Background: an optimization exercise with open tools, aiming at small area. Do not read the settings as production practice.
Where RTL was checked, it was by simulation tests only, not by an equivalence proof against the original.
The series may have gaps, and a smaller design here may also do less where the tests do not look.
No functional check of the RTL was part of runs 2 to 4 and 6.
Power and IR drop assume default switching activity.

==> flow/design.v, too long to show whole: its modules and the start of the top module <==
// module custom_alu_top: 28 lines
// module custom_alu: 381 lines
// module custom_alu_row0: 10 lines
// module custom_alu_row1: 12 lines
// module custom_alu_row2: 14 lines
// module custom_alu_row3: 16 lines
// module custom_alu_row4: 18 lines
// module custom_alu_row5: 20 lines
// module custom_alu_row6: 22 lines
// module custom_alu_row7: 24 lines
// module custom_alu_row8: 54 lines
// module custom_alu_row9: 58 lines
// module custom_alu_row10: 66 lines
// module custom_alu_row11: 70 lines
// module custom_alu_row12: 76 lines
// module custom_alu_row13: 80 lines
// module custom_alu_row14: 90 lines
// module custom_alu_row15: 94 lines
// module custom_alu_row16: 100 lines
// module custom_alu_row17: 104 lines
// module custom_alu_row18: 112 lines
// module custom_alu_row19: 116 lines
// module custom_alu_row20: 122 lines
// module custom_alu_row21: 126 lines
// module custom_alu_row22: 136 lines
// module custom_alu_row23: 140 lines
// module custom_alu_row24: 146 lines
// module custom_alu_row25: 150 lines
// module custom_alu_row26: 158 lines
// module custom_alu_row27: 162 lines
// module custom_alu_row28: 168 lines
// module custom_alu_row29: 172 lines
// module custom_alu_row30: 184 lines
// module custom_alu_pg: 4 lines
// module custom_alu_go_ppp_p: 3 lines
// module custom_alu_gp_pppp_p: 4 lines
module custom_alu_top(
    input             CLK,
    input      [31:0] RA,
    input      [31:0] RB,
    input      [4:0]  ALU_OP,
    output reg [31:0] Y,
    output reg        C
    );
  // ...
==> flow/run.sh <==
#!/bin/bash
# synth_recipe.tcl (not shown) runs the flow's synth.tcl, then flattens the netlist and writes it again
# the make line also repeats each setting of config.mk as NAME=value (left out here)
make -C /OpenROAD-flow-scripts/flow DESIGN_CONFIG=/design/flow/config.mk WORK_HOME=/design/flow/orfs CLKGATE_MAP_FILE= SYNTH_SCRIPT=/design/flow/synth_recipe.tcl finish
==> flow/config.mk <==
export PLATFORM = sky130hd
export DESIGN_NAME = custom_alu_top
export DESIGN_NICKNAME = custom_alu_top
export VERILOG_FILES = /design/flow/design.v
export SDC_FILE = /design/flow/constraint.sdc
export NUM_CORES = 4
export LEC_CHECK = 0
export CAP_MARGIN = 20
export CORE_MARGIN = 2
export CORE_UTILIZATION = 40
export CTS_CLUSTER_DIAMETER = 60
export CTS_CLUSTER_SIZE = 10
export SLEW_MARGIN = 20
export SYNTH_HIERARCHICAL = 1
==> flow/constraint.sdc <==
create_clock -name core_clock -period 75.0 [get_ports {CLK}]
set_input_delay 15.0000 -clock core_clock [delete_from_list [all_inputs] [get_ports {CLK}]]
set_output_delay 15.0000 -clock core_clock [all_outputs]
set_load 0.01 [all_outputs]
### The clock tree on the layout, run 1

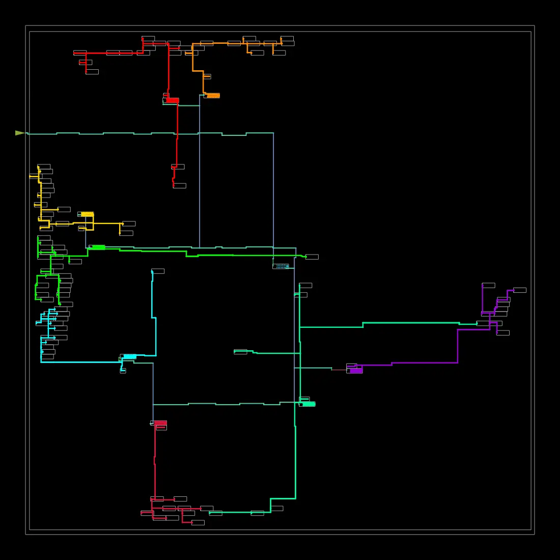
CTS Buf Count: 9
Root Buffer: clkbuf_16
H-tree levels: 3
CTS sink cnt: 102

### Placement view, run 1

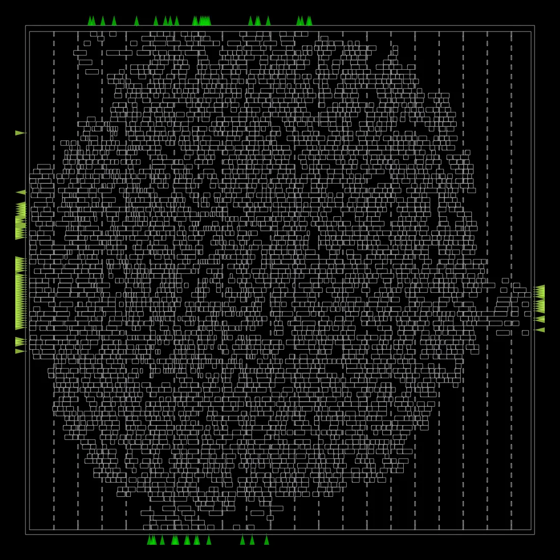
# Taps: 1070
row count: 105

### Signal wires on met3, run 1

Cells faint in the background.
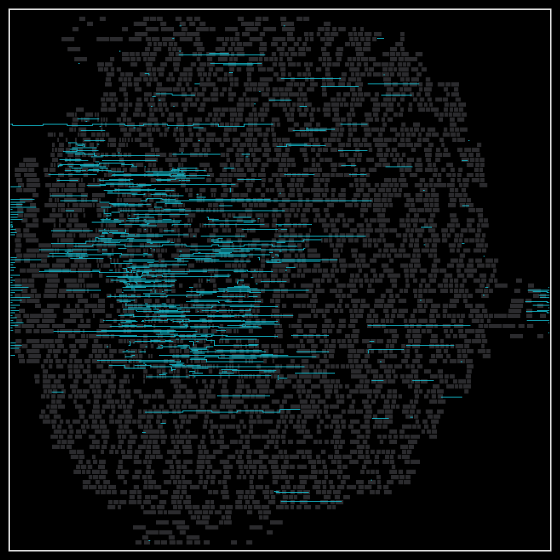
wire length on this layer	6590 um
main direction	horizontal
nets with wire on the layer	321
longest straight run	112 um
final WL: 109 mm
grt met3 use: 3.29%
Vias: 28200

### Local utilization, run 1

The bar under the picture is 100 um long. 29 x 29 tiles, from white (low) to dark blue (high), 0 to 100% covered.
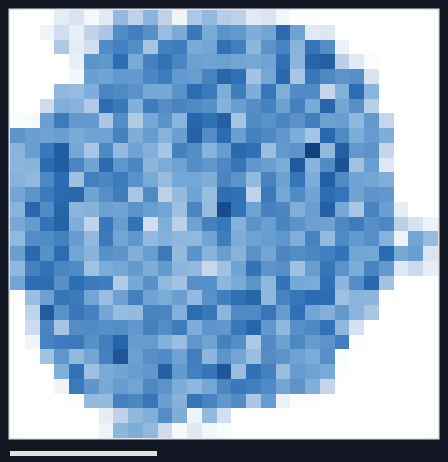
fullest tile	93%
tiles over 75% full	5.9%
mean over tiles	41%
emptiest ninth of the die	lower right
Initial Util: 40.4%
total core area: 82100 um2
Final Util: 44.5%

==> qor.yml, run 1 <==
status: "no timing/DRC/antenna violations"
synthCells: 3633
grt_overflow: 0
drv_slew: 0
final-hold-violation-count: 0
async_reset_ff_share_pct: 0
path_delay_family: "compound AO/OA/AOI/OAI gates"
synth_area_um2: 33100
hold_depth: 3
clock_tree.buffer_depth: 2
fin_ws_ps: 2760
firstDrtPassIters: 6
maxCapViolCount: 0
switching_share_pct: 49.1
clock_latency_ps: 440
crit_required_ps: 75290
powerDensity_nw_per_um2: 27.2
clock.fmax_ghz: 0.0138
synth_area_leaders: "a21o_1, ha_1, mux2_2, xor2_1, and2_1"
io_pins: 103
grt_start_max_net_pins: 46
crit_type: "reg -> reg"
synthTopCellsByCount: "a21o_1, ha_1, xor2_1, and2_1, mux2_2"
synth_top_area_share_pct: 19.3
grt_util_met1_pct: 33.5
drive_gt1_share_pct: 19.4
synth.largest_area_cell: "a21o_1"
numPortBuffers: 102
p_seq_share_pct: 7.1
p_switching_uw: 488
start_kind: "flop"
p_int_uw: 506
area_delta_synth_final_pct: 10.4
ir_drop_v: 0.0000165
final_period_minus_worst_setup_slack_ps: 72240
worst_setup_path_end_kind: "flop"
reg2reg_slack_ps: 2760
yosysSeqAreaShare_pct: 6.16
synth_edf_count: 0
crit_fanout: 26
busiest_layer: "met2"
antenna_left: 0
nFillCells: 7949
clk_transition_reported_paths_ps: 80
synthMostInstantiatedCell: "a21o_1"
fin_tns_setup_ps: 0
avgSynthCellArea_um2: 9.12
fin_nets: 4387
grt_use_total_pct: 25.0
holdWs_ps: 851
power_frac_clock_pct: 5.5
syn-num-nets: 4233
synth_ff_type: "dfxtp_1"
skew_ps: 27.5
gp_congestion: 1.02
period_share_pct: 96.3
cpMaxStageDelayCell: "a22oi_1"
power_frac_comb_pct: 87.4
grt_pass1_wl_mm: 165
grt_pass1_vias: 27800
worstPathArrival_ps: 72540
initialDrtViolationCount: 2162
wl_per_cell_um: 22.3
r2r_cells: 293
cts_hold_buf: 0
ys_ff_latch: 102
post-place-ws_ps: -784
ys.warnings.count: 8
static-leakage-power_nw: 20.9
die_x_um: 292
route.detailed.drc: 0
path_depth: 293
tritoncts: "yes"
slew_headroom_pct: 22.6
drt-vias-per-instance: 5.80
setup_viol: 0
design_area_um2: 36600
slowest_delay_ps: 710
path_common_cell: "a21o_1"
place_area_um2: 35500
critical_path_buf_inv_count: 30
dp.final_hpwl_mm: 84.8
die-area_um2: 85100
worst_slew_pin_slew_ps: 1150
dieHeight_um: 292
synth.distinct_cells: 84
grtUsageMet2_pct: 40.3
antenna_found_initial: 7
hold_class: "reg -> reg"
## run 1: metrics by stage
step	total power [mW]	utilization, %	instances
2_1_floorplan	0.731	-	3633
3_3_place_gp	0.917	43.2	4786
3_5_place_dp	0.920	43.2	4786
4_1_cts	0.983	43.6	4806
5_1_grt	1.08	44.5	4862
6_report	0.994	44.5	4864
## run 1: placed cells by master (no fill, tap or decap), drive strengths merged, types with 24 or more instances in the layout
master         instances
ha                   494
mux2i                 40
o21ai                 47
nor2                  83
nand2                148
fa                    36
mux2                 488
inv                   45
a221o                 52
a22oi                 28
a21o                 852
and2                 434
buf                  135
clkdlybuf4s50        102
nor4                  24
dfxtp                102
a21oi                 41
xor2                 477
o211ai                26
## run 1: worst register-to-register path, delay by kind of cell (launching register included)
| kind | cells | cell delay (ps) |
|---|---|---|
| muxes | 31 | 11090 |
| and+or+nand+nor | 36 | 6370 |
| adders and majority gates | 51 | 18120 |
| DFF | 1 | 420 |
| AOI/OAI and AO/OA | 145 | 31590 |
| buffers and inverters | 30 | 4520 |
## run 1: layout make-up
| type | count | area [um2] | share of cell area, % |
|---|---|---|---|
| clock inverters | 7 | 86.3 | 0.236 |
| flip-flops and latches | 102 | 2040 | 5.59 |
| clock buffers | 9 | 225 | 0.616 |
| repair buffers | 237 | 2320 | 6.35 |
| well taps | 1070 | 1340 | 3.66 |
| diodes | 2 | 5.00 | 0.0137 |
| inverters | 43 | 169 | 0.462 |
| multi-input cells | 3394 | 30400 | 83.1 |
## run 1: power groups by stage
stage	Clock, mW	Combinational (mW)	Sequential (mW)
after CTS	0.0558	0.857	0.0708
final	0.0545	0.869	0.0710
after floorplan	0	0.659	0.0718
after detailed placement	0	0.849	0.0719
after global routing	0.0576	0.954	0.0716
after global placement	0	0.845	0.0720
## run 1: per-layer routing
metal / wire length, um / vias up
li1: - / 13700
met5: 0 / -
met2: 47400 / 899
met3: 6590 / 227
met1: 49500 / 13300
met4: 5210 / 0
## run 1: logic make-up (layout without fill, tap and decap cells)
family,after synthesis,after routing,synth area share [%]
AO/OA/AOI/OAI,1079,1084,25.3
XOR/XNOR,485,485,12.8
adder cells (fa/ha/maj),530,530,20.8
buffers and inverters,142,296,2.86
flip-flops,102,102,6.16
multiplexers,528,528,18.9
other,0,2,0
AND/OR/NAND/NOR,767,767,13.2
## run 1: timing repair
action | 4_1_cts | 5_1_grt
pin swaps | 4 | 25
setup endpoints to repair | 9 | 33
gates cloned | 4 | 1
resized for setup | 0 | 36
buffers inserted | 0 | 55
==> run 2: changes to the inputs <==
--- a/flow/design.v
+++ b/flow/design.v
@@ -56,9 +56,10 @@
 endgenerate
 wire [31:0] yc  = m ? RA : ~bo;        
+wire [31:0] ycn = ~yc;                
 wire [31:0] ax  = {32{~m}} & RA;       
 wire [31:0] q;                         
 wire [0:0] x0, r0;
-assign x0[0] = ax[31];
-custom_alu_row0 u_row0(.x(x0), .y(yc[0:0]), .ci(~m), .ms(m & bo[31]), .en(d & ~bhi[0]), .r(r0), .qo(q[0]));
+assign x0[0] = ~ax[31];
+custom_alu_row0 u_row0(.x(x0), .y(ycn[0:0]), .ci(m), .ms(m & bo[31]), .en(d & ~bhi[0]), .r(r0), .qo(q[0]));
 wire [1:0] x1, r1;
 assign x1[0] = ax[30];
@@ -66,7 +67,7 @@
 custom_alu_row1 u_row1(.x(x1), .y(yc[1:0]), .ci(~m), .ms(m & bo[30]), .en(d & ~bhi[1]), .r(r1), .qo(q[1]));
 wire [2:0] x2, r2;
-assign x2[0] = ax[29];
+assign x2[0] = ~ax[29];
 assign x2[2:1] = r1;
-custom_alu_row2 u_row2(.x(x2), .y(yc[2:0]), .ci(~m), .ms(m & bo[29]), .en(d & ~bhi[2]), .r(r2), .qo(q[2]));
+custom_alu_row2 u_row2(.x(x2), .y(ycn[2:0]), .ci(m), .ms(m & bo[29]), .en(d & ~bhi[2]), .r(r2), .qo(q[2]));
 wire [3:0] x3, r3;
 assign x3[0] = ax[28];
@@ -74,7 +75,7 @@
 custom_alu_row3 u_row3(.x(x3), .y(yc[3:0]), .ci(~m), .ms(m & bo[28]), .en(d & ~bhi[3]), .r(r3), .qo(q[3]));
 wire [4:0] x4, r4;
-assign x4[0] = ax[27];
+assign x4[0] = ~ax[27];
 assign x4[4:1] = r3;
-custom_alu_row4 u_row4(.x(x4), .y(yc[4:0]), .ci(~m), .ms(m & bo[27]), .en(d & ~bhi[4]), .r(r4), .qo(q[4]));
+custom_alu_row4 u_row4(.x(x4), .y(ycn[4:0]), .ci(m), .ms(m & bo[27]), .en(d & ~bhi[4]), .r(r4), .qo(q[4]));
 wire [5:0] x5, r5;
 assign x5[0] = ax[26];
@@ -82,7 +83,7 @@
 custom_alu_row5 u_row5(.x(x5), .y(yc[5:0]), .ci(~m), .ms(m & bo[26]), .en(d & ~bhi[5]), .r(r5), .qo(q[5]));
 wire [6:0] x6, r6;
-assign x6[0] = ax[25];
+assign x6[0] = ~ax[25];
 assign x6[6:1] = r5;
-custom_alu_row6 u_row6(.x(x6), .y(yc[6:0]), .ci(~m), .ms(m & bo[25]), .en(d & ~bhi[6]), .r(r6), .qo(q[6]));
+custom_alu_row6 u_row6(.x(x6), .y(ycn[6:0]), .ci(m), .ms(m & bo[25]), .en(d & ~bhi[6]), .r(r6), .qo(q[6]));
 wire [7:0] x7, r7;
 assign x7[0] = ax[24];
@@ -90,7 +91,7 @@
 custom_alu_row7 u_row7(.x(x7), .y(yc[7:0]), .ci(~m), .ms(m & bo[24]), .en(d & ~bhi[7]), .r(r7), .qo(q[7]));
 wire [8:0] x8, r8;
-assign x8[0] = ax[23];
+assign x8[0] = ~ax[23];
 assign x8[8:1] = r7;
-custom_alu_row8 u_row8(.x(x8), .y(yc[8:0]), .ci(~m), .ms(m & bo[23]), .en(d & ~bhi[8]), .r(r8), .qo(q[8]));
+custom_alu_row8 u_row8(.x(x8), .y(ycn[8:0]), .ci(m), .ms(m & bo[23]), .en(d & ~bhi[8]), .r(r8), .qo(q[8]));
 wire [9:0] x9, r9;
 assign x9[0] = ax[22];
@@ -98,7 +99,7 @@
 custom_alu_row9 u_row9(.x(x9), .y(yc[9:0]), .ci(~m), .ms(m & bo[22]), .en(d & ~bhi[9]), .r(r9), .qo(q[9]));
 wire [10:0] x10, r10;
-assign x10[0] = ax[21];
+assign x10[0] = ~ax[21];
 assign x10[10:1] = r9;
-custom_alu_row10 u_row10(.x(x10), .y(yc[10:0]), .ci(~m), .ms(m & bo[21]), .en(d & ~bhi[10]), .r(r10), .qo(q[10]));
+custom_alu_row10 u_row10(.x(x10), .y(ycn[10:0]), .ci(m), .ms(m & bo[21]), .en(d & ~bhi[10]), .r(r10), .qo(q[10]));
 wire [11:0] x11, r11;
 assign x11[0] = ax[20];
@@ -106,7 +107,7 @@
 custom_alu_row11 u_row11(.x(x11), .y(yc[11:0]), .ci(~m), .ms(m & bo[20]), .en(d & ~bhi[11]), .r(r11), .qo(q[11]));
 wire [12:0] x12, r12;
-assign x12[0] = ax[19];
+assign x12[0] = ~ax[19];
 assign x12[12:1] = r11;
-custom_alu_row12 u_row12(.x(x12), .y(yc[12:0]), .ci(~m), .ms(m & bo[19]), .en(d & ~bhi[12]), .r(r12), .qo(q[12]));
+custom_alu_row12 u_row12(.x(x12), .y(ycn[12:0]), .ci(m), .ms(m & bo[19]), .en(d & ~bhi[12]), .r(r12), .qo(q[12]));
 wire [13:0] x13, r13;
 assign x13[0] = ax[18];
@@ -114,7 +115,7 @@
 custom_alu_row13 u_row13(.x(x13), .y(yc[13:0]), .ci(~m), .ms(m & bo[18]), .en(d & ~bhi[13]), .r(r13), .qo(q[13]));
 wire [14:0] x14, r14;
-assign x14[0] = ax[17];
+assign x14[0] = ~ax[17];
 assign x14[14:1] = r13;
-custom_alu_row14 u_row14(.x(x14), .y(yc[14:0]), .ci(~m), .ms(m & bo[17]), .en(d & ~bhi[14]), .r(r14), .qo(q[14]));
+custom_alu_row14 u_row14(.x(x14), .y(ycn[14:0]), .ci(m), .ms(m & bo[17]), .en(d & ~bhi[14]), .r(r14), .qo(q[14]));
 wire [15:0] x15, r15;
 assign x15[0] = ax[16];
@@ -122,7 +123,7 @@
 custom_alu_row15 u_row15(.x(x15), .y(yc[15:0]), .ci(~m), .ms(m & bo[16]), .en(d & ~bhi[15]), .r(r15), .qo(q[15]));
 wire [16:0] x16, r16;
-assign x16[0] = ax[15];
+assign x16[0] = ~ax[15];
 assign x16[16:1] = r15;
-custom_alu_row16 u_row16(.x(x16), .y(yc[16:0]), .ci(~m), .ms(m & bo[15]), .en(d & ~bhi[16]), .r(r16), .qo(q[16]));
+custom_alu_row16 u_row16(.x(x16), .y(ycn[16:0]), .ci(m), .ms(m & bo[15]), .en(d & ~bhi[16]), .r(r16), .qo(q[16]));
 wire [17:0] x17, r17;
 assign x17[0] = ax[14];
@@ -130,7 +131,7 @@
 custom_alu_row17 u_row17(.x(x17), .y(yc[17:0]), .ci(~m), .ms(m & bo[14]), .en(d & ~bhi[17]), .r(r17), .qo(q[17]));
 wire [18:0] x18, r18;
-assign x18[0] = ax[13];
+assign x18[0] = ~ax[13];
 assign x18[18:1] = r17;
-custom_alu_row18 u_row18(.x(x18), .y(yc[18:0]), .ci(~m), .ms(m & bo[13]), .en(d & ~bhi[18]), .r(r18), .qo(q[18]));
+custom_alu_row18 u_row18(.x(x18), .y(ycn[18:0]), .ci(m), .ms(m & bo[13]), .en(d & ~bhi[18]), .r(r18), .qo(q[18]));
 wire [19:0] x19, r19;
 assign x19[0] = ax[12];
@@ -138,7 +139,7 @@
 custom_alu_row19 u_row19(.x(x19), .y(yc[19:0]), .ci(~m), .ms(m & bo[12]), .en(d & ~bhi[19]), .r(r19), .qo(q[19]));
 wire [20:0] x20, r20;
-assign x20[0] = ax[11];
+assign x20[0] = ~ax[11];
 assign x20[20:1] = r19;
-custom_alu_row20 u_row20(.x(x20), .y(yc[20:0]), .ci(~m), .ms(m & bo[11]), .en(d & ~bhi[20]), .r(r20), .qo(q[20]));
+custom_alu_row20 u_row20(.x(x20), .y(ycn[20:0]), .ci(m), .ms(m & bo[11]), .en(d & ~bhi[20]), .r(r20), .qo(q[20]));
 wire [21:0] x21, r21;
 assign x21[0] = ax[10];
@@ -146,7 +147,7 @@
 custom_alu_row21 u_row21(.x(x21), .y(yc[21:0]), .ci(~m), .ms(m & bo[10]), .en(d & ~bhi[21]), .r(r21), .qo(q[21]));
 wire [22:0] x22, r22;
-assign x22[0] = ax[9];
+assign x22[0] = ~ax[9];
 assign x22[22:1] = r21;
-custom_alu_row22 u_row22(.x(x22), .y(yc[22:0]), .ci(~m), .ms(m & bo[9]), .en(d & ~bhi[22]), .r(r22), .qo(q[22]));
+custom_alu_row22 u_row22(.x(x22), .y(ycn[22:0]), .ci(m), .ms(m & bo[9]), .en(d & ~bhi[22]), .r(r22), .qo(q[22]));
 wire [23:0] x23, r23;
 assign x23[0] = ax[8];
@@ -154,7 +155,7 @@
 custom_alu_row23 u_row23(.x(x23), .y(yc[23:0]), .ci(~m), .ms(m & bo[8]), .en(d & ~bhi[23]), .r(r23), .qo(q[23]));
 wire [24:0] x24, r24;
-assign x24[0] = ax[7];
+assign x24[0] = ~ax[7];
 assign x24[24:1] = r23;
-custom_alu_row24 u_row24(.x(x24), .y(yc[24:0]), .ci(~m), .ms(m & bo[7]), .en(d & ~bhi[24]), .r(r24), .qo(q[24]));
+custom_alu_row24 u_row24(.x(x24), .y(ycn[24:0]), .ci(m), .ms(m & bo[7]), .en(d & ~bhi[24]), .r(r24), .qo(q[24]));
 wire [25:0] x25, r25;
 assign x25[0] = ax[6];
@@ -162,7 +163,7 @@
 custom_alu_row25 u_row25(.x(x25), .y(yc[25:0]), .ci(~m), .ms(m & bo[6]), .en(d & ~bhi[25]), .r(r25), .qo(q[25]));
 wire [26:0] x26, r26;
-assign x26[0] = ax[5];
+assign x26[0] = ~ax[5];
 assign x26[26:1] = r25;
-custom_alu_row26 u_row26(.x(x26), .y(yc[26:0]), .ci(~m), .ms(m & bo[5]), .en(d & ~bhi[26]), .r(r26), .qo(q[26]));
+custom_alu_row26 u_row26(.x(x26), .y(ycn[26:0]), .ci(m), .ms(m & bo[5]), .en(d & ~bhi[26]), .r(r26), .qo(q[26]));
 wire [27:0] x27, r27;
 assign x27[0] = ax[4];
@@ -170,7 +171,7 @@
 custom_alu_row27 u_row27(.x(x27), .y(yc[27:0]), .ci(~m), .ms(m & bo[4]), .en(d & ~bhi[27]), .r(r27), .qo(q[27]));
 wire [28:0] x28, r28;
-assign x28[0] = ax[3];
+assign x28[0] = ~ax[3];
 assign x28[28:1] = r27;
-custom_alu_row28 u_row28(.x(x28), .y(yc[28:0]), .ci(~m), .ms(m & bo[3]), .en(d & ~bhi[28]), .r(r28), .qo(q[28]));
+custom_alu_row28 u_row28(.x(x28), .y(ycn[28:0]), .ci(m), .ms(m & bo[3]), .en(d & ~bhi[28]), .r(r28), .qo(q[28]));
 wire [29:0] x29, r29;
 assign x29[0] = ax[2];
@@ -178,7 +179,7 @@
 custom_alu_row29 u_row29(.x(x29), .y(yc[29:0]), .ci(~m), .ms(m & bo[2]), .en(d & ~bhi[29]), .r(r29), .qo(q[29]));
 wire [30:0] x30, r30;
-assign x30[0] = ax[1];
+assign x30[0] = ~ax[1];
 assign x30[30:1] = r29;
-custom_alu_row30 u_row30(.x(x30), .y(yc[30:0]), .ci(~m), .ms(m & bo[1]), .en(d & ~bhi[30]), .r(r30), .qo(q[30]));
+custom_alu_row30 u_row30(.x(x30), .y(ycn[30:0]), .ci(m), .ms(m & bo[1]), .en(d & ~bhi[30]), .r(r30), .qo(q[30]));
 wire [31:0] x31, y31;
 assign x31 = {r30, ax[0]};
@@ -416,7 +417,7 @@
     assign a_s[0] = x[0] ^ y[0] ^ a_c[0];
     assign a_c[1] = (x[0] & y[0]) | (a_c[0] & (x[0] ^ y[0]));
-    assign qo = en & a_c[1];
+    assign qo = en & ~(a_c[1]);
     wire sel = ms | qo;
-    assign r = sel ? {a_s[0]} : x;
+    assign r = ~(sel ? {a_s[0]} : x);    
 endmodule
 module custom_alu_row1(input [1:0] x, input [1:0] y, input ci, input ms, input en, output [1:0] r, output qo);
@@ -428,7 +429,7 @@
     assign a_s[1] = x[1] ^ y[1] ^ a_c[1];
     assign a_c[2] = (x[1] & y[1]) | (a_c[1] & (x[1] ^ y[1]));
-    assign qo = en & a_c[2];
+    assign qo = en & (a_c[2]);
     wire sel = ms | qo;
-    assign r = sel ? {a_s[1], a_s[0]} : x;
+    assign r = ~(sel ? {a_s[1], a_s[0]} : x);    
 endmodule
 module custom_alu_row2(input [2:0] x, input [2:0] y, input ci, input ms, input en, output [2:0] r, output qo);
@@ -442,7 +443,7 @@
     assign a_s[2] = x[2] ^ y[2] ^ a_c[2];
     assign a_c[3] = (x[2] & y[2]) | (a_c[2] & (x[2] ^ y[2]));
-    assign qo = en & a_c[3];
+    assign qo = en & ~(a_c[3]);
     wire sel = ms | qo;
-    assign r = sel ? {a_s[2], a_s[1], a_s[0]} : x;
+    assign r = ~(sel ? {a_s[2], a_s[1], a_s[0]} : x);    
 endmodule
 module custom_alu_row3(input [3:0] x, input [3:0] y, input ci, input ms, input en, output [3:0] r, output qo);
@@ -458,7 +459,7 @@
     assign a_s[3] = x[3] ^ y[3] ^ a_c[3];
     assign a_c[4] = (x[3] & y[3]) | (a_c[3] & (x[3] ^ y[3]));
-    assign qo = en & a_c[4];
+    assign qo = en & (a_c[4]);
     wire sel = ms | qo;
-    assign r = sel ? {a_s[3], a_s[2], a_s[1], a_s[0]} : x;
+    assign r = ~(sel ? {a_s[3], a_s[2], a_s[1], a_s[0]} : x);    
 endmodule
 module custom_alu_row4(input [4:0] x, input [4:0] y, input ci, input ms, input en, output [4:0] r, output qo);
@@ -476,7 +477,7 @@
     assign a_s[4] = x[4] ^ y[4] ^ a_c[4];
     assign a_c[5] = (x[4] & y[4]) | (a_c[4] & (x[4] ^ y[4]));
-    assign qo = en & a_c[5];
+    assign qo = en & ~(a_c[5]);
     wire sel = ms | qo;
-    assign r = sel ? {a_s[4], a_s[3], a_s[2], a_s[1], a_s[0]} : x;
+    assign r = ~(sel ? {a_s[4], a_s[3], a_s[2], a_s[1], a_s[0]} : x);    
 endmodule
 module custom_alu_row5(input [5:0] x, input [5:0] y, input ci, input ms, input en, output [5:0] r, output qo);
@@ -496,7 +497,7 @@
     assign a_s[5] = x[5] ^ y[5] ^ a_c[5];
     assign a_c[6] = (x[5] & y[5]) | (a_c[5] & (x[5] ^ y[5]));
-    assign qo = en & a_c[6];
+    assign qo = en & (a_c[6]);
     wire sel = ms | qo;
-    assign r = sel ? {a_s[5], a_s[4], a_s[3], a_s[2], a_s[1], a_s[0]} : x;
+    assign r = ~(sel ? {a_s[5], a_s[4], a_s[3], a_s[2], a_s[1], a_s[0]} : x);    
 endmodule
 module custom_alu_row6(input [6:0] x, input [6:0] y, input ci, input ms, input en, output [6:0] r, output qo);
@@ -518,7 +519,7 @@
     assign a_s[6] = x[6] ^ y[6] ^ a_c[6];
     assign a_c[7] = (x[6] & y[6]) | (a_c[6] & (x[6] ^ y[6]));
-    assign qo = en & a_c[7];
+    assign qo = en & ~(a_c[7]);
     wire sel = ms | qo;
-    assign r = sel ? {a_s[6], a_s[5], a_s[4], a_s[3], a_s[2], a_s[1], a_s[0]} : x;
+    assign r = ~(sel ? {a_s[6], a_s[5], a_s[4], a_s[3], a_s[2], a_s[1], a_s[0]} : x);    
 endmodule
 module custom_alu_row7(input [7:0] x, input [7:0] y, input ci, input ms, input en, output [7:0] r, output qo);
@@ -542,7 +543,7 @@
     assign a_s[7] = x[7] ^ y[7] ^ a_c[7];
     assign a_c[8] = (x[7] & y[7]) | (a_c[7] & (x[7] ^ y[7]));
-    assign qo = en & a_c[8];
+    assign qo = en & (a_c[8]);
     wire sel = ms | qo;
-    assign r = sel ? {a_s[7], a_s[6], a_s[5], a_s[4], a_s[3], a_s[2], a_s[1], a_s[0]} : x;
+    assign r = ~(sel ? {a_s[7], a_s[6], a_s[5], a_s[4], a_s[3], a_s[2], a_s[1], a_s[0]} : x);    
 endmodule
 module custom_alu_row8(input [8:0] x, input [8:0] y, input ci, input ms, input en, output [8:0] r, output qo);
@@ -596,7 +597,7 @@
     wire a_s7 = a_p[8] ^ a_G2_7;
     wire a_s8 = a_p[9] ^ a_G4_8;
-    assign qo = en & a_G3_9;
+    assign qo = en & ~(a_G3_9);
     wire sel = ms | qo;
-    assign r = sel ? {a_s8, a_s7, a_s6, a_s5, a_s4, a_s3, a_s2, a_s1, a_s0} : x;
+    assign r = ~(sel ? {a_s8, a_s7, a_s6, a_s5, a_s4, a_s3, a_s2, a_s1, a_s0} : x);    
 endmodule
 module custom_alu_row9(input [9:0] x, input [9:0] y, input ci, input ms, input en, output [9:0] r, output qo);
@@ -654,7 +655,7 @@
     wire a_s8 = a_p[9] ^ a_G4_8;
     wire a_s9 = a_p[10] ^ a_G3_9;
-    assign qo = en & a_G4_10;
+    assign qo = en & (a_G4_10);
     wire sel = ms | qo;
-    assign r = sel ? {a_s9, a_s8, a_s7, a_s6, a_s5, a_s4, a_s3, a_s2, a_s1, a_s0} : x;
+    assign r = ~(sel ? {a_s9, a_s8, a_s7, a_s6, a_s5, a_s4, a_s3, a_s2, a_s1, a_s0} : x);    
 endmodule
 module custom_alu_row10(input [10:0] x, input [10:0] y, input ci, input ms, input en, output [10:0] r, output qo);
@@ -720,7 +721,7 @@
     wire a_s9 = a_p[10] ^ a_G4_9;
     wire a_s10 = a_p[11] ^ a_G5_10;
-    assign qo = en & a_G3_11;
+    assign qo = en & ~(a_G3_11);
     wire sel = ms | qo;
-    assign r = sel ? {a_s10, a_s9, a_s8, a_s7, a_s6, a_s5, a_s4, a_s3, a_s2, a_s1, a_s0} : x;
+    assign r = ~(sel ? {a_s10, a_s9, a_s8, a_s7, a_s6, a_s5, a_s4, a_s3, a_s2, a_s1, a_s0} : x);    
 endmodule
 module custom_alu_row11(input [11:0] x, input [11:0] y, input ci, input ms, input en, output [11:0] r, output qo);
@@ -790,7 +791,7 @@
     wire a_s10 = a_p[11] ^ a_G5_10;
     wire a_s11 = a_p[12] ^ a_G3_11;
-    assign qo = en & a_G5_12;
+    assign qo = en & (a_G5_12);
     wire sel = ms | qo;
-    assign r = sel ? {a_s11, a_s10, a_s9, a_s8, a_s7, a_s6, a_s5, a_s4, a_s3, a_s2, a_s1, a_s0} : x;
+    assign r = ~(sel ? {a_s11, a_s10, a_s9, a_s8, a_s7, a_s6, a_s5, a_s4, a_s3, a_s2, a_s1, a_s0} : x);    
 endmodule
 module custom_alu_row12(input [12:0] x, input [12:0] y, input ci, input ms, input en, output [12:0] r, output qo);
@@ -866,7 +867,7 @@
     wire a_s11 = a_p[12] ^ a_G3_11;
     wire a_s12 = a_p[13] ^ a_G5_12;
-    assign qo = en & a_G4_13;
+    assign qo = en & ~(a_G4_13);
     wire sel = ms | qo;
-    assign r = sel ? {a_s12, a_s11, a_s10, a_s9, a_s8, a_s7, a_s6, a_s5, a_s4, a_s3, a_s2, a_s1, a_s0} : x;
+    assign r = ~(sel ? {a_s12, a_s11, a_s10, a_s9, a_s8, a_s7, a_s6, a_s5, a_s4, a_s3, a_s2, a_s1, a_s0} : x);    
 endmodule
 module custom_alu_row13(input [13:0] x, input [13:0] y, input ci, input ms, input en, output [13:0] r, output qo);
@@ -946,7 +947,7 @@
     wire a_s12 = a_p[13] ^ a_G5_12;
     wire a_s13 = a_p[14] ^ a_G4_13;
-    assign qo = en & a_G5_14;
+    assign qo = en & (a_G5_14);
     wire sel = ms | qo;
-    assign r = sel ? {a_s13, a_s12, a_s11, a_s10, a_s9, a_s8, a_s7, a_s6, a_s5, a_s4, a_s3, a_s2, a_s1, a_s0} : x;
+    assign r = ~(sel ? {a_s13, a_s12, a_s11, a_s10, a_s9, a_s8, a_s7, a_s6, a_s5, a_s4, a_s3, a_s2, a_s1, a_s0} : x);    
 endmodule
 module custom_alu_row14(input [14:0] x, input [14:0] y, input ci, input ms, input en, output [14:0] r, output qo);
@@ -1036,7 +1037,7 @@
     wire a_s13 = a_p[14] ^ a_G5_13;
     wire a_s14 = a_p[15] ^ a_G6_14;
-    assign qo = en & a_G3_15;
+    assign qo = en & ~(a_G3_15);
     wire sel = ms | qo;
-    assign r = sel ? {a_s14, a_s13, a_s12, a_s11, a_s10, a_s9, a_s8, a_s7, a_s6, a_s5, a_s4, a_s3, a_s2, a_s1, a_s0} : x;
+    assign r = ~(sel ? {a_s14, a_s13, a_s12, a_s11, a_s10, a_s9, a_s8, a_s7, a_s6, a_s5, a_s4, a_s3, a_s2, a_s1, a_s0} : x);    
 endmodule
 module custom_alu_row15(input [15:0] x, input [15:0] y, input ci, input ms, input en, output [15:0] r, output qo);
@@ -1130,7 +1131,7 @@
     wire a_s14 = a_p[15] ^ a_G6_14;
     wire a_s15 = a_p[16] ^ a_G3_15;
-    assign qo = en & a_G6_16;
+    assign qo = en & (a_G6_16);
     wire sel = ms | qo;
-    assign r = sel ? {a_s15, a_s14, a_s13, a_s12, a_s11, a_s10, a_s9, a_s8, a_s7, a_s6, a_s5, a_s4, a_s3, a_s2, a_s1, a_s0} : x;
+    assign r = ~(sel ? {a_s15, a_s14, a_s13, a_s12, a_s11, a_s10, a_s9, a_s8, a_s7, a_s6, a_s5, a_s4, a_s3, a_s2, a_s1, a_s0} : x);    
 endmodule
 module custom_alu_row16(input [16:0] x, input [16:0] y, input ci, input ms, input en, output [16:0] r, output qo);
@@ -1230,7 +1231,7 @@
     wire a_s15 = a_p[16] ^ a_G3_15;
     wire a_s16 = a_p[17] ^ a_G6_16;
-    assign qo = en & a_G5_17;
+    assign qo = en & ~(a_G5_17);
     wire sel = ms | qo;
-    assign r = sel ? {a_s16, a_s15, a_s14, a_s13, a_s12, a_s11, a_s10, a_s9, a_s8, a_s7, a_s6, a_s5, a_s4, a_s3, a_s2, a_s1, a_s0} : x;
+    assign r = ~(sel ? {a_s16, a_s15, a_s14, a_s13, a_s12, a_s11, a_s10, a_s9, a_s8, a_s7, a_s6, a_s5, a_s4, a_s3, a_s2, a_s1, a_s0} : x);    
 endmodule
 module custom_alu_row17(input [17:0] x, input [17:0] y, input ci, input ms, input en, output [17:0] r, output qo);
@@ -1334,7 +1335,7 @@
     wire a_s16 = a_p[17] ^ a_G6_16;
     wire a_s17 = a_p[18] ^ a_G5_17;
-    assign qo = en & a_G6_18;
+    assign qo = en & (a_G6_18);
     wire sel = ms | qo;
-    assign r = sel ? {a_s17, a_s16, a_s15, a_s14, a_s13, a_s12, a_s11, a_s10, a_s9, a_s8, a_s7, a_s6, a_s5, a_s4, a_s3, a_s2, a_s1, a_s0} : x;
+    assign r = ~(sel ? {a_s17, a_s16, a_s15, a_s14, a_s13, a_s12, a_s11, a_s10, a_s9, a_s8, a_s7, a_s6, a_s5, a_s4, a_s3, a_s2, a_s1, a_s0} : x);    
 endmodule
 module custom_alu_row18(input [18:0] x, input [18:0] y, input ci, input ms, input en, output [18:0] r, output qo);
@@ -1446,7 +1447,7 @@
     wire a_s17 = a_p[18] ^ a_G5_17;
     wire a_s18 = a_p[19] ^ a_G6_18;
-    assign qo = en & a_G4_19;
+    assign qo = en & ~(a_G4_19);
     wire sel = ms | qo;
-    assign r = sel ? {a_s18, a_s17, a_s16, a_s15, a_s14, a_s13, a_s12, a_s11, a_s10, a_s9, a_s8, a_s7, a_s6, a_s5, a_s4, a_s3, a_s2, a_s1, a_s0} : x;
+    assign r = ~(sel ? {a_s18, a_s17, a_s16, a_s15, a_s14, a_s13, a_s12, a_s11, a_s10, a_s9, a_s8, a_s7, a_s6, a_s5, a_s4, a_s3, a_s2, a_s1, a_s0} : x);    
 endmodule
 module custom_alu_row19(input [19:0] x, input [19:0] y, input ci, input ms, input en, output [19:0] r, output qo);
@@ -1562,7 +1563,7 @@
     wire a_s18 = a_p[19] ^ a_G6_18;
     wire a_s19 = a_p[20] ^ a_G4_19;
-    assign qo = en & a_G6_20;
+    assign qo = en & (a_G6_20);
     wire sel = ms | qo;
-    assign r = sel ? {a_s19, a_s18, a_s17, a_s16, a_s15, a_s14, a_s13, a_s12, a_s11, a_s10, a_s9, a_s8, a_s7, a_s6, a_s5, a_s4, a_s3, a_s2, a_s1, a_s0} : x;
+    assign r = ~(sel ? {a_s19, a_s18, a_s17, a_s16, a_s15, a_s14, a_s13, a_s12, a_s11, a_s10, a_s9, a_s8, a_s7, a_s6, a_s5, a_s4, a_s3, a_s2, a_s1, a_s0} : x);    
 endmodule
 module custom_alu_row20(input [20:0] x, input [20:0] y, input ci, input ms, input en, output [20:0] r, output qo);
@@ -1684,7 +1685,7 @@
     wire a_s19 = a_p[20] ^ a_G4_19;
     wire a_s20 = a_p[21] ^ a_G6_20;
-    assign qo = en & a_G5_21;
+    assign qo = en & ~(a_G5_21);
     wire sel = ms | qo;
-    assign r = sel ? {a_s20, a_s19, a_s18, a_s17, a_s16, a_s15, a_s14, a_s13, a_s12, a_s11, a_s10, a_s9, a_s8, a_s7, a_s6, a_s5, a_s4, a_s3, a_s2, a_s1, a_s0} : x;
+    assign r = ~(sel ? {a_s20, a_s19, a_s18, a_s17, a_s16, a_s15, a_s14, a_s13, a_s12, a_s11, a_s10, a_s9, a_s8, a_s7, a_s6, a_s5, a_s4, a_s3, a_s2, a_s1, a_s0} : x);    
 endmodule
 module custom_alu_row21(input [21:0] x, input [21:0] y, input ci, input ms, input en, output [21:0] r, output qo);
@@ -1810,7 +1811,7 @@
     wire a_s20 = a_p[21] ^ a_G6_20;
     wire a_s21 = a_p[22] ^ a_G5_21;
-    assign qo = en & a_G6_22;
+    assign qo = en & (a_G6_22);
     wire sel = ms | qo;
-    assign r = sel ? {a_s21, a_s20, a_s19, a_s18, a_s17, a_s16, a_s15, a_s14, a_s13, a_s12, a_s11, a_s10, a_s9, a_s8, a_s7, a_s6, a_s5, a_s4, a_s3, a_s2, a_s1, a_s0} : x;
+    assign r = ~(sel ? {a_s21, a_s20, a_s19, a_s18, a_s17, a_s16, a_s15, a_s14, a_s13, a_s12, a_s11, a_s10, a_s9, a_s8, a_s7, a_s6, a_s5, a_s4, a_s3, a_s2, a_s1, a_s0} : x);    
 endmodule
 module custom_alu_row22(input [22:0] x, input [22:0] y, input ci, input ms, input en, output [22:0] r, output qo);
@@ -1946,7 +1947,7 @@
     wire a_s21 = a_p[22] ^ a_G6_21;
     wire a_s22 = a_p[23] ^ a_G7_22;
-    assign qo = en & a_G4_23;
+    assign qo = en & ~(a_G4_23);
     wire sel = ms | qo;
-    assign r = sel ? {a_s22, a_s21, a_s20, a_s19, a_s18, a_s17, a_s16, a_s15, a_s14, a_s13, a_s12, a_s11, a_s10, a_s9, a_s8, a_s7, a_s6, a_s5, a_s4, a_s3, a_s2, a_s1, a_s0} : x;
+    assign r = ~(sel ? {a_s22, a_s21, a_s20, a_s19, a_s18, a_s17, a_s16, a_s15, a_s14, a_s13, a_s12, a_s11, a_s10, a_s9, a_s8, a_s7, a_s6, a_s5, a_s4, a_s3, a_s2, a_s1, a_s0} : x);    
 endmodule
 module custom_alu_row23(input [23:0] x, input [23:0] y, input ci, input ms, input en, output [23:0] r, output qo);
@@ -2086,7 +2087,7 @@
     wire a_s22 = a_p[23] ^ a_G7_22;
     wire a_s23 = a_p[24] ^ a_G4_23;
-    assign qo = en & a_G7_24;
+    assign qo = en & (a_G7_24);
     wire sel = ms | qo;
-    assign r = sel ? {a_s23, a_s22, a_s21, a_s20, a_s19, a_s18, a_s17, a_s16, a_s15, a_s14, a_s13, a_s12, a_s11, a_s10, a_s9, a_s8, a_s7, a_s6, a_s5, a_s4, a_s3, a_s2, a_s1, a_s0} : x;
+    assign r = ~(sel ? {a_s23, a_s22, a_s21, a_s20, a_s19, a_s18, a_s17, a_s16, a_s15, a_s14, a_s13, a_s12, a_s11, a_s10, a_s9, a_s8, a_s7, a_s6, a_s5, a_s4, a_s3, a_s2, a_s1, a_s0} : x);    
 endmodule
 module custom_alu_row24(input [24:0] x, input [24:0] y, input ci, input ms, input en, output [24:0] r, output qo);
@@ -2232,7 +2233,7 @@
     wire a_s23 = a_p[24] ^ a_G4_23;
     wire a_s24 = a_p[25] ^ a_G7_24;
-    assign qo = en & a_G6_25;
+    assign qo = en & ~(a_G6_25);
     wire sel = ms | qo;
-    assign r = sel ? {a_s24, a_s23, a_s22, a_s21, a_s20, a_s19, a_s18, a_s17, a_s16, a_s15, a_s14, a_s13, a_s12, a_s11, a_s10, a_s9, a_s8, a_s7, a_s6, a_s5, a_s4, a_s3, a_s2, a_s1, a_s0} : x;
+    assign r = ~(sel ? {a_s24, a_s23, a_s22, a_s21, a_s20, a_s19, a_s18, a_s17, a_s16, a_s15, a_s14, a_s13, a_s12, a_s11, a_s10, a_s9, a_s8, a_s7, a_s6, a_s5, a_s4, a_s3, a_s2, a_s1, a_s0} : x);    
 endmodule
 module custom_alu_row25(input [25:0] x, input [25:0] y, input ci, input ms, input en, output [25:0] r, output qo);
@@ -2382,7 +2383,7 @@
     wire a_s24 = a_p[25] ^ a_G7_24;
     wire a_s25 = a_p[26] ^ a_G6_25;
-    assign qo = en & a_G7_26;
+    assign qo = en & (a_G7_26);
     wire sel = ms | qo;
-    assign r = sel ? {a_s25, a_s24, a_s23, a_s22, a_s21, a_s20, a_s19, a_s18, a_s17, a_s16, a_s15, a_s14, a_s13, a_s12, a_s11, a_s10, a_s9, a_s8, a_s7, a_s6, a_s5, a_s4, a_s3, a_s2, a_s1, a_s0} : x;
+    assign r = ~(sel ? {a_s25, a_s24, a_s23, a_s22, a_s21, a_s20, a_s19, a_s18, a_s17, a_s16, a_s15, a_s14, a_s13, a_s12, a_s11, a_s10, a_s9, a_s8, a_s7, a_s6, a_s5, a_s4, a_s3, a_s2, a_s1, a_s0} : x);    
 endmodule
 module custom_alu_row26(input [26:0] x, input [26:0] y, input ci, input ms, input en, output [26:0] r, output qo);
@@ -2540,7 +2541,7 @@
     wire a_s25 = a_p[26] ^ a_G6_25;
     wire a_s26 = a_p[27] ^ a_G7_26;
-    assign qo = en & a_G5_27;
+    assign qo = en & ~(a_G5_27);
     wire sel = ms | qo;
-    assign r = sel ? {a_s26, a_s25, a_s24, a_s23, a_s22, a_s21, a_s20, a_s19, a_s18, a_s17, a_s16, a_s15, a_s14, a_s13, a_s12, a_s11, a_s10, a_s9, a_s8, a_s7, a_s6, a_s5, a_s4, a_s3, a_s2, a_s1, a_s0} : x;
+    assign r = ~(sel ? {a_s26, a_s25, a_s24, a_s23, a_s22, a_s21, a_s20, a_s19, a_s18, a_s17, a_s16, a_s15, a_s14, a_s13, a_s12, a_s11, a_s10, a_s9, a_s8, a_s7, a_s6, a_s5, a_s4, a_s3, a_s2, a_s1, a_s0} : x);    
 endmodule
 module custom_alu_row27(input [27:0] x, input [27:0] y, input ci, input ms, input en, output [27:0] r, output qo);
@@ -2702,7 +2703,7 @@
     wire a_s26 = a_p[27] ^ a_G7_26;
     wire a_s27 = a_p[28] ^ a_G5_27;
-    assign qo = en & a_G7_28;
+    assign qo = en & (a_G7_28);
     wire sel = ms | qo;
-    assign r = sel ? {a_s27, a_s26, a_s25, a_s24, a_s23, a_s22, a_s21, a_s20, a_s19, a_s18, a_s17, a_s16, a_s15, a_s14, a_s13, a_s12, a_s11, a_s10, a_s9, a_s8, a_s7, a_s6, a_s5, a_s4, a_s3, a_s2, a_s1, a_s0} : x;
+    assign r = ~(sel ? {a_s27, a_s26, a_s25, a_s24, a_s23, a_s22, a_s21, a_s20, a_s19, a_s18, a_s17, a_s16, a_s15, a_s14, a_s13, a_s12, a_s11, a_s10, a_s9, a_s8, a_s7, a_s6, a_s5, a_s4, a_s3, a_s2, a_s1, a_s0} : x);    
 endmodule
 module custom_alu_row28(input [28:0] x, input [28:0] y, input ci, input ms, input en, output [28:0] r, output qo);
@@ -2870,7 +2871,7 @@
     wire a_s27 = a_p[28] ^ a_G5_27;
     wire a_s28 = a_p[29] ^ a_G7_28;
-    assign qo = en & a_G6_29;
+    assign qo = en & ~(a_G6_29);
     wire sel = ms | qo;
-    assign r = sel ? {a_s28, a_s27, a_s26, a_s25, a_s24, a_s23, a_s22, a_s21, a_s20, a_s19, a_s18, a_s17, a_s16, a_s15, a_s14, a_s13, a_s12, a_s11, a_s10, a_s9, a_s8, a_s7, a_s6, a_s5, a_s4, a_s3, a_s2, a_s1, a_s0} : x;
+    assign r = ~(sel ? {a_s28, a_s27, a_s26, a_s25, a_s24, a_s23, a_s22, a_s21, a_s20, a_s19, a_s18, a_s17, a_s16, a_s15, a_s14, a_s13, a_s12, a_s11, a_s10, a_s9, a_s8, a_s7, a_s6, a_s5, a_s4, a_s3, a_s2, a_s1, a_s0} : x);    
 endmodule
 module custom_alu_row29(input [29:0] x, input [29:0] y, input ci, input ms, input en, output [29:0] r, output qo);
@@ -3042,7 +3043,7 @@
     wire a_s28 = a_p[29] ^ a_G7_28;
     wire a_s29 = a_p[30] ^ a_G6_29;
-    assign qo = en & a_G7_30;
+    assign qo = en & (a_G7_30);
     wire sel = ms | qo;
-    assign r = sel ? {a_s29, a_s28, a_s27, a_s26, a_s25, a_s24, a_s23, a_s22, a_s21, a_s20, a_s19, a_s18, a_s17, a_s16, a_s15, a_s14, a_s13, a_s12, a_s11, a_s10, a_s9, a_s8, a_s7, a_s6, a_s5, a_s4, a_s3, a_s2, a_s1, a_s0} : x;
+    assign r = ~(sel ? {a_s29, a_s28, a_s27, a_s26, a_s25, a_s24, a_s23, a_s22, a_s21, a_s20, a_s19, a_s18, a_s17, a_s16, a_s15, a_s14, a_s13, a_s12, a_s11, a_s10, a_s9, a_s8, a_s7, a_s6, a_s5, a_s4, a_s3, a_s2, a_s1, a_s0} : x);    
 endmodule
 module custom_alu_row30(input [30:0] x, input [30:0] y, input ci, input ms, input en, output [30:0] r, output qo);
@@ -3226,7 +3227,7 @@
     wire a_s29 = a_p[30] ^ a_G7_29;
     wire a_s30 = a_p[31] ^ a_G8_30;
-    assign qo = en & a_G4_31;
+    assign qo = en & ~(a_G4_31);
     wire sel = ms | qo;
-    assign r = sel ? {a_s30, a_s29, a_s28, a_s27, a_s26, a_s25, a_s24, a_s23, a_s22, a_s21, a_s20, a_s19, a_s18, a_s17, a_s16, a_s15, a_s14, a_s13, a_s12, a_s11, a_s10, a_s9, a_s8, a_s7, a_s6, a_s5, a_s4, a_s3, a_s2, a_s1, a_s0} : x;
+    assign r = ~(sel ? {a_s30, a_s29, a_s28, a_s27, a_s26, a_s25, a_s24, a_s23, a_s22, a_s21, a_s20, a_s19, a_s18, a_s17, a_s16, a_s15, a_s14, a_s13, a_s12, a_s11, a_s10, a_s9, a_s8, a_s7, a_s6, a_s5, a_s4, a_s3, a_s2, a_s1, a_s0} : x);    
 endmodule
 module custom_alu_pg(input a, input b, output p, output g);
### Cell classes on the final placement, run 2

The bar under the picture is 100 um long.
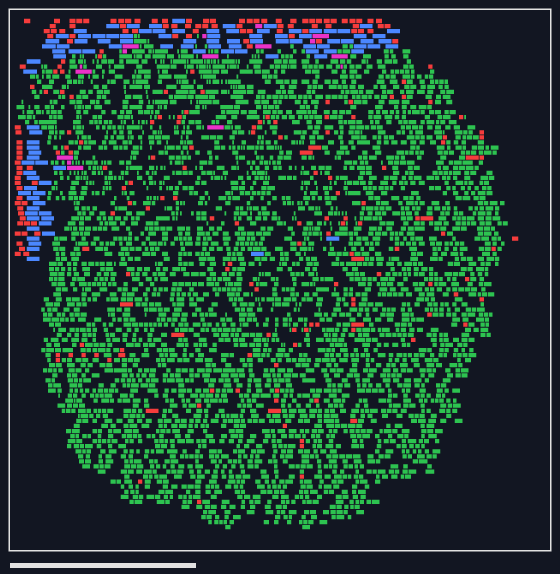
class	colour	cells	share of their area
flip-flops	blue	102	5.9%
all other logic	green	3492	87%
clock drivers and dummy loads	magenta	16	0.80%
other buffers and delay cells	red	235	6.3%
post-route cell area: 35800 um2
total core area: 80800 um2
Seq/total area: 5.72%

### Placement view, run 2

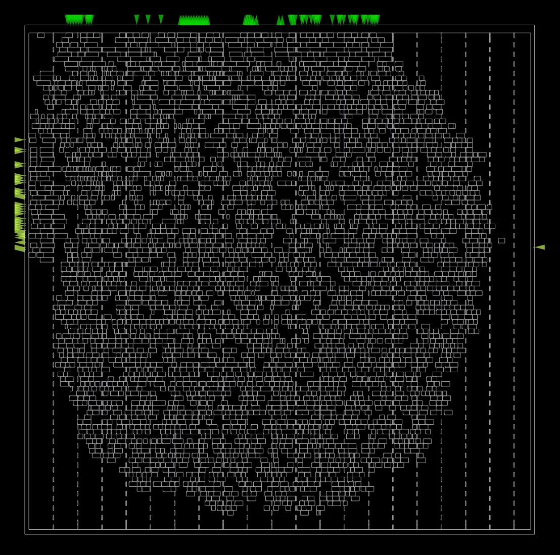
FF+latch count: 102
row count: 104
Post-Layout Cell Count: 4907
Final Util: 44.3%
filler cell count: 7913

### The clock tree on the layout, run 2

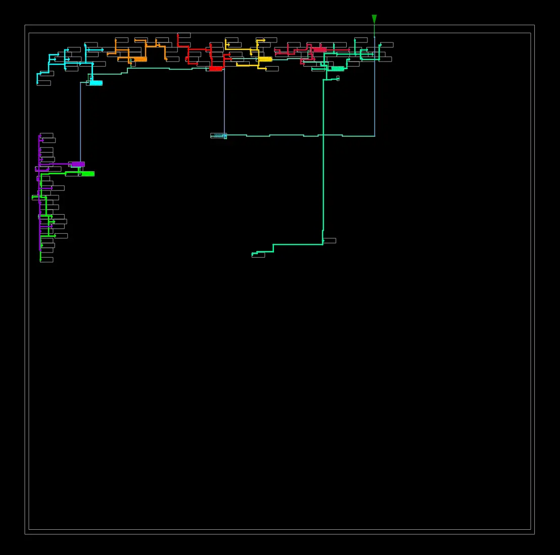

### Local utilization, run 2

The bar under the picture is 100 um long. 29 x 29 tiles, from white (low) to dark blue (high), 0 to 100% covered.
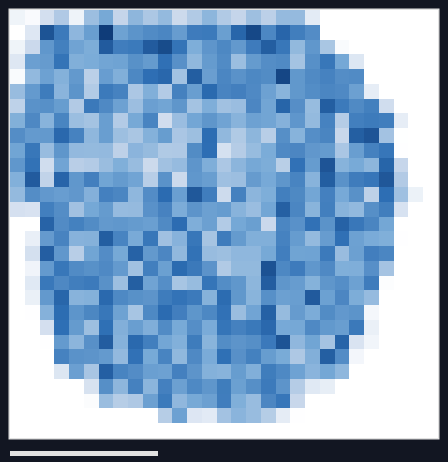
mean over tiles	41%
fullest tile	95%
emptiest ninth of the die	lower right
tiles over 75% full	6.3%
nearly empty tiles	23%
Initial Util: 40.5%

==> run 2 against run 1 <==
Effect of this change: die area fell by 1.1%; via count rose by 3.5%; clock power fell by 19%; cell area fell by 2.2%; utilization fell by 0.27 points; first-iteration DRC count rose by 8.7%; non-clock buffer count fell by 2; count of clock-buffer cells in the layout rose by 1.
==> qor.yml, run 2 <==
clk_transition_reported_paths_ps: 60  # -20 ps
ys_ff_latch: 102  # unchanged
hold_class: "reg -> reg"
multi_input_comb_area_um2: 29600  # -2.5%
synthTopCellsByCount: "a21o_1, mux2i_1, ha_1, xor2_1, and2_1"
drive_gt1_share_pct: 7.10  # -12 points
synthCells: 3704  # +2.0%
ys.warnings.count: 8  # unchanged
crit_fanout: 37  # +42%
syn-num-nets: 4304  # +1.7%
route.detailed.drc: 0  # unchanged
reg2reg_slack_ps: 3160  # +410 ps
grt_use_total_pct: 27.7  # +2.7 points
powerDensity_nw_per_um2: 24.1  # -11%
tritoncts: "yes"
drv_slew: 0  # unchanged
ir_drop_v: 0.0000149  # -10%
setup_viol: 0  # unchanged
crit_required_ps: 75230  # -60 ps
hold_depth: 3  # unchanged
synthMostInstantiatedCell: "a21o_1"
wl_mm: 122  # +12%
numPortBuffers: 102  # unchanged
static-leakage-power_nw: 23.0  # +10%
async_reset_ff_share_pct: 0  # unchanged
maxCapViolCount: 0  # unchanged
dieHeight_um: 290  # -0.57%
synth_top_area_share_pct: 19.5  # +0.15 points
antenna_found_initial: 2  # -5
synth_area_leaders: "a21o_1, ha_1, mux2i_1, xor2_1, and2_1"
seq_area_um2: 2050  # +0.12%
dp.final_hpwl_mm: 95.2  # +12%
synth_area_um2: 32800  # -1.1%
fin_nets: 4440  # +1.2%
gp_congestion: 1.04  # +1.9%
worstPathArrival_ps: 72070  # -470 ps
r2r_cells: 303  # +3.4%
clock.fmax_ghz: 0.0139  # +0.56%
area_delta_synth_final_pct: 9.22
grt_start_max_net_pins: 56  # +22%
crit_type: "reg -> reg"
htreeDepth: 3  # unchanged
post-place-ws_ps: -371  # +414 ps
initialDrtViolationCount: 2351  # +8.7%
final_cell_mix: "a21o_1, mux2i_1, ha_1"
io_pins: 103  # unchanged
period_share_pct: 95.8  # -0.54 points
worst_slew_pin_slew_ps: 1240  # +82.4 ps
clock-root-buffer: "clkbuf_16"
start_kind: "flop"
final_common_cell: "a21o_1"
vias: 29200  # +3.5%
clock_tree.buffer_depth: 2  # unchanged
yosysSeqAreaShare_pct: 6.23  # +0.071 points
status: "no timing/DRC/antenna violations"
fin_ws_ps: 3160  # +405 ps
synth.distinct_cells: 75  # -11%
firstDrtPassIters: 6  # unchanged
avgSynthCellArea_um2: 8.84  # -3.0%
clock_sinks: 102  # unchanged
grt_pass1_wl_mm: 178  # +7.5%
slew_headroom_pct: 16.7  # -5.9 points
wl_per_cell_um: 24.9  # +11%
grt_pass1_vias: 27500  # -1.2%
drt-vias-per-instance: 5.95  # +2.6%
final_period_minus_worst_setup_slack_ps: 71840  # -405 ps
[run 2: cell count changes in the layout (fill, tap and decap cells not counted), moves of 19 or more]
| cell | previous run | this run |
|---|---|---|
| mux2i_1 | 40 | 504 |
| mux2_2 | 380 | 16 |
| mux2_4 | 96 | 2 |
| inv_1 | 41 | 93 |
| nor2_1 | 81 | 42 |
| o22ai_1 | 1 | 31 |
| a311o_1 | 0 | 25 |
| o311ai_0 | 0 | 25 |
| a221o_1 | 52 | 28 |
| and2_1 | 414 | 392 |
| nand2_1 | 146 | 125 |
| o211ai_1 | 26 | 6 |
| nor3_1 | 9 | 28 |
[run 2: metrics by stage]
stage / TNS, ps / std cells / area (um2) / total power, mW / hold WS, ps
after floorplan: 0 / 3704 / 32800 / 0.622 / 633
after global placement: 0 / 4826 / 34800 / 0.797 / 791
after detailed placement: -371 / 4826 / 34800 / 0.798 / 799
after CTS: 0 / 4843 / 35100 / 0.847 / 824
after global routing: -157 / 4905 / 35800 / 0.930 / 899
final: 0 / 4907 / 35800 / 0.861 / 842
[run 2: what timing repair did]
action,CTS,global route
hold buffers,0,0
pin swaps,1,18
gates resized for setup,1,17
hold endpoints to repair,0,0
cloned,1,6
setup buffers,0,56
setup endpoints to repair,1,33
[run 2: kinds of logic after synthesis]
logic type / count (synthesis) / share of synthesized area [%]
AOI/OAI and AO/OA: 1104 / 25.5
and+or+nand+nor: 735 / 13.7
adders and majority gates: 530 / 21.1
muxes: 528 / 16.2
xor gates and xnor gates: 494 / 13.2
buffers and inverters: 211 / 4.05
DFF: 102 / 6.23
[run 2: per-layer routing]
layer	up-vias	track usage, %	wire length (um)
met5	-	0	0
met4	0	12.6	6730
met3	282	5.65	9670
met2	1082	44.0	53200
met1	13900	35.9	52400
li1	14000	-	-
[run 2: cell type report]
cell class | instances | share of cell area (%)
multi-input combinational | 3398 | 82.8
clock inverter | 6 | 0.133
timing repair buffer | 235 | 6.03
clock buffer | 10 | 0.640
inverter | 94 | 0.986
sequential | 102 | 5.72
antenna | 2 | 0.0140
tap | 1060 | 3.71
[run 2: critical path, delay by kind of cell, from the launching register on]
family | cells | cell delay, ps
AO/OA/AOI/OAI | 124 | 27410
adder cells (fa/ha/maj) | 52 | 16520
AND/OR/NAND/NOR | 69 | 13110
multiplexers | 31 | 9680
buffers and inverters | 27 | 4180
flip-flops | 1 | 540
[run 2: power breakdown]
group | internal [mW] | leakage, nW | total (mW) | switching, mW
registers | 0.0647 | 0.860 | 0.0738 | 0.00908
clock network | 0.0227 | 0.127 | 0.0443 | 0.0216
logic | 0.335 | 22.0 | 0.743 | 0.408
==> run 3: changes to the inputs <==
--- a/flow/config.mk
+++ b/flow/config.mk
@@ -8,5 +8,5 @@
 export CAP_MARGIN = 20
 export CORE_MARGIN = 2
-export CORE_UTILIZATION = 40
+export CORE_UTILIZATION = 55
 export CTS_CLUSTER_DIAMETER = 60
 export CTS_CLUSTER_SIZE = 10
### Signal wires on met3, run 3

Cells faint in the background.
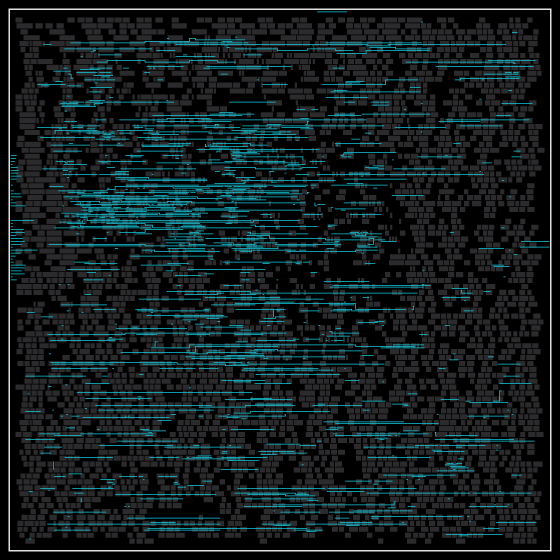
wire length on this layer	11000 um
nets with wire on the layer	415
share of all routed wire	8.4%
final WL: 130 mm
Vias: 30600
grt met3 use: 7.96%

### Routed metal, one colour a layer, run 3

The bar under the picture is 50 um long. Two of the layers only.
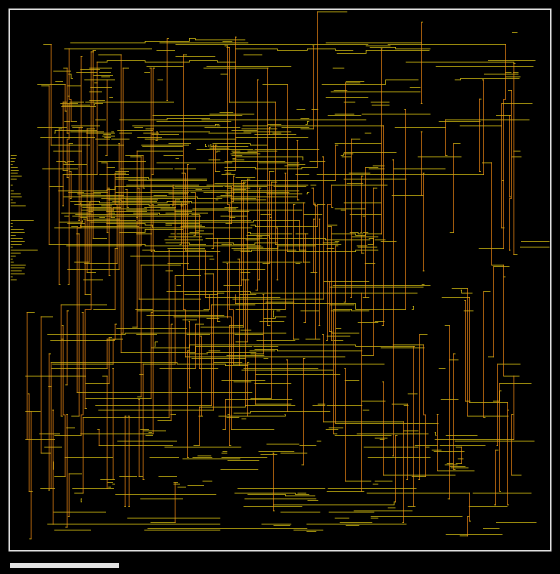
layer	colour	wire length
met4	orange	9140 um
met3	yellow	11000 um
Routed wire per std cell: 28.2 um
All-Layer GR Usage: 40.9%

### The clock tree on the layout, run 3

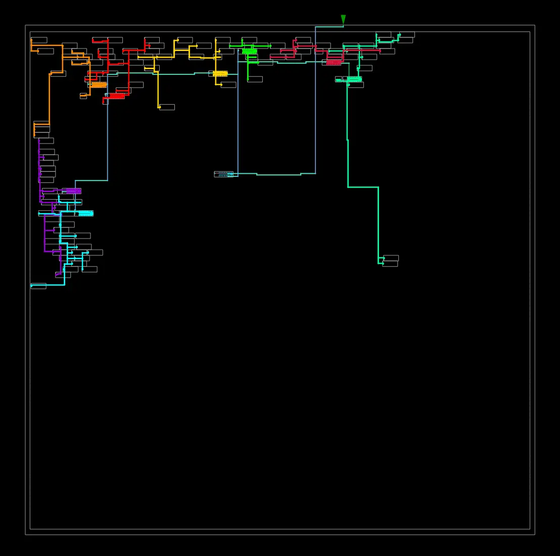

### Local utilization, run 3

The bar under the picture is 50 um long. 25 x 25 tiles, from white (low) to dark blue (high), 0 to 100% covered.
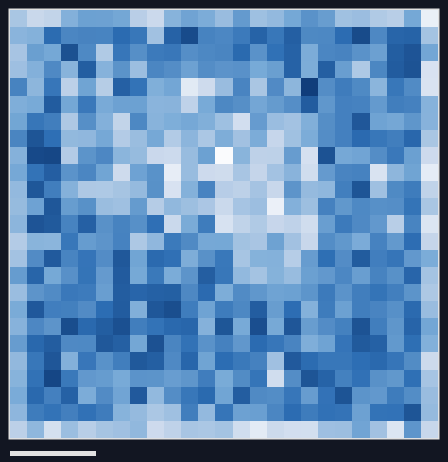
tiles over 75% full	16%
fullest tile	95%
mean over tiles	56%
Final Util: 60.3%
Initial Util: 55.6%
total core area: 58900 um2

==> run 3 against run 2 <==
Effect of this change: still clean on timing, DRC and antenna; cell count shrank 5.8%; global-route usage increased by 13 points; utilization grew 16 points; critical path depth is 2 higher; sequential power is 0.5% lower; sequential cell count stayed put; maximum frequency decreased by 0.59%; non-clock buffer count down 4; critical endpoint unchanged; largest cell class unchanged.
==> qor.yml, run 3 <==
status: "no timing/DRC/antenna violations"
worst_slew_pin_slew_ps: 1220  # -20.8 ps
clock.fmax_ghz: 0.0138  # -0.59%
fin_ws_ps: 2730  # -427 ps
slowest_delay_ps: 540
drt-vias-per-instance: 6.61  # +11%
p_seq_share_pct: 8.3  # -0.3 points
synth_top_area_share_pct: 19.5  # unchanged
yosysSeqAreaShare_pct: 6.23  # unchanged
antenna_left: 0
static-leakage-power_nw: 23.0  # +0.17%
clock_latency_ps: 380
fin_nets: 4440  # unchanged
route.detailed.drc: 0  # unchanged
synth_ff_type: "dfxtp_1"
place_area_um2: 34500  # -0.99%
hold_class: "reg -> reg"
skew_ps: 19.1
hold_depth: 4  # +1
ys_ff_latch: 102  # unchanged
crit_type: "reg -> reg"
synth_area_um2: 32800  # unchanged
rows: 89  # -14%
worst_setup_path_end_kind: "flop"
syn-num-nets: 4304  # unchanged
firstDrtPassIters: 7  # +1
power_frac_comb_pct: 86.3  # about the same
crit_fanout: 31  # -16%
drv_slew: 0  # unchanged
cts_hold_buf: 0  # unchanged
antenna_found_initial: 4  # +2
dp.final_hpwl_mm: 101  # +6.2%
start_kind: "flop"
grt_pass1_vias: 30100  # +9.6%
grt_start_max_net_pins: 114  # +100%
htreeDepth: 3  # unchanged
final_period_minus_worst_setup_slack_ps: 72270  # +427 ps
async_reset_ff_share_pct: 0  # unchanged
ys.warnings.count: 8  # unchanged
tritoncts: "yes"
gp_congestion: 1.07  # +2.3%
synthCells: 3704  # unchanged
drive_gt1_share_pct: 7.10  # unchanged
clock-root-buffer: "clkbuf_16"
dieHeight_um: 248  # -15%
slew_headroom_pct: 18.5  # +1.8 points
powerDensity_nw_per_um2: 25.0  # +3.8%
worstPathArrival_ps: 72520  # +450 ps
power_frac_clock_pct: 5.4  # +0.3 points
switching_share_pct: 52.1  # +1.1 points
initialDrtViolationCount: 2659  # +13%
p_int_uw: 425  # +0.72%
period_share_pct: 96.4  # +0.57 points
clk_transition_reported_paths_ps: 80  # +20 ps
synthMostInstantiatedCell: "a21o_1"
final_common_cell: "a21o_1"
numPortBuffers: 102  # unchanged
avgSynthCellArea_um2: 8.84  # unchanged
r2r_cells: 305  # +0.66%
ir_drop_v: 0.0000201  # +36%
design_area_um2: 35500  # -0.74%
clock_tree.buffer_depth: 2  # unchanged
area_delta_synth_final_pct: 8.41
post-place-ws_ps: -1460  # -1090 ps
maxCapViolCount: 0  # unchanged
final_cell_mix: "a21o_1, mux2i_1, ha_1"
path_common_cell: "a21o_1"
setup_viol: 0  # unchanged
crit_required_ps: 75250  # +20 ps
reg2reg_slack_ps: 2730  # -430 ps
synthTopCellsByCount: "a21o_1, mux2i_1, ha_1, xor2_1, and2_1"
clock_sinks: 102  # unchanged
grt_pass1_wl_mm: 188  # +5.8%
p_switching_uw: 462  # +5.3%
synth.distinct_cells: 75  # unchanged
io_pins: 103  # unchanged
synth_area_leaders: "a21o_1, ha_1, mux2i_1, xor2_1, and2_1"
[run 3: changes by cell type in the layout (fill, tap and decap cells not counted), sizes merged]
cell      delta
inv          +3
a21oi        +4
clkbuf       -1
clkinvlp     -2
buf          -4
[run 3: power by group through the flow]
stage	Clock [mW]	Sequential (mW)	Combinational (mW)
2_1_floorplan	0	0.0736	0.549
3_3_place_gp	0	0.0736	0.716
3_5_place_dp	0	0.0741	0.739
4_1_cts	0.0487	0.0728	0.746
5_1_grt	0.0508	0.0737	0.825
6_report	0.0480	0.0734	0.765
[run 3: per-stage QoR]
step / total power [mW] / hold slack, ps / cells / setup TNS, ps
global route: 0.949 / 862 / 4618 / -16.4
finish: 0.887 / 805 / 4620 / 0
floorplan: 0.622 / 633 / 3704 / 0
detailed placement: 0.813 / 775 / 4541 / -8960
CTS: 0.867 / 797 / 4563 / 0
global placement: 0.790 / 803 / 4541 / -36.7
[run 3: routing by layer]
| metal | vias up | global-route usage, % | wire, um |
|---|---|---|---|
| met1 | 14800 | 51.7 | 54000 |
| met2 | 1387 | 64.8 | 56200 |
| met3 | 418 | 7.96 | 11000 |
| met5 | - | 0 | 19 |
| met4 | 4 | 23.3 | 9140 |
| li1 | 13900 | - | - |
[run 3: cell families after synthesis]
group	after synthesis	synth area share (%)
xor+xnor	494	13.2
mux	528	16.2
simple gates	735	13.7
compound gates	1104	25.5
fa+ha+maj	530	21.1
buf+inv	211	4.05
flops	102	6.23
[run 3: area by class of cell]
type | count | area [um2]
Antenna cell | 2 | 5.00
Clock buffer | 9 | 225
Clock inverter | 7 | 72.6
Fill cell | 5236 | 23400
Inverter | 94 | 353
Multi-Input combinational cell | 3402 | 29700
Sequential cell | 102 | 2050
Tap cell | 773 | 967
Timing Repair Buffer | 231 | 2170
[run 3: worst max-delay path: cells and delay by family (launching register included)]
family	cells	cell delay (ps)
AND/OR/NAND/NOR	69	13240
flip-flops	1	530
adder cells (fa/ha/maj)	52	16530
multiplexers	31	9970
buffers and inverters	28	3960
AO/OA/AOI/OAI	125	27570
[run 3: repair_timing]
action / CTS / global route
endpoints found under the setup margin: 29 / 33
buffers inserted: 0 / 50
gates cloned: 6 / 5
pin swaps: 6 / 20
hold endpoints to repair: 0 / 0
resized for setup: 3 / 15
==> run 4: changes to the inputs <==
--- a/flow/design.v
+++ b/flow/design.v
@@ -52,5 +52,5 @@
 generate
     for (k = 30; k >= 0; k = k - 1) begin : g_bhi
-        assign bhi[k] = bhi[k+1] | bo[k+1];
+        assign bhi[k] = sh ? (RB[4:0] > k) : (|RB[31:k+1]);
     end
 endgenerate
@@ -548,114 +548,56 @@
 endmodule
 module custom_alu_row8(input [8:0] x, input [8:0] y, input ci, input ms, input en, output [8:0] r, output qo);
-    wire [9:0] a_p, a_g;
-    assign a_p[0] = 1'b0;
-    assign a_g[0] = ci;
-    custom_alu_pg a_pg0 (.a(x[0]), .b(y[0]), .p(a_p[1]), .g(a_g[1]));
-    custom_alu_pg a_pg1 (.a(x[1]), .b(y[1]), .p(a_p[2]), .g(a_g[2]));
-    custom_alu_pg a_pg2 (.a(x[2]), .b(y[2]), .p(a_p[3]), .g(a_g[3]));
-    custom_alu_pg a_pg3 (.a(x[3]), .b(y[3]), .p(a_p[4]), .g(a_g[4]));
-    custom_alu_pg a_pg4 (.a(x[4]), .b(y[4]), .p(a_p[5]), .g(a_g[5]));
-    custom_alu_pg a_pg5 (.a(x[5]), .b(y[5]), .p(a_p[6]), .g(a_g[6]));
-    custom_alu_pg a_pg6 (.a(x[6]), .b(y[6]), .p(a_p[7]), .g(a_g[7]));
-    custom_alu_pg a_pg7 (.a(x[7]), .b(y[7]), .p(a_p[8]), .g(a_g[8]));
-    custom_alu_pg a_pg8 (.a(x[8]), .b(y[8]), .p(a_p[9]), .g(a_g[9]));
-    wire a_G0_1;
-    custom_alu_go_ppp_p a_G0_1_u (.gh(a_g[1]), .ph(a_p[1]), .gl(a_g[0]), .g(a_G0_1));
-    wire a_G0_3, a_P0_3;
-    custom_alu_gp_pppp_p a_G0_3_u (.gh(a_g[3]), .ph(a_p[3]), .gl(a_g[2]), .pl(a_p[2]), .g(a_G0_3), .p(a_P0_3));
-    wire a_G0_5, a_P0_5;
-    custom_alu_gp_pppp_p a_G0_5_u (.gh(a_g[5]), .ph(a_p[5]), .gl(a_g[4]), .pl(a_p[4]), .g(a_G0_5), .p(a_P0_5));
-    wire a_G0_7, a_P0_7;
-    custom_alu_gp_pppp_p a_G0_7_u (.gh(a_g[7]), .ph(a_p[7]), .gl(a_g[6]), .pl(a_p[6]), .g(a_G0_7), .p(a_P0_7));
-    wire a_G0_9, a_P0_9;
-    custom_alu_gp_pppp_p a_G0_9_u (.gh(a_g[9]), .ph(a_p[9]), .gl(a_g[8]), .pl(a_p[8]), .g(a_G0_9), .p(a_P0_9));
-    wire a_G1_3;
-    custom_alu_go_ppp_p a_G1_3_u (.gh(a_G0_3), .ph(a_P0_3), .gl(a_G0_1), .g(a_G1_3));
-    wire a_G1_7, a_P1_7;
-    custom_alu_gp_pppp_p a_G1_7_u (.gh(a_G0_7), .ph(a_P0_7), .gl(a_G0_5), .pl(a_P0_5), .g(a_G1_7), .p(a_P1_7));
-    wire a_G2_7;
-    custom_alu_go_ppp_p a_G2_7_u (.gh(a_G1_7), .ph(a_P1_7), .gl(a_G1_3), .g(a_G2_7));
-    wire a_G3_5;
-    custom_alu_go_ppp_p a_G3_5_u (.gh(a_G0_5), .ph(a_P0_5), .gl(a_G1_3), .g(a_G3_5));
-    wire a_G3_9;
-    custom_alu_go_ppp_p a_G3_9_u (.gh(a_G0_9), .ph(a_P0_9), .gl(a_G2_7), .g(a_G3_9));
-    wire a_G4_2;
-    custom_alu_go_ppp_p a_G4_2_u (.gh(a_g[2]), .ph(a_p[2]), .gl(a_G0_1), .g(a_G4_2));
-    wire a_G4_4;
-    custom_alu_go_ppp_p a_G4_4_u (.gh(a_g[4]), .ph(a_p[4]), .gl(a_G1_3), .g(a_G4_4));
-    wire a_G4_6;
-    custom_alu_go_ppp_p a_G4_6_u (.gh(a_g[6]), .ph(a_p[6]), .gl(a_G3_5), .g(a_G4_6));
-    wire a_G4_8;
-    custom_alu_go_ppp_p a_G4_8_u (.gh(a_g[8]), .ph(a_p[8]), .gl(a_G2_7), .g(a_G4_8));
-    wire a_s0 = a_p[1] ^ a_g[0];
-    wire a_s1 = a_p[2] ^ a_G0_1;
-    wire a_s2 = a_p[3] ^ a_G4_2;
-    wire a_s3 = a_p[4] ^ a_G1_3;
-    wire a_s4 = a_p[5] ^ a_G4_4;
-    wire a_s5 = a_p[6] ^ a_G3_5;
-    wire a_s6 = a_p[7] ^ a_G4_6;
-    wire a_s7 = a_p[8] ^ a_G2_7;
-    wire a_s8 = a_p[9] ^ a_G4_8;
-    assign qo = en & ~(a_G3_9);
+    wire [9:0] a_c;
+    wire [8:0] a_s;
+    assign a_c[0] = ci;
+    assign a_s[0] = x[0] ^ y[0] ^ a_c[0];
+    assign a_c[1] = (x[0] & y[0]) | (a_c[0] & (x[0] ^ y[0]));
+    assign a_s[1] = x[1] ^ y[1] ^ a_c[1];
+    assign a_c[2] = (x[1] & y[1]) | (a_c[1] & (x[1] ^ y[1]));
+    assign a_s[2] = x[2] ^ y[2] ^ a_c[2];
+    assign a_c[3] = (x[2] & y[2]) | (a_c[2] & (x[2] ^ y[2]));
+    assign a_s[3] = x[3] ^ y[3] ^ a_c[3];
+    assign a_c[4] = (x[3] & y[3]) | (a_c[3] & (x[3] ^ y[3]));
+    assign a_s[4] = x[4] ^ y[4] ^ a_c[4];
+    assign a_c[5] = (x[4] & y[4]) | (a_c[4] & (x[4] ^ y[4]));
+    assign a_s[5] = x[5] ^ y[5] ^ a_c[5];
+    assign a_c[6] = (x[5] & y[5]) | (a_c[5] & (x[5] ^ y[5]));
+    assign a_s[6] = x[6] ^ y[6] ^ a_c[6];
+    assign a_c[7] = (x[6] & y[6]) | (a_c[6] & (x[6] ^ y[6]));
+    assign a_s[7] = x[7] ^ y[7] ^ a_c[7];
+    assign a_c[8] = (x[7] & y[7]) | (a_c[7] & (x[7] ^ y[7]));
+    assign a_s[8] = x[8] ^ y[8] ^ a_c[8];
+    assign a_c[9] = (x[8] & y[8]) | (a_c[8] & (x[8] ^ y[8]));
+    assign qo = en & ~(a_c[9]);
     wire sel = ms | qo;
-    assign r = ~(sel ? {a_s8, a_s7, a_s6, a_s5, a_s4, a_s3, a_s2, a_s1, a_s0} : x);    
+    assign r = ~(sel ? {a_s[8], a_s[7], a_s[6], a_s[5], a_s[4], a_s[3], a_s[2], a_s[1], a_s[0]} : x);    
 endmodule
 module custom_alu_row9(input [9:0] x, input [9:0] y, input ci, input ms, input en, output [9:0] r, output qo);
-    wire [10:0] a_p, a_g;
-    assign a_p[0] = 1'b0;
-    assign a_g[0] = ci;
-    custom_alu_pg a_pg0 (.a(x[0]), .b(y[0]), .p(a_p[1]), .g(a_g[1]));
-    custom_alu_pg a_pg1 (.a(x[1]), .b(y[1]), .p(a_p[2]), .g(a_g[2]));
-    custom_alu_pg a_pg2 (.a(x[2]), .b(y[2]), .p(a_p[3]), .g(a_g[3]));
-    custom_alu_pg a_pg3 (.a(x[3]), .b(y[3]), .p(a_p[4]), .g(a_g[4]));
-    custom_alu_pg a_pg4 (.a(x[4]), .b(y[4]), .p(a_p[5]), .g(a_g[5]));
-    custom_alu_pg a_pg5 (.a(x[5]), .b(y[5]), .p(a_p[6]), .g(a_g[6]));
-    custom_alu_pg a_pg6 (.a(x[6]), .b(y[6]), .p(a_p[7]), .g(a_g[7]));
-    custom_alu_pg a_pg7 (.a(x[7]), .b(y[7]), .p(a_p[8]), .g(a_g[8]));
-    custom_alu_pg a_pg8 (.a(x[8]), .b(y[8]), .p(a_p[9]), .g(a_g[9]));
-    custom_alu_pg a_pg9 (.a(x[9]), .b(y[9]), .p(a_p[10]), .g(a_g[10]));
-    wire a_G0_1;
-    custom_alu_go_ppp_p a_G0_1_u (.gh(a_g[1]), .ph(a_p[1]), .gl(a_g[0]), .g(a_G0_1));
-    wire a_G0_3, a_P0_3;
-    custom_alu_gp_pppp_p a_G0_3_u (.gh(a_g[3]), .ph(a_p[3]), .gl(a_g[2]), .pl(a_p[2]), .g(a_G0_3), .p(a_P0_3));
-    wire a_G0_5, a_P0_5;
-    custom_alu_gp_pppp_p a_G0_5_u (.gh(a_g[5]), .ph(a_p[5]), .gl(a_g[4]), .pl(a_p[4]), .g(a_G0_5), .p(a_P0_5));
-    wire a_G0_7, a_P0_7;
-    custom_alu_gp_pppp_p a_G0_7_u (.gh(a_g[7]), .ph(a_p[7]), .gl(a_g[6]), .pl(a_p[6]), .g(a_G0_7), .p(a_P0_7));
-    wire a_G0_9, a_P0_9;
-    custom_alu_gp_pppp_p a_G0_9_u (.gh(a_g[9]), .ph(a_p[9]), .gl(a_g[8]), .pl(a_p[8]), .g(a_G0_9), .p(a_P0_9));
-    wire a_G1_3;
-    custom_alu_go_ppp_p a_G1_3_u (.gh(a_G0_3), .ph(a_P0_3), .gl(a_G0_1), .g(a_G1_3));
-    wire a_G1_7, a_P1_7;
-    custom_alu_gp_pppp_p a_G1_7_u (.gh(a_G0_7), .ph(a_P0_7), .gl(a_G0_5), .pl(a_P0_5), .g(a_G1_7), .p(a_P1_7));
-    wire a_G2_7;
-    custom_alu_go_ppp_p a_G2_7_u (.gh(a_G1_7), .ph(a_P1_7), .gl(a_G1_3), .g(a_G2_7));
-    wire a_G3_5;
-    custom_alu_go_ppp_p a_G3_5_u (.gh(a_G0_5), .ph(a_P0_5), .gl(a_G1_3), .g(a_G3_5));
-    wire a_G3_9;
-    custom_alu_go_ppp_p a_G3_9_u (.gh(a_G0_9), .ph(a_P0_9), .gl(a_G2_7), .g(a_G3_9));
-    wire a_G4_2;
-    custom_alu_go_ppp_p a_G4_2_u (.gh(a_g[2]), .ph(a_p[2]), .gl(a_G0_1), .g(a_G4_2));
-    wire a_G4_4;
-    custom_alu_go_ppp_p a_G4_4_u (.gh(a_g[4]), .ph(a_p[4]), .gl(a_G1_3), .g(a_G4_4));
-    wire a_G4_6;
-    custom_alu_go_ppp_p a_G4_6_u (.gh(a_g[6]), .ph(a_p[6]), .gl(a_G3_5), .g(a_G4_6));
-    wire a_G4_8;
-    custom_alu_go_ppp_p a_G4_8_u (.gh(a_g[8]), .ph(a_p[8]), .gl(a_G2_7), .g(a_G4_8));
-    wire a_G4_10;
-    custom_alu_go_ppp_p a_G4_10_u (.gh(a_g[10]), .ph(a_p[10]), .gl(a_G3_9), .g(a_G4_10));
-    wire a_s0 = a_p[1] ^ a_g[0];
-    wire a_s1 = a_p[2] ^ a_G0_1;
-    wire a_s2 = a_p[3] ^ a_G4_2;
-    wire a_s3 = a_p[4] ^ a_G1_3;
-    wire a_s4 = a_p[5] ^ a_G4_4;
-    wire a_s5 = a_p[6] ^ a_G3_5;
-    wire a_s6 = a_p[7] ^ a_G4_6;
-    wire a_s7 = a_p[8] ^ a_G2_7;
-    wire a_s8 = a_p[9] ^ a_G4_8;
-    wire a_s9 = a_p[10] ^ a_G3_9;
-    assign qo = en & (a_G4_10);
+    wire [10:0] a_c;
+    wire [9:0] a_s;
+    assign a_c[0] = ci;
+    assign a_s[0] = x[0] ^ y[0] ^ a_c[0];
+    assign a_c[1] = (x[0] & y[0]) | (a_c[0] & (x[0] ^ y[0]));
+    assign a_s[1] = x[1] ^ y[1] ^ a_c[1];
+    assign a_c[2] = (x[1] & y[1]) | (a_c[1] & (x[1] ^ y[1]));
+    assign a_s[2] = x[2] ^ y[2] ^ a_c[2];
+    assign a_c[3] = (x[2] & y[2]) | (a_c[2] & (x[2] ^ y[2]));
+    assign a_s[3] = x[3] ^ y[3] ^ a_c[3];
+    assign a_c[4] = (x[3] & y[3]) | (a_c[3] & (x[3] ^ y[3]));
+    assign a_s[4] = x[4] ^ y[4] ^ a_c[4];
+    assign a_c[5] = (x[4] & y[4]) | (a_c[4] & (x[4] ^ y[4]));
+    assign a_s[5] = x[5] ^ y[5] ^ a_c[5];
+    assign a_c[6] = (x[5] & y[5]) | (a_c[5] & (x[5] ^ y[5]));
+    assign a_s[6] = x[6] ^ y[6] ^ a_c[6];
+    assign a_c[7] = (x[6] & y[6]) | (a_c[6] & (x[6] ^ y[6]));
+    assign a_s[7] = x[7] ^ y[7] ^ a_c[7];
+    assign a_c[8] = (x[7] & y[7]) | (a_c[7] & (x[7] ^ y[7]));
+    assign a_s[8] = x[8] ^ y[8] ^ a_c[8];
+    assign a_c[9] = (x[8] & y[8]) | (a_c[8] & (x[8] ^ y[8]));
+    assign a_s[9] = x[9] ^ y[9] ^ a_c[9];
+    assign a_c[10] = (x[9] & y[9]) | (a_c[9] & (x[9] ^ y[9]));
+    assign qo = en & (a_c[10]);
     wire sel = ms | qo;
-    assign r = ~(sel ? {a_s9, a_s8, a_s7, a_s6, a_s5, a_s4, a_s3, a_s2, a_s1, a_s0} : x);    
+    assign r = ~(sel ? {a_s[9], a_s[8], a_s[7], a_s[6], a_s[5], a_s[4], a_s[3], a_s[2], a_s[1], a_s[0]} : x);    
 endmodule
 module custom_alu_row10(input [10:0] x, input [10:0] y, input ci, input ms, input en, output [10:0] r, output qo);
--- a/flow/config.mk
+++ b/flow/config.mk
@@ -8,5 +8,5 @@
 export CAP_MARGIN = 20
 export CORE_MARGIN = 2
-export CORE_UTILIZATION = 55
+export CORE_UTILIZATION = 40
 export CTS_CLUSTER_DIAMETER = 60
 export CTS_CLUSTER_SIZE = 10
### The clock tree on the layout, run 4

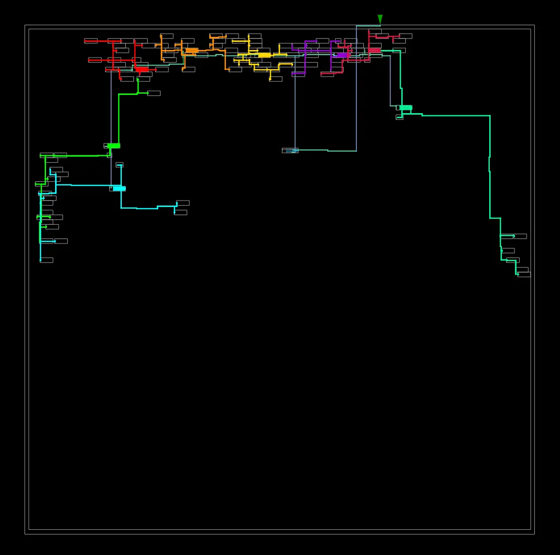

### Placement view, run 4

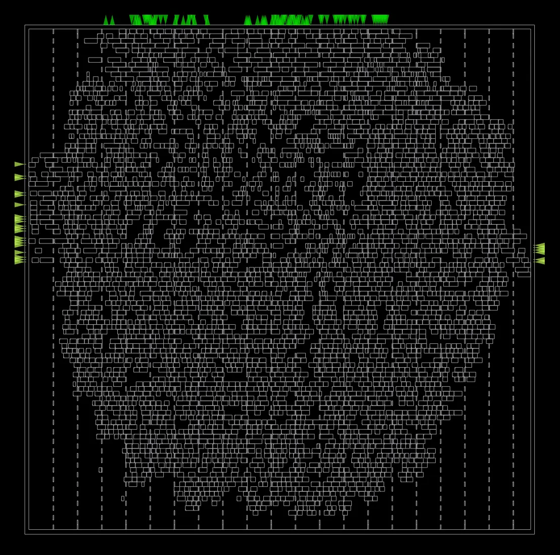
Seq/total area: 5.54%
row count: 105
filler cell count: 8108

### Cell classes on the final placement, run 4

The bar under the picture is 100 um long.
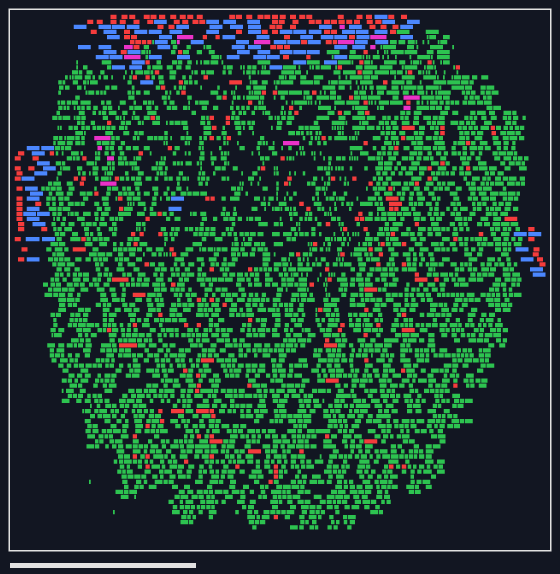
class	colour	cells	share of their area
other buffers and delay cells	red	290	7.6%
flip-flops	blue	102	5.8%
clock drivers and dummy loads	magenta	16	0.82%
all other logic	green	3543	86%
total core area: 81700 um2
post-route cell area: 36900 um2
Final Util: 45.1%

### Routed metal, one colour a layer, run 4

The bar under the picture is 100 um long. Two of the layers only.
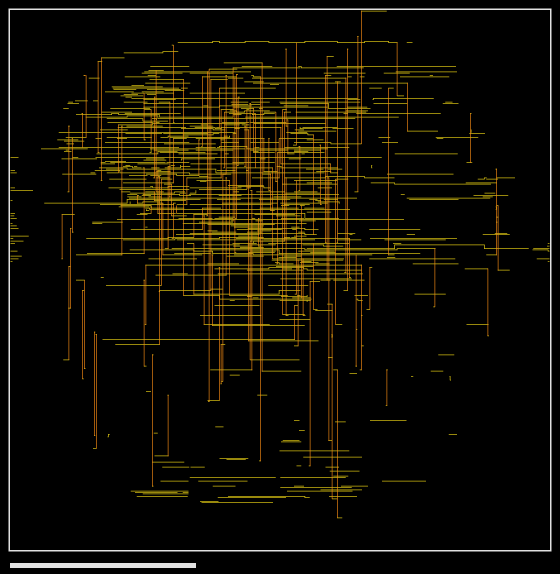
layer	colour	wire length
met4	orange	6410 um
met3	yellow	10800 um
Routed wire per std cell: 25.7 um
final WL: 129 mm

==> run 4 against run 3 <==
Effect of this change: die area rose by 37%; sequential cell count did not move; non-clock buffer count rose by 59; global-route usage fell by 12 points; count of clock-buffer cells in the layout rose by 1; maximum frequency fell by 0.15%; cell area rose by 3.8%.
==> qor.yml, run 4 <==
slowest_delay_ps: 610  # +70 ps
fin_nets: 4546  # +2.4%
firstDrtPassIters: 11  # +4
area_delta_synth_final_pct: 12.2
numPortBuffers: 102  # unchanged
p_int_uw: 427  # +0.56%
dp.final_hpwl_mm: 100  # -0.86%
ys_ff_latch: 102  # unchanged
start_util_pct: 40.2  # -15 points
synthMostInstantiatedCell: "a21o_1"
clock.fmax_ghz: 0.0138  # -0.15%
syn-num-nets: 4350  # +1.1%
antenna_found_initial: 3  # -1
post-place-ws_ps: -1670  # -205 ps
htreeDepth: 3  # unchanged
drv_slew: 0  # unchanged
worst_setup_path_end_kind: "flop"
holdWs_ps: 771  # -33.9 ps
path_common_cell: "a21o_1"
synthTopCellsByCount: "a21o_1, xor2_1, ha_1, mux2i_1, and2_1"
static-leakage-power_nw: 22.9  # -0.56%
worst_slew_pin_slew_ps: 1360  # +145 ps
cts_hold_buf: 0  # unchanged
synth_top_area_share_pct: 18.8  # -0.61 points
tritoncts: "yes"
finalPower_uw: 879  # -0.83%
crit_type: "reg -> reg"
p_seq_share_pct: 7.8  # -0.5 points
period_share_pct: 96.5  # +0.15 points
route.detailed.drc: 0  # unchanged
status: "no timing/DRC/antenna violations"
initialDrtViolationCount: 2745  # +3.2%
maxCapViolCount: 0  # unchanged
clock_latency_ps: 390  # about the same
ir_drop_v: 0.0000118  # -41%
crit_required_ps: 75250  # about the same
crit_fanout: 18  # -42%
diodes: 0  # -2
hold_depth: 2  # -2
synth_ff_type: "dfxtp_1"
async_reset_ff_share_pct: 0  # unchanged
clock_tree.buffer_depth: 2  # unchanged
slew_headroom_pct: 8.57  # -9.9 points
grt_pass1_vias: 28100  # -6.5%
fin_ws_ps: 2620  # -112 ps
setup_viol: 0  # unchanged
grt_use_total_pct: 29.0  # -12 points
power_frac_clock_pct: 5.5  # about the same
clk_transition_reported_paths_ps: 80  # about the same
final_common_cell: "a21o_1"
clock_sinks: 102  # unchanged
start_kind: "flop"
hold_class: "reg -> reg"
powerDensity_nw_per_um2: 23.9  # -4.5%
fin_tns_setup_ps: 0  # unchanged
reg2reg_slack_ps: 2620  # -110 ps
gp_congestion: 1.03  # -3.1%
run 4: cell count changes after synthesis, sizes merged, moves of 19 or more:
cell	delta
mux2i	-34
nand2	+19
ha	-19
o311ai	-24
a222oi	+20
a21o	-24
nor2	+26
a21oi	+32
fa	+19
inv	+35
a311o	-25
o21ai	-37
run 4: critical path: cells and delay by family, from the launching register on:
kind / cells / cell delay, ps
multiplexers: 31 / 7820
adder cells (fa/ha/maj): 67 / 21580
flip-flops: 1 / 400
buffers and inverters: 35 / 4440
AND/OR/NAND/NOR: 59 / 10880
XOR/XNOR: 1 / 260
AO/OA/AOI/OAI: 123 / 26650
run 4: per-stage QoR:
step,area (um2),std cells
4_1_cts,35400,4917
6_report,36900,5021
5_1_grt,36900,5021
3_3_place_gp,35000,4892
2_1_floorplan,32900,3750
3_5_place_dp,35000,4893
run 4: logic make-up (layout without fill, tap and decap cells):
family	after synthesis	in the layout	share of synthesized area [%]
buf+inv	246	435	4.41
xor+xnor	491	491	13.1
fa+ha+maj	530	530	21.4
flops	102	102	6.21
simple gates	780	787	14.1
mux	508	508	15.6
compound gates	1093	1098	25.2
run 4: repair_timing:
item                                    4_1_cts  5_1_grt
buffers inserted                              2       97
gates cloned                                  6        7
pin swaps                                     7       33
endpoints found under the setup margin       31       33
resized for setup                             4      101
hold endpoints to repair                      0        0
run 4: power groups by stage:
stage	logic [mW]	clock network [mW]	registers, mW
detailed placement	0.731	0	0.0694
CTS	0.738	0.0498	0.0682
global placement	0.729	0	0.0693
finish	0.763	0.0482	0.0688
floorplan	0.566	0	0.0678
global route	0.834	0.0513	0.0687
run 4: layout make-up:
| cell class | count | area, um2 | share of cell area [%] |
|---|---|---|---|
| Multi-Input combinational cell | 3414 | 30000 | 81.4 |
| Tap cell | 1070 | 1340 | 3.63 |
| Sequential cell | 102 | 2040 | 5.54 |
| Inverter | 129 | 487 | 1.32 |
| Clock inverter | 6 | 52.6 | 0.143 |
| Timing Repair Buffer | 290 | 2700 | 7.31 |
| Clock buffer | 10 | 239 | 0.648 |
run 4: per-layer routing:
metal	vias up	GRT usage (%)	share of wire [%]
li1	14100	-	-
met3	262	5.79	8.3
met2	1146	45.7	43
met4	2	12.0	5.0
met1	14300	38.5	44
met5	-	0	0.010
==> run 5: changes to the inputs <==
--- a/flow/design.v
+++ b/flow/design.v
@@ -52,5 +52,5 @@
 generate
     for (k = 30; k >= 0; k = k - 1) begin : g_bhi
-        assign bhi[k] = sh ? (RB[4:0] > k) : (|RB[31:k+1]);
+        assign bhi[k] = bhi[k+1] | bo[k+1];
     end
 endgenerate
### Local utilization, run 5

The bar under the picture is 100 um long. 29 x 29 tiles, from white (low) to dark blue (high), 0 to 100% covered.
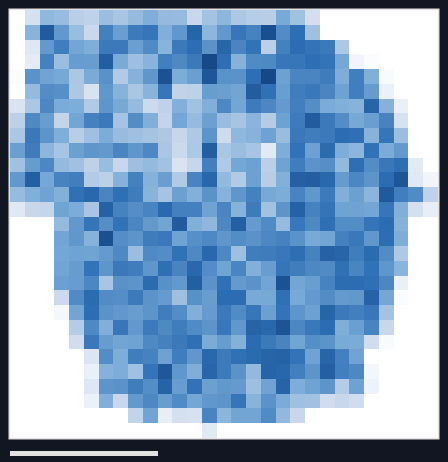
mean over tiles	43%
tiles over 75% full	8.1%
nearly empty tiles	22%
Final Util: 46.4%
total core area: 80500 um2
Initial Util: 40.4%

### Routed metal, one colour a layer, run 5

The bar under the picture is 100 um long. Two of the layers only.
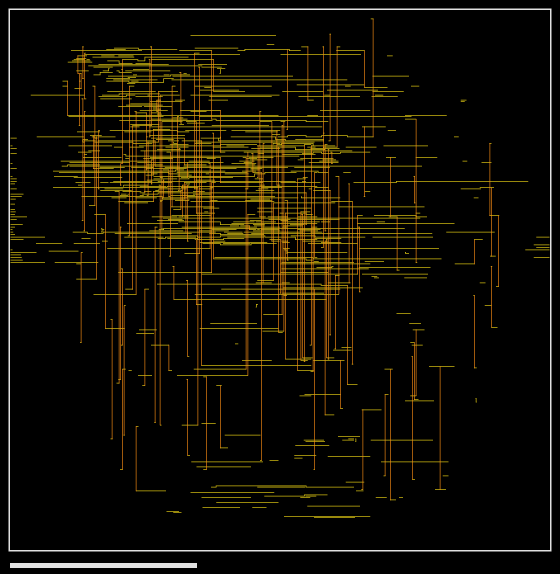
layer	colour	wire length
met4	orange	6980 um
met3	yellow	10500 um
final WL: 123 mm
Routed wire per std cell: 24.9 um
All-Layer GR Usage: 28.1%
Vias: 29400

### Signal wires on met3, run 5

Cells faint in the background.
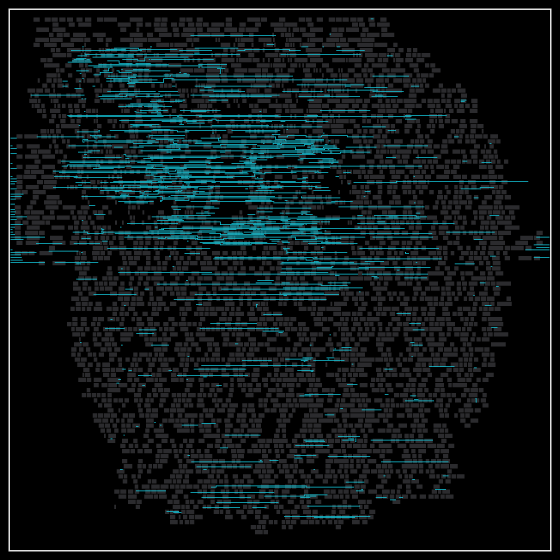
share of all routed wire	8.5%
nets with wire on the layer	402
wire length on this layer	10500 um
grt met3 use: 5.88%

### Cell classes on the final placement, run 5

The bar under the picture is 100 um long.
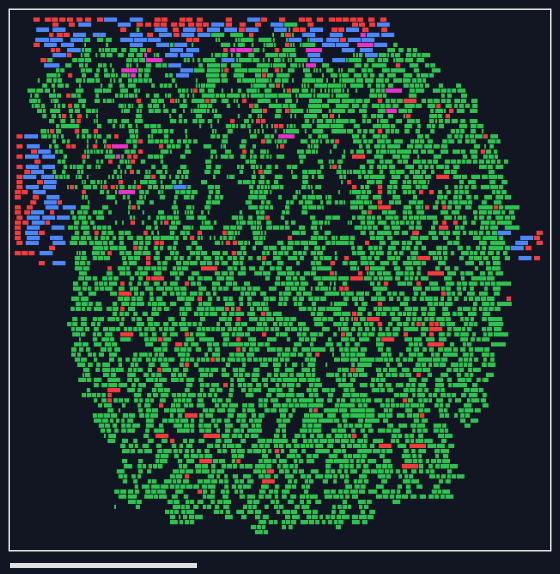
class	colour	cells	share of their area
other buffers and delay cells	red	295	7.8%
all other logic	green	3469	86%
flip-flops	blue	102	5.7%
clock drivers and dummy loads	magenta	16	0.82%
post-route cell area: 37400 um2
row count: 104

==> run 5 against run 4 <==
Effect of this change: cell area increased by 1.4%; utilization increased by 1.3 points; register-to-register slack got worse by 180 ps; count of clock-buffer cells in the layout decreased by 1; first-iteration DRC count decreased by 12%; die area decreased by 0.85%; area after synthesis decreased by 0.86%; power increased by 0.76%; combinational power about the same; still clean; non-clock buffer count increased by 5; clock skew about the same; highest routed layer unchanged; largest cell class unchanged.
==> qor.yml, run 5 <==
fin_cells: 4944  # -1.5%
slew_headroom_pct: 16.2  # +7.6 points
cpMaxStageDelayCell: "dfxtp_1"
dp.cells: 4826  # -1.4%
syn-num-nets: 4278  # -1.7%
finalPower_uw: 886  # +0.76%
tritoncts: "yes"
synth_area_um2: 32600
gp_congestion: 1.06  # +2.2%
worstPathArrival_ps: 72800
crit_fanout: 14  # -4
clock_sinks: 102  # unchanged
fin_ws_ps: 2440  # -178 ps
synth.distinct_cells: 75
synthMostInstantiatedCell: "a21o_1"
nFillCells: 7755  # -4.4%
async_reset_ff_share_pct: 0  # unchanged
worst_setup_path_end_kind: "flop"
ys.warnings.count: 8
reg2reg_slack_ps: 2440  # -180 ps
final-hold-violation-count: 0
grt_pass1_vias: 27600  # -2.1%
numPortBuffers: 102  # unchanged
ir_drop_v: 0.0000133  # +12%
drv_slew: 0  # unchanged
status: "no timing/DRC/antenna violations"
slowest_delay_ps: 690  # +80 ps
holdWs_ps: 899  # +128 ps
avgSynthCellArea_um2: 8.86
final_period_minus_worst_setup_slack_ps: 72560
skew_ps: 19.5
dieHeight_um: 289
dp.final_hpwl_mm: 95.3  # -5.0%
cts_buffers: 9
static-leakage-power_nw: 22.4  # -2.0%
hold_class: "reg -> reg"
die-area_um2: 83700
hold_depth: 3  # +1
drt-vias-per-instance: 5.94
start_kind: "flop"
yosysSeqAreaShare_pct: 6.27
powerDensity_nw_per_um2: 23.7  # -0.64%
synthTopCellsByCount: "a21o_1, mux2i_1, ha_1, xor2_1, and2_1"
maxCapViolCount: 0  # unchanged
synth_ff_type: "dfxtp_1"
firstDrtPassIters: 6  # -5
path_common_cell: "a21o_1"
final_cell_mix: "a21o_1, ha_1, xor2_1"
grt_overflow: 0
synth_area_leaders: "a21o_1, ha_1, mux2i_1, xor2_1, and2_1"
place_area_um2: 34800  # -0.59%
htreeDepth: 3  # unchanged
clk_transition_reported_paths_ps: 80  # about the same
die_x_um: 289
clock_latency_ps: 380  # about the same
r2r_cells: 318
clock.fmax_ghz: 0.0138  # -0.25%
fin_nets: 4477  # -1.5%
synth_top_area_share_pct: 18.9  # +0.048 points
antenna_found_initial: 5  # +2
ys_ff_latch: 102  # unchanged
period_share_pct: 96.7  # +0.24 points
post-place-ws_ps: -549  # +1120 ps
grt_start_max_net_pins: 62
clock_tree.buffer_depth: 2  # unchanged
area_delta_synth_final_pct: 14.8
initialDrtViolationCount: 2427  # -12%
setup_viol: 0  # unchanged
route.detailed.drc: 0  # unchanged
crit_required_ps: 75250  # about the same
worst_slew_pin_slew_ps: 1240  # -116 ps
crit_type: "reg -> reg"
final_common_cell: "a21o_1"
antenna_left: 0
synth_edf_count: 0
fin_tns_setup_ps: 0  # unchanged
-- run 5: cell count changes in the layout (fill, tap and decap cells not counted), moves of 25 or more --
cell	change
mux2i_4	+43
mux2i_1	-57
a21oi_1	-30
nor2_1	-27
a311o_1	+25
mux2i_2	+34
-- run 5: layout make-up --
cell class | instances | area, um2 | share of cell area, %
repair buffers | 295 | 2820 | 7.54
clock buffers | 9 | 225 | 0.602
well taps | 1060 | 1330 | 3.55
inverters | 127 | 477 | 1.28
clock inverters | 7 | 71.3 | 0.191
flip-flops and latches | 102 | 2050 | 5.49
diodes | 2 | 5.00 | 0.0134
multi-input cells | 3342 | 30400 | 81.3
-- run 5: cells by family after synthesis --
logic type | after synthesis | share of synthesized area [%]
compound gates | 1076 | 25.1
simple gates | 724 | 13.5
fa+ha+maj | 530 | 21.6
mux | 528 | 16.4
xor+xnor | 475 | 12.8
buf+inv | 243 | 4.42
flops | 102 | 6.27
-- run 5: metal layers --
metal  routed length, um  global-route usage (%)  vias to the layer above
li1                    -                       -                    13900
met1               52500                    36.7                    14000
met2               53300                    44.0                     1191
met3               10500                    5.88                      299
met4                6980                    13.1                        2
met5                  13                       0                        -
-- run 5: critical path, delay by kind of cell (launching register included) --
kind / cells / cell delay (ps)
muxes: 31 / 7990
AOI/OAI and AO/OA: 131 / 27470
and+or+nand+nor: 53 / 9960
adders and majority gates: 67 / 21550
buffers and inverters: 36 / 4410
DFF: 1 / 690
-- run 5: where the power goes --
group	switching, mW	internal (mW)	leakage [nW]	total [mW]
Combinational	0.418	0.347	21.4	0.765
Clock	0.0248	0.0234	0.142	0.0482
Sequential	0.00874	0.0646	0.860	0.0734
Total	0.452	0.435	22.4	0.886
-- run 5: timing repair --
action | CTS | global route
gates cloned | 3 | 12
gates resized for setup | 1 | 249
endpoints found under the hold margin | 0 | 0
hold buffers | 0 | 0
setup endpoints to repair | 1 | 33
setup buffers | 0 | 85
pin swaps | 4 | 33
==> run 6: changes to the inputs <==
--- a/flow/design.v
+++ b/flow/design.v
@@ -602,138 +602,64 @@
 endmodule
 module custom_alu_row10(input [10:0] x, input [10:0] y, input ci, input ms, input en, output [10:0] r, output qo);
-    wire [11:0] a_p, a_g;
-    assign a_p[0] = 1'b0;
-    assign a_g[0] = ci;
-    custom_alu_pg a_pg0 (.a(x[0]), .b(y[0]), .p(a_p[1]), .g(a_g[1]));
-    custom_alu_pg a_pg1 (.a(x[1]), .b(y[1]), .p(a_p[2]), .g(a_g[2]));
-    custom_alu_pg a_pg2 (.a(x[2]), .b(y[2]), .p(a_p[3]), .g(a_g[3]));
-    custom_alu_pg a_pg3 (.a(x[3]), .b(y[3]), .p(a_p[4]), .g(a_g[4]));
-    custom_alu_pg a_pg4 (.a(x[4]), .b(y[4]), .p(a_p[5]), .g(a_g[5]));
-    custom_alu_pg a_pg5 (.a(x[5]), .b(y[5]), .p(a_p[6]), .g(a_g[6]));
-    custom_alu_pg a_pg6 (.a(x[6]), .b(y[6]), .p(a_p[7]), .g(a_g[7]));
-    custom_alu_pg a_pg7 (.a(x[7]), .b(y[7]), .p(a_p[8]), .g(a_g[8]));
-    custom_alu_pg a_pg8 (.a(x[8]), .b(y[8]), .p(a_p[9]), .g(a_g[9]));
-    custom_alu_pg a_pg9 (.a(x[9]), .b(y[9]), .p(a_p[10]), .g(a_g[10]));
-    custom_alu_pg a_pg10 (.a(x[10]), .b(y[10]), .p(a_p[11]), .g(a_g[11]));
-    wire a_G0_1;
-    custom_alu_go_ppp_p a_G0_1_u (.gh(a_g[1]), .ph(a_p[1]), .gl(a_g[0]), .g(a_G0_1));
-    wire a_G0_3, a_P0_3;
-    custom_alu_gp_pppp_p a_G0_3_u (.gh(a_g[3]), .ph(a_p[3]), .gl(a_g[2]), .pl(a_p[2]), .g(a_G0_3), .p(a_P0_3));
-    wire a_G0_5, a_P0_5;
-    custom_alu_gp_pppp_p a_G0_5_u (.gh(a_g[5]), .ph(a_p[5]), .gl(a_g[4]), .pl(a_p[4]), .g(a_G0_5), .p(a_P0_5));
-    wire a_G0_7, a_P0_7;
-    custom_alu_gp_pppp_p a_G0_7_u (.gh(a_g[7]), .ph(a_p[7]), .gl(a_g[6]), .pl(a_p[6]), .g(a_G0_7), .p(a_P0_7));
-    wire a_G0_9, a_P0_9;
-    custom_alu_gp_pppp_p a_G0_9_u (.gh(a_g[9]), .ph(a_p[9]), .gl(a_g[8]), .pl(a_p[8]), .g(a_G0_9), .p(a_P0_9));
-    wire a_G0_11, a_P0_11;
-    custom_alu_gp_pppp_p a_G0_11_u (.gh(a_g[11]), .ph(a_p[11]), .gl(a_g[10]), .pl(a_p[10]), .g(a_G0_11), .p(a_P0_11));
-    wire a_G1_3;
-    custom_alu_go_ppp_p a_G1_3_u (.gh(a_G0_3), .ph(a_P0_3), .gl(a_G0_1), .g(a_G1_3));
-    wire a_G1_7, a_P1_7;
-    custom_alu_gp_pppp_p a_G1_7_u (.gh(a_G0_7), .ph(a_P0_7), .gl(a_G0_5), .pl(a_P0_5), .g(a_G1_7), .p(a_P1_7));
-    wire a_G1_11, a_P1_11;
-    custom_alu_gp_pppp_p a_G1_11_u (.gh(a_G0_11), .ph(a_P0_11), .gl(a_G0_9), .pl(a_P0_9), .g(a_G1_11), .p(a_P1_11));
-    wire a_G2_7;
-    custom_alu_go_ppp_p a_G2_7_u (.gh(a_G1_7), .ph(a_P1_7), .gl(a_G1_3), .g(a_G2_7));
-    wire a_G3_11;
-    custom_alu_go_ppp_p a_G3_11_u (.gh(a_G1_11), .ph(a_P1_11), .gl(a_G2_7), .g(a_G3_11));
-    wire a_G4_5;
-    custom_alu_go_ppp_p a_G4_5_u (.gh(a_G0_5), .ph(a_P0_5), .gl(a_G1_3), .g(a_G4_5));
-    wire a_G4_9;
-    custom_alu_go_ppp_p a_G4_9_u (.gh(a_G0_9), .ph(a_P0_9), .gl(a_G2_7), .g(a_G4_9));
-    wire a_G5_2;
-    custom_alu_go_ppp_p a_G5_2_u (.gh(a_g[2]), .ph(a_p[2]), .gl(a_G0_1), .g(a_G5_2));
-    wire a_G5_4;
-    custom_alu_go_ppp_p a_G5_4_u (.gh(a_g[4]), .ph(a_p[4]), .gl(a_G1_3), .g(a_G5_4));
-    wire a_G5_6;
-    custom_alu_go_ppp_p a_G5_6_u (.gh(a_g[6]), .ph(a_p[6]), .gl(a_G4_5), .g(a_G5_6));
-    wire a_G5_8;
-    custom_alu_go_ppp_p a_G5_8_u (.gh(a_g[8]), .ph(a_p[8]), .gl(a_G2_7), .g(a_G5_8));
-    wire a_G5_10;
-    custom_alu_go_ppp_p a_G5_10_u (.gh(a_g[10]), .ph(a_p[10]), .gl(a_G4_9), .g(a_G5_10));
-    wire a_s0 = a_p[1] ^ a_g[0];
-    wire a_s1 = a_p[2] ^ a_G0_1;
-    wire a_s2 = a_p[3] ^ a_G5_2;
-    wire a_s3 = a_p[4] ^ a_G1_3;
-    wire a_s4 = a_p[5] ^ a_G5_4;
-    wire a_s5 = a_p[6] ^ a_G4_5;
-    wire a_s6 = a_p[7] ^ a_G5_6;
-    wire a_s7 = a_p[8] ^ a_G2_7;
-    wire a_s8 = a_p[9] ^ a_G5_8;
-    wire a_s9 = a_p[10] ^ a_G4_9;
-    wire a_s10 = a_p[11] ^ a_G5_10;
-    assign qo = en & ~(a_G3_11);
+    wire [11:0] a_c;
+    wire [10:0] a_s;
+    assign a_c[0] = ci;
+    assign a_s[0] = x[0] ^ y[0] ^ a_c[0];
+    assign a_c[1] = (x[0] & y[0]) | (a_c[0] & (x[0] ^ y[0]));
+    assign a_s[1] = x[1] ^ y[1] ^ a_c[1];
+    assign a_c[2] = (x[1] & y[1]) | (a_c[1] & (x[1] ^ y[1]));
+    assign a_s[2] = x[2] ^ y[2] ^ a_c[2];
+    assign a_c[3] = (x[2] & y[2]) | (a_c[2] & (x[2] ^ y[2]));
+    assign a_s[3] = x[3] ^ y[3] ^ a_c[3];
+    assign a_c[4] = (x[3] & y[3]) | (a_c[3] & (x[3] ^ y[3]));
+    assign a_s[4] = x[4] ^ y[4] ^ a_c[4];
+    assign a_c[5] = (x[4] & y[4]) | (a_c[4] & (x[4] ^ y[4]));
+    assign a_s[5] = x[5] ^ y[5] ^ a_c[5];
+    assign a_c[6] = (x[5] & y[5]) | (a_c[5] & (x[5] ^ y[5]));
+    assign a_s[6] = x[6] ^ y[6] ^ a_c[6];
+    assign a_c[7] = (x[6] & y[6]) | (a_c[6] & (x[6] ^ y[6]));
+    assign a_s[7] = x[7] ^ y[7] ^ a_c[7];
+    assign a_c[8] = (x[7] & y[7]) | (a_c[7] & (x[7] ^ y[7]));
+    assign a_s[8] = x[8] ^ y[8] ^ a_c[8];
+    assign a_c[9] = (x[8] & y[8]) | (a_c[8] & (x[8] ^ y[8]));
+    assign a_s[9] = x[9] ^ y[9] ^ a_c[9];
+    assign a_c[10] = (x[9] & y[9]) | (a_c[9] & (x[9] ^ y[9]));
+    assign a_s[10] = x[10] ^ y[10] ^ a_c[10];
+    assign a_c[11] = (x[10] & y[10]) | (a_c[10] & (x[10] ^ y[10]));
+    assign qo = en & ~(a_c[11]);
     wire sel = ms | qo;
-    assign r = ~(sel ? {a_s10, a_s9, a_s8, a_s7, a_s6, a_s5, a_s4, a_s3, a_s2, a_s1, a_s0} : x);    
+    assign r = ~(sel ? {a_s[10], a_s[9], a_s[8], a_s[7], a_s[6], a_s[5], a_s[4], a_s[3], a_s[2], a_s[1], a_s[0]} : x);    
 endmodule
 module custom_alu_row11(input [11:0] x, input [11:0] y, input ci, input ms, input en, output [11:0] r, output qo);
-    wire [12:0] a_p, a_g;
-    assign a_p[0] = 1'b0;
-    assign a_g[0] = ci;
-    custom_alu_pg a_pg0 (.a(x[0]), .b(y[0]), .p(a_p[1]), .g(a_g[1]));
-    custom_alu_pg a_pg1 (.a(x[1]), .b(y[1]), .p(a_p[2]), .g(a_g[2]));
-    custom_alu_pg a_pg2 (.a(x[2]), .b(y[2]), .p(a_p[3]), .g(a_g[3]));
-    custom_alu_pg a_pg3 (.a(x[3]), .b(y[3]), .p(a_p[4]), .g(a_g[4]));
-    custom_alu_pg a_pg4 (.a(x[4]), .b(y[4]), .p(a_p[5]), .g(a_g[5]));
-    custom_alu_pg a_pg5 (.a(x[5]), .b(y[5]), .p(a_p[6]), .g(a_g[6]));
-    custom_alu_pg a_pg6 (.a(x[6]), .b(y[6]), .p(a_p[7]), .g(a_g[7]));
-    custom_alu_pg a_pg7 (.a(x[7]), .b(y[7]), .p(a_p[8]), .g(a_g[8]));
-    custom_alu_pg a_pg8 (.a(x[8]), .b(y[8]), .p(a_p[9]), .g(a_g[9]));
-    custom_alu_pg a_pg9 (.a(x[9]), .b(y[9]), .p(a_p[10]), .g(a_g[10]));
-    custom_alu_pg a_pg10 (.a(x[10]), .b(y[10]), .p(a_p[11]), .g(a_g[11]));
-    custom_alu_pg a_pg11 (.a(x[11]), .b(y[11]), .p(a_p[12]), .g(a_g[12]));
-    wire a_G0_1;
-    custom_alu_go_ppp_p a_G0_1_u (.gh(a_g[1]), .ph(a_p[1]), .gl(a_g[0]), .g(a_G0_1));
-    wire a_G0_3, a_P0_3;
-    custom_alu_gp_pppp_p a_G0_3_u (.gh(a_g[3]), .ph(a_p[3]), .gl(a_g[2]), .pl(a_p[2]), .g(a_G0_3), .p(a_P0_3));
-    wire a_G0_5, a_P0_5;
-    custom_alu_gp_pppp_p a_G0_5_u (.gh(a_g[5]), .ph(a_p[5]), .gl(a_g[4]), .pl(a_p[4]), .g(a_G0_5), .p(a_P0_5));
-    wire a_G0_7, a_P0_7;
-    custom_alu_gp_pppp_p a_G0_7_u (.gh(a_g[7]), .ph(a_p[7]), .gl(a_g[6]), .pl(a_p[6]), .g(a_G0_7), .p(a_P0_7));
-    wire a_G0_9, a_P0_9;
-    custom_alu_gp_pppp_p a_G0_9_u (.gh(a_g[9]), .ph(a_p[9]), .gl(a_g[8]), .pl(a_p[8]), .g(a_G0_9), .p(a_P0_9));
-    wire a_G0_11, a_P0_11;
-    custom_alu_gp_pppp_p a_G0_11_u (.gh(a_g[11]), .ph(a_p[11]), .gl(a_g[10]), .pl(a_p[10]), .g(a_G0_11), .p(a_P0_11));
-    wire a_G1_3;
-    custom_alu_go_ppp_p a_G1_3_u (.gh(a_G0_3), .ph(a_P0_3), .gl(a_G0_1), .g(a_G1_3));
-    wire a_G1_7, a_P1_7;
-    custom_alu_gp_pppp_p a_G1_7_u (.gh(a_G0_7), .ph(a_P0_7), .gl(a_G0_5), .pl(a_P0_5), .g(a_G1_7), .p(a_P1_7));
-    wire a_G1_11, a_P1_11;
-    custom_alu_gp_pppp_p a_G1_11_u (.gh(a_G0_11), .ph(a_P0_11), .gl(a_G0_9), .pl(a_P0_9), .g(a_G1_11), .p(a_P1_11));
-    wire a_G2_7;
-    custom_alu_go_ppp_p a_G2_7_u (.gh(a_G1_7), .ph(a_P1_7), .gl(a_G1_3), .g(a_G2_7));
-    wire a_G3_11;
-    custom_alu_go_ppp_p a_G3_11_u (.gh(a_G1_11), .ph(a_P1_11), .gl(a_G2_7), .g(a_G3_11));
-    wire a_G4_5;
-    custom_alu_go_ppp_p a_G4_5_u (.gh(a_G0_5), .ph(a_P0_5), .gl(a_G1_3), .g(a_G4_5));
-    wire a_G4_9;
-    custom_alu_go_ppp_p a_G4_9_u (.gh(a_G0_9), .ph(a_P0_9), .gl(a_G2_7), .g(a_G4_9));
-    wire a_G5_2;
-    custom_alu_go_ppp_p a_G5_2_u (.gh(a_g[2]), .ph(a_p[2]), .gl(a_G0_1), .g(a_G5_2));
-    wire a_G5_4;
-    custom_alu_go_ppp_p a_G5_4_u (.gh(a_g[4]), .ph(a_p[4]), .gl(a_G1_3), .g(a_G5_4));
-    wire a_G5_6;
-    custom_alu_go_ppp_p a_G5_6_u (.gh(a_g[6]), .ph(a_p[6]), .gl(a_G4_5), .g(a_G5_6));
-    wire a_G5_8;
-    custom_alu_go_ppp_p a_G5_8_u (.gh(a_g[8]), .ph(a_p[8]), .gl(a_G2_7), .g(a_G5_8));
-    wire a_G5_10;
-    custom_alu_go_ppp_p a_G5_10_u (.gh(a_g[10]), .ph(a_p[10]), .gl(a_G4_9), .g(a_G5_10));
-    wire a_G5_12;
-    custom_alu_go_ppp_p a_G5_12_u (.gh(a_g[12]), .ph(a_p[12]), .gl(a_G3_11), .g(a_G5_12));
-    wire a_s0 = a_p[1] ^ a_g[0];
-    wire a_s1 = a_p[2] ^ a_G0_1;
-    wire a_s2 = a_p[3] ^ a_G5_2;
-    wire a_s3 = a_p[4] ^ a_G1_3;
-    wire a_s4 = a_p[5] ^ a_G5_4;
-    wire a_s5 = a_p[6] ^ a_G4_5;
-    wire a_s6 = a_p[7] ^ a_G5_6;
-    wire a_s7 = a_p[8] ^ a_G2_7;
-    wire a_s8 = a_p[9] ^ a_G5_8;
-    wire a_s9 = a_p[10] ^ a_G4_9;
-    wire a_s10 = a_p[11] ^ a_G5_10;
-    wire a_s11 = a_p[12] ^ a_G3_11;
-    assign qo = en & (a_G5_12);
+    wire [12:0] a_c;
+    wire [11:0] a_s;
+    assign a_c[0] = ci;
+    assign a_s[0] = x[0] ^ y[0] ^ a_c[0];
+    assign a_c[1] = (x[0] & y[0]) | (a_c[0] & (x[0] ^ y[0]));
+    assign a_s[1] = x[1] ^ y[1] ^ a_c[1];
+    assign a_c[2] = (x[1] & y[1]) | (a_c[1] & (x[1] ^ y[1]));
+    assign a_s[2] = x[2] ^ y[2] ^ a_c[2];
+    assign a_c[3] = (x[2] & y[2]) | (a_c[2] & (x[2] ^ y[2]));
+    assign a_s[3] = x[3] ^ y[3] ^ a_c[3];
+    assign a_c[4] = (x[3] & y[3]) | (a_c[3] & (x[3] ^ y[3]));
+    assign a_s[4] = x[4] ^ y[4] ^ a_c[4];
+    assign a_c[5] = (x[4] & y[4]) | (a_c[4] & (x[4] ^ y[4]));
+    assign a_s[5] = x[5] ^ y[5] ^ a_c[5];
+    assign a_c[6] = (x[5] & y[5]) | (a_c[5] & (x[5] ^ y[5]));
+    assign a_s[6] = x[6] ^ y[6] ^ a_c[6];
+    assign a_c[7] = (x[6] & y[6]) | (a_c[6] & (x[6] ^ y[6]));
+    assign a_s[7] = x[7] ^ y[7] ^ a_c[7];
+    assign a_c[8] = (x[7] & y[7]) | (a_c[7] & (x[7] ^ y[7]));
+    assign a_s[8] = x[8] ^ y[8] ^ a_c[8];
+    assign a_c[9] = (x[8] & y[8]) | (a_c[8] & (x[8] ^ y[8]));
+    assign a_s[9] = x[9] ^ y[9] ^ a_c[9];
+    assign a_c[10] = (x[9] & y[9]) | (a_c[9] & (x[9] ^ y[9]));
+    assign a_s[10] = x[10] ^ y[10] ^ a_c[10];
+    assign a_c[11] = (x[10] & y[10]) | (a_c[10] & (x[10] ^ y[10]));
+    assign a_s[11] = x[11] ^ y[11] ^ a_c[11];
+    assign a_c[12] = (x[11] & y[11]) | (a_c[11] & (x[11] ^ y[11]));
+    assign qo = en & (a_c[12]);
     wire sel = ms | qo;
-    assign r = ~(sel ? {a_s11, a_s10, a_s9, a_s8, a_s7, a_s6, a_s5, a_s4, a_s3, a_s2, a_s1, a_s0} : x);    
+    assign r = ~(sel ? {a_s[11], a_s[10], a_s[9], a_s[8], a_s[7], a_s[6], a_s[5], a_s[4], a_s[3], a_s[2], a_s[1], a_s[0]} : x);    
 endmodule
 module custom_alu_row12(input [12:0] x, input [12:0] y, input ci, input ms, input en, output [12:0] r, output qo);
### Signal wires on met3, run 6

Cells faint in the background.
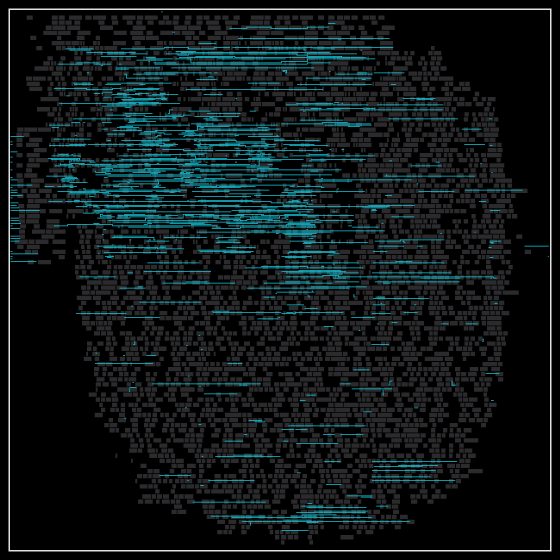
grt met3 use: 5.54%
Vias: 29500
final WL: 124 mm

### Local utilization, run 6

The bar under the picture is 100 um long. 29 x 29 tiles, from white (low) to dark blue (high), 0 to 100% covered.
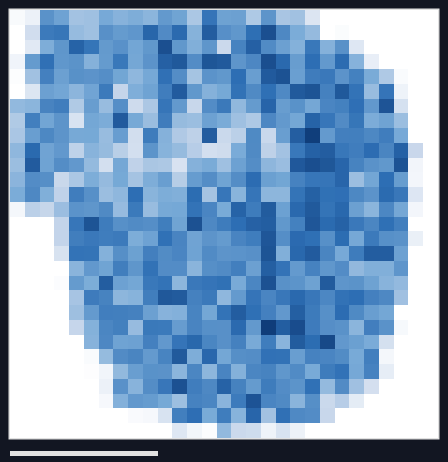
tiles over 75% full	11%
mean over tiles	45%
fullest tile	95%
nearly empty tiles	20%
Final Util: 48.1%
total core area: 80300 um2

### The clock tree on the layout, run 6

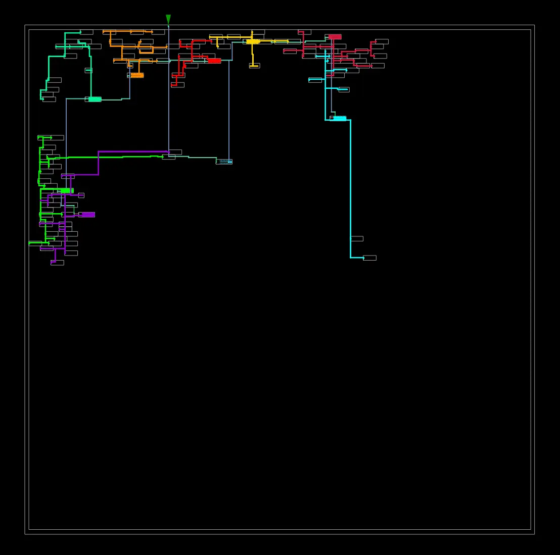

### Routed metal, one colour a layer, run 6

The bar under the picture is 100 um long. Two of the layers only.
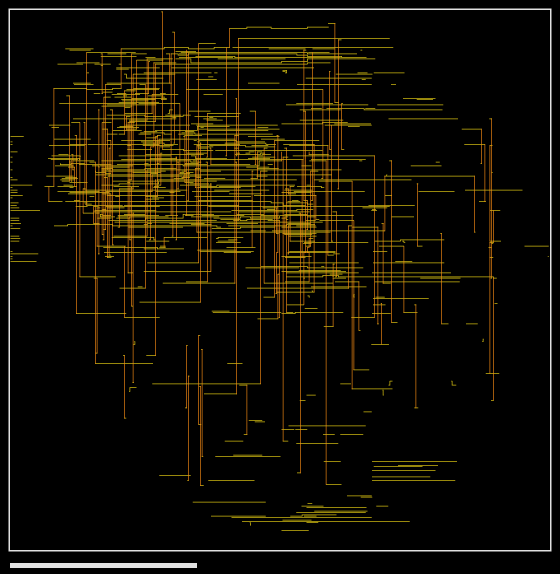
layer	colour	wire length
met3	yellow	10300 um
met4	orange	7060 um
Routed wire per std cell: 24.8 um
All-Layer GR Usage: 28.8%

==> run 6 against run 5 <==
Effect of this change: now fails the layout checks on negative setup slack; clock skew grew 5.6 ps; cell count rose by 1.2%; area after synthesis is 0.77% lower; combinational power rose by 2%; routed wire length up 0.59%; worst hold slack worse by 29 ps; cell area up 3.3%; sequential cell count is the same; first-iteration DRC count is 4.0% lower; worst setup slack lost 2700 ps; utilization up 1.7 points; critical endpoint unchanged; largest cell class unchanged.
==> qor.yml, run 6 <==
fin_nets: 4536  # +1.3%
fin_cells: 5003  # +1.2%
yosysSeqAreaShare_pct: 6.32  # +0.049 points
firstDrtPassIters: 6  # unchanged
worst_slew_pin_slew_ps: 964  # -280 ps
antenna_found_initial: 4  # -1
path_common_cell: "a21o_1"
grt_pass1_vias: 27900  # +1.1%
synth_fa_ha_area_share_pct: 22.3  # +0.70 points
synth_edf_count: 0  # unchanged
clock_tree.buffer_depth: 2  # unchanged
synth_xor_area_share_pct: 12.2  # -0.52 points
antenna_left: 0  # unchanged
final_common_cell: "a21o_1"
multi_input_comb_area_um2: 30700  # +0.98%
final_period_minus_worst_setup_slack_ps: 75210  # +2650 ps
status: "finished with violations"
synthSimpleGateAreaFrac_pct: 13.3  # -0.22 points
dp.cells: 4879  # +1.1%
crit_required_ps: 75260  # about the same
static-leakage-power_nw: 22.6  # +0.47%
synthMostInstantiatedCell: "a21o_1"
ys.warnings.count: 8  # unchanged
tritoncts: "yes"
synth_top_family_by_area: "compound AO/OA/AOI/OAI gates"
period_share_pct: 100  # +3.5 points
so_faults: "negative setup slack"
nFillCells: 7627  # -1.7%
synth_top_area_share_pct: 18.2  # -0.71 points
htreeDepth: 3  # unchanged
start_util_pct: 40.3  # -0.18 points
syn-num-nets: 4245  # -0.77%
reg2reg_slack_ps: -210  # -2650 ps
rows: 104  # unchanged
slew_headroom_pct: 35.7  # +20 points
synth_ff_type: "dfxtp_1"
synth_area_um2: 32300  # -0.77%
die_x_um: 288  # -0.38%
synth_mux_area_share_pct: 16.6  # +0.20 points
cpMaxStageDelayCell: "or4_4"
worstPathArrival_ps: 75470  # +2670 ps
clk_transition_reported_paths_ps: 90  # about the same
gp_congestion: 1.05  # -0.67%
final-hold-violation-count: 0  # unchanged
clock_latency_ps: 400  # +20 ps
fin_tns_setup_ps: -207  # -207 ps
die-area_um2: 83100  # -0.76%
synthTopCellsByCount: "a21o_1, mux2i_1, ha_1, xor2_1, and2_1"
ir_drop_v: 0.0000150  # +13%
route.detailed.drc: 0  # unchanged
dieHeight_um: 288  # -0.38%
path_depth: 332  # +4.4%
setup_viol: 1  # +1
ys_ff_latch: 102  # unchanged
numPortBuffers: 102  # unchanged
drv_slew: 0  # unchanged
grt_overflow: 0  # unchanged
fin_ws_ps: -207  # -2650 ps
[run 6: cell count changes in the layout (fill, tap and decap cells not counted), sizes merged, moves of 18 or more]
cell and change:
buf +95, inv +41, a21o -37, fa +23, ha -23, xor2 -23, mux2 +18, mux2i -18
[run 6: stage by stage]
stage	util [%]	power, mW	setup slack (ps)	area (um2)
floorplan	-	0.607	4100	32300
finish	48.1	0.909	-207	38600
CTS	45.9	0.857	28.9	36800
global placement	44.0	0.777	-686	35300
global route	48.1	0.982	-2880	38600
detailed placement	44.0	0.780	-1710	35300
[run 6: logic make-up after synthesis]
logic type	count (synthesis)
flip-flops	102
AND/OR/NAND/NOR	709
AO/OA/AOI/OAI	1040
multiplexers	528
adder cells (fa/ha/maj)	530
XOR/XNOR	452
buffers and inverters	284
[run 6: where the power goes]
part | leakage, nW | internal [mW] | switching (mW) | total, mW
clock network | 0.159 | 0.0271 | 0.0261 | 0.0531
registers | 0.860 | 0.0646 | 0.00807 | 0.0727
logic | 21.5 | 0.364 | 0.420 | 0.784
[run 6: worst min-delay path: stages, from the launching register on]
cell and delay, ps:
dfxtp_1 430, mux2i_1 100, o21ai_0 170, a221o_1 140
[run 6: final cells by class]
cell class,count,area share [%]
multi-input cells,3267,79.5
repair buffers,388,9.24
flip-flops and latches,102,5.29
well taps,1060,3.43
inverters,168,1.63
clock buffers,9,0.583
clock inverters,7,0.266
diodes,2,0.0130
[run 6: routing by layer]
layer | vias to the layer above | GRT usage, % | routed length (um)
met2 | 1169 | 45.8 | 54400
li1 | 13900 | - | -
met3 | 307 | 5.54 | 10300
met5 | - | 0.795 | 121
met1 | 14000 | 37.5 | 52100
met4 | 6 | 13.3 | 7060
[run 6: timing repair]
item	4_1_cts	5_1_grt
pin swaps	17	49
setup endpoints to repair	30	33
setup buffers	34	58
hold buffers	0	0
resized for setup	151	202
gates cloned	9	5
endpoints found under the hold margin	0	0

[re-timing with driven ports]
In the flow no input, the clock included, has a driving cell. The finished layouts below were timed again as built, in two steps.
Step 1 (the two cells are an assumption about what drives the block):
set clk [get_ports {CLK}]
set_driving_cell -lib_cell sky130_fd_sc_hd__clkbuf_16 $clk
set_driving_cell -lib_cell sky130_fd_sc_hd__buf_2 [delete_from_list [all_inputs] $clk]
Step 2 moves the port delays by t, midway between the first and last clock arrival at a register: inputs arrive t later, outputs are due t later. That takes back most of the time a late clock gives input paths.
a / b / c = ideal ports / drivers / drivers and shift; a / b = the first two.
run | shift t [ns] | setup slack, ns | slew at the worst register clock pin (ns)
run 1 | 0.488 | 2.756 / 2.756 / 2.756 | 0.11 / 0.11
run 2 | 0.421 | 3.162 / 3.162 / 3.162 | 0.09 / 0.09
run 3 | 0.417 | 2.735 / 2.735 / 2.735 | 0.09 / 0.09
run 4 | 0.420 | 2.623 / 2.623 / 2.623 | 0.09 / 0.09
run 5 | 0.418 | 2.445 / 2.445 / 2.445 | 0.09 / 0.09
run 6 | 0.427 | -0.207 / -0.207 / -0.207 | 0.09 / 0.09
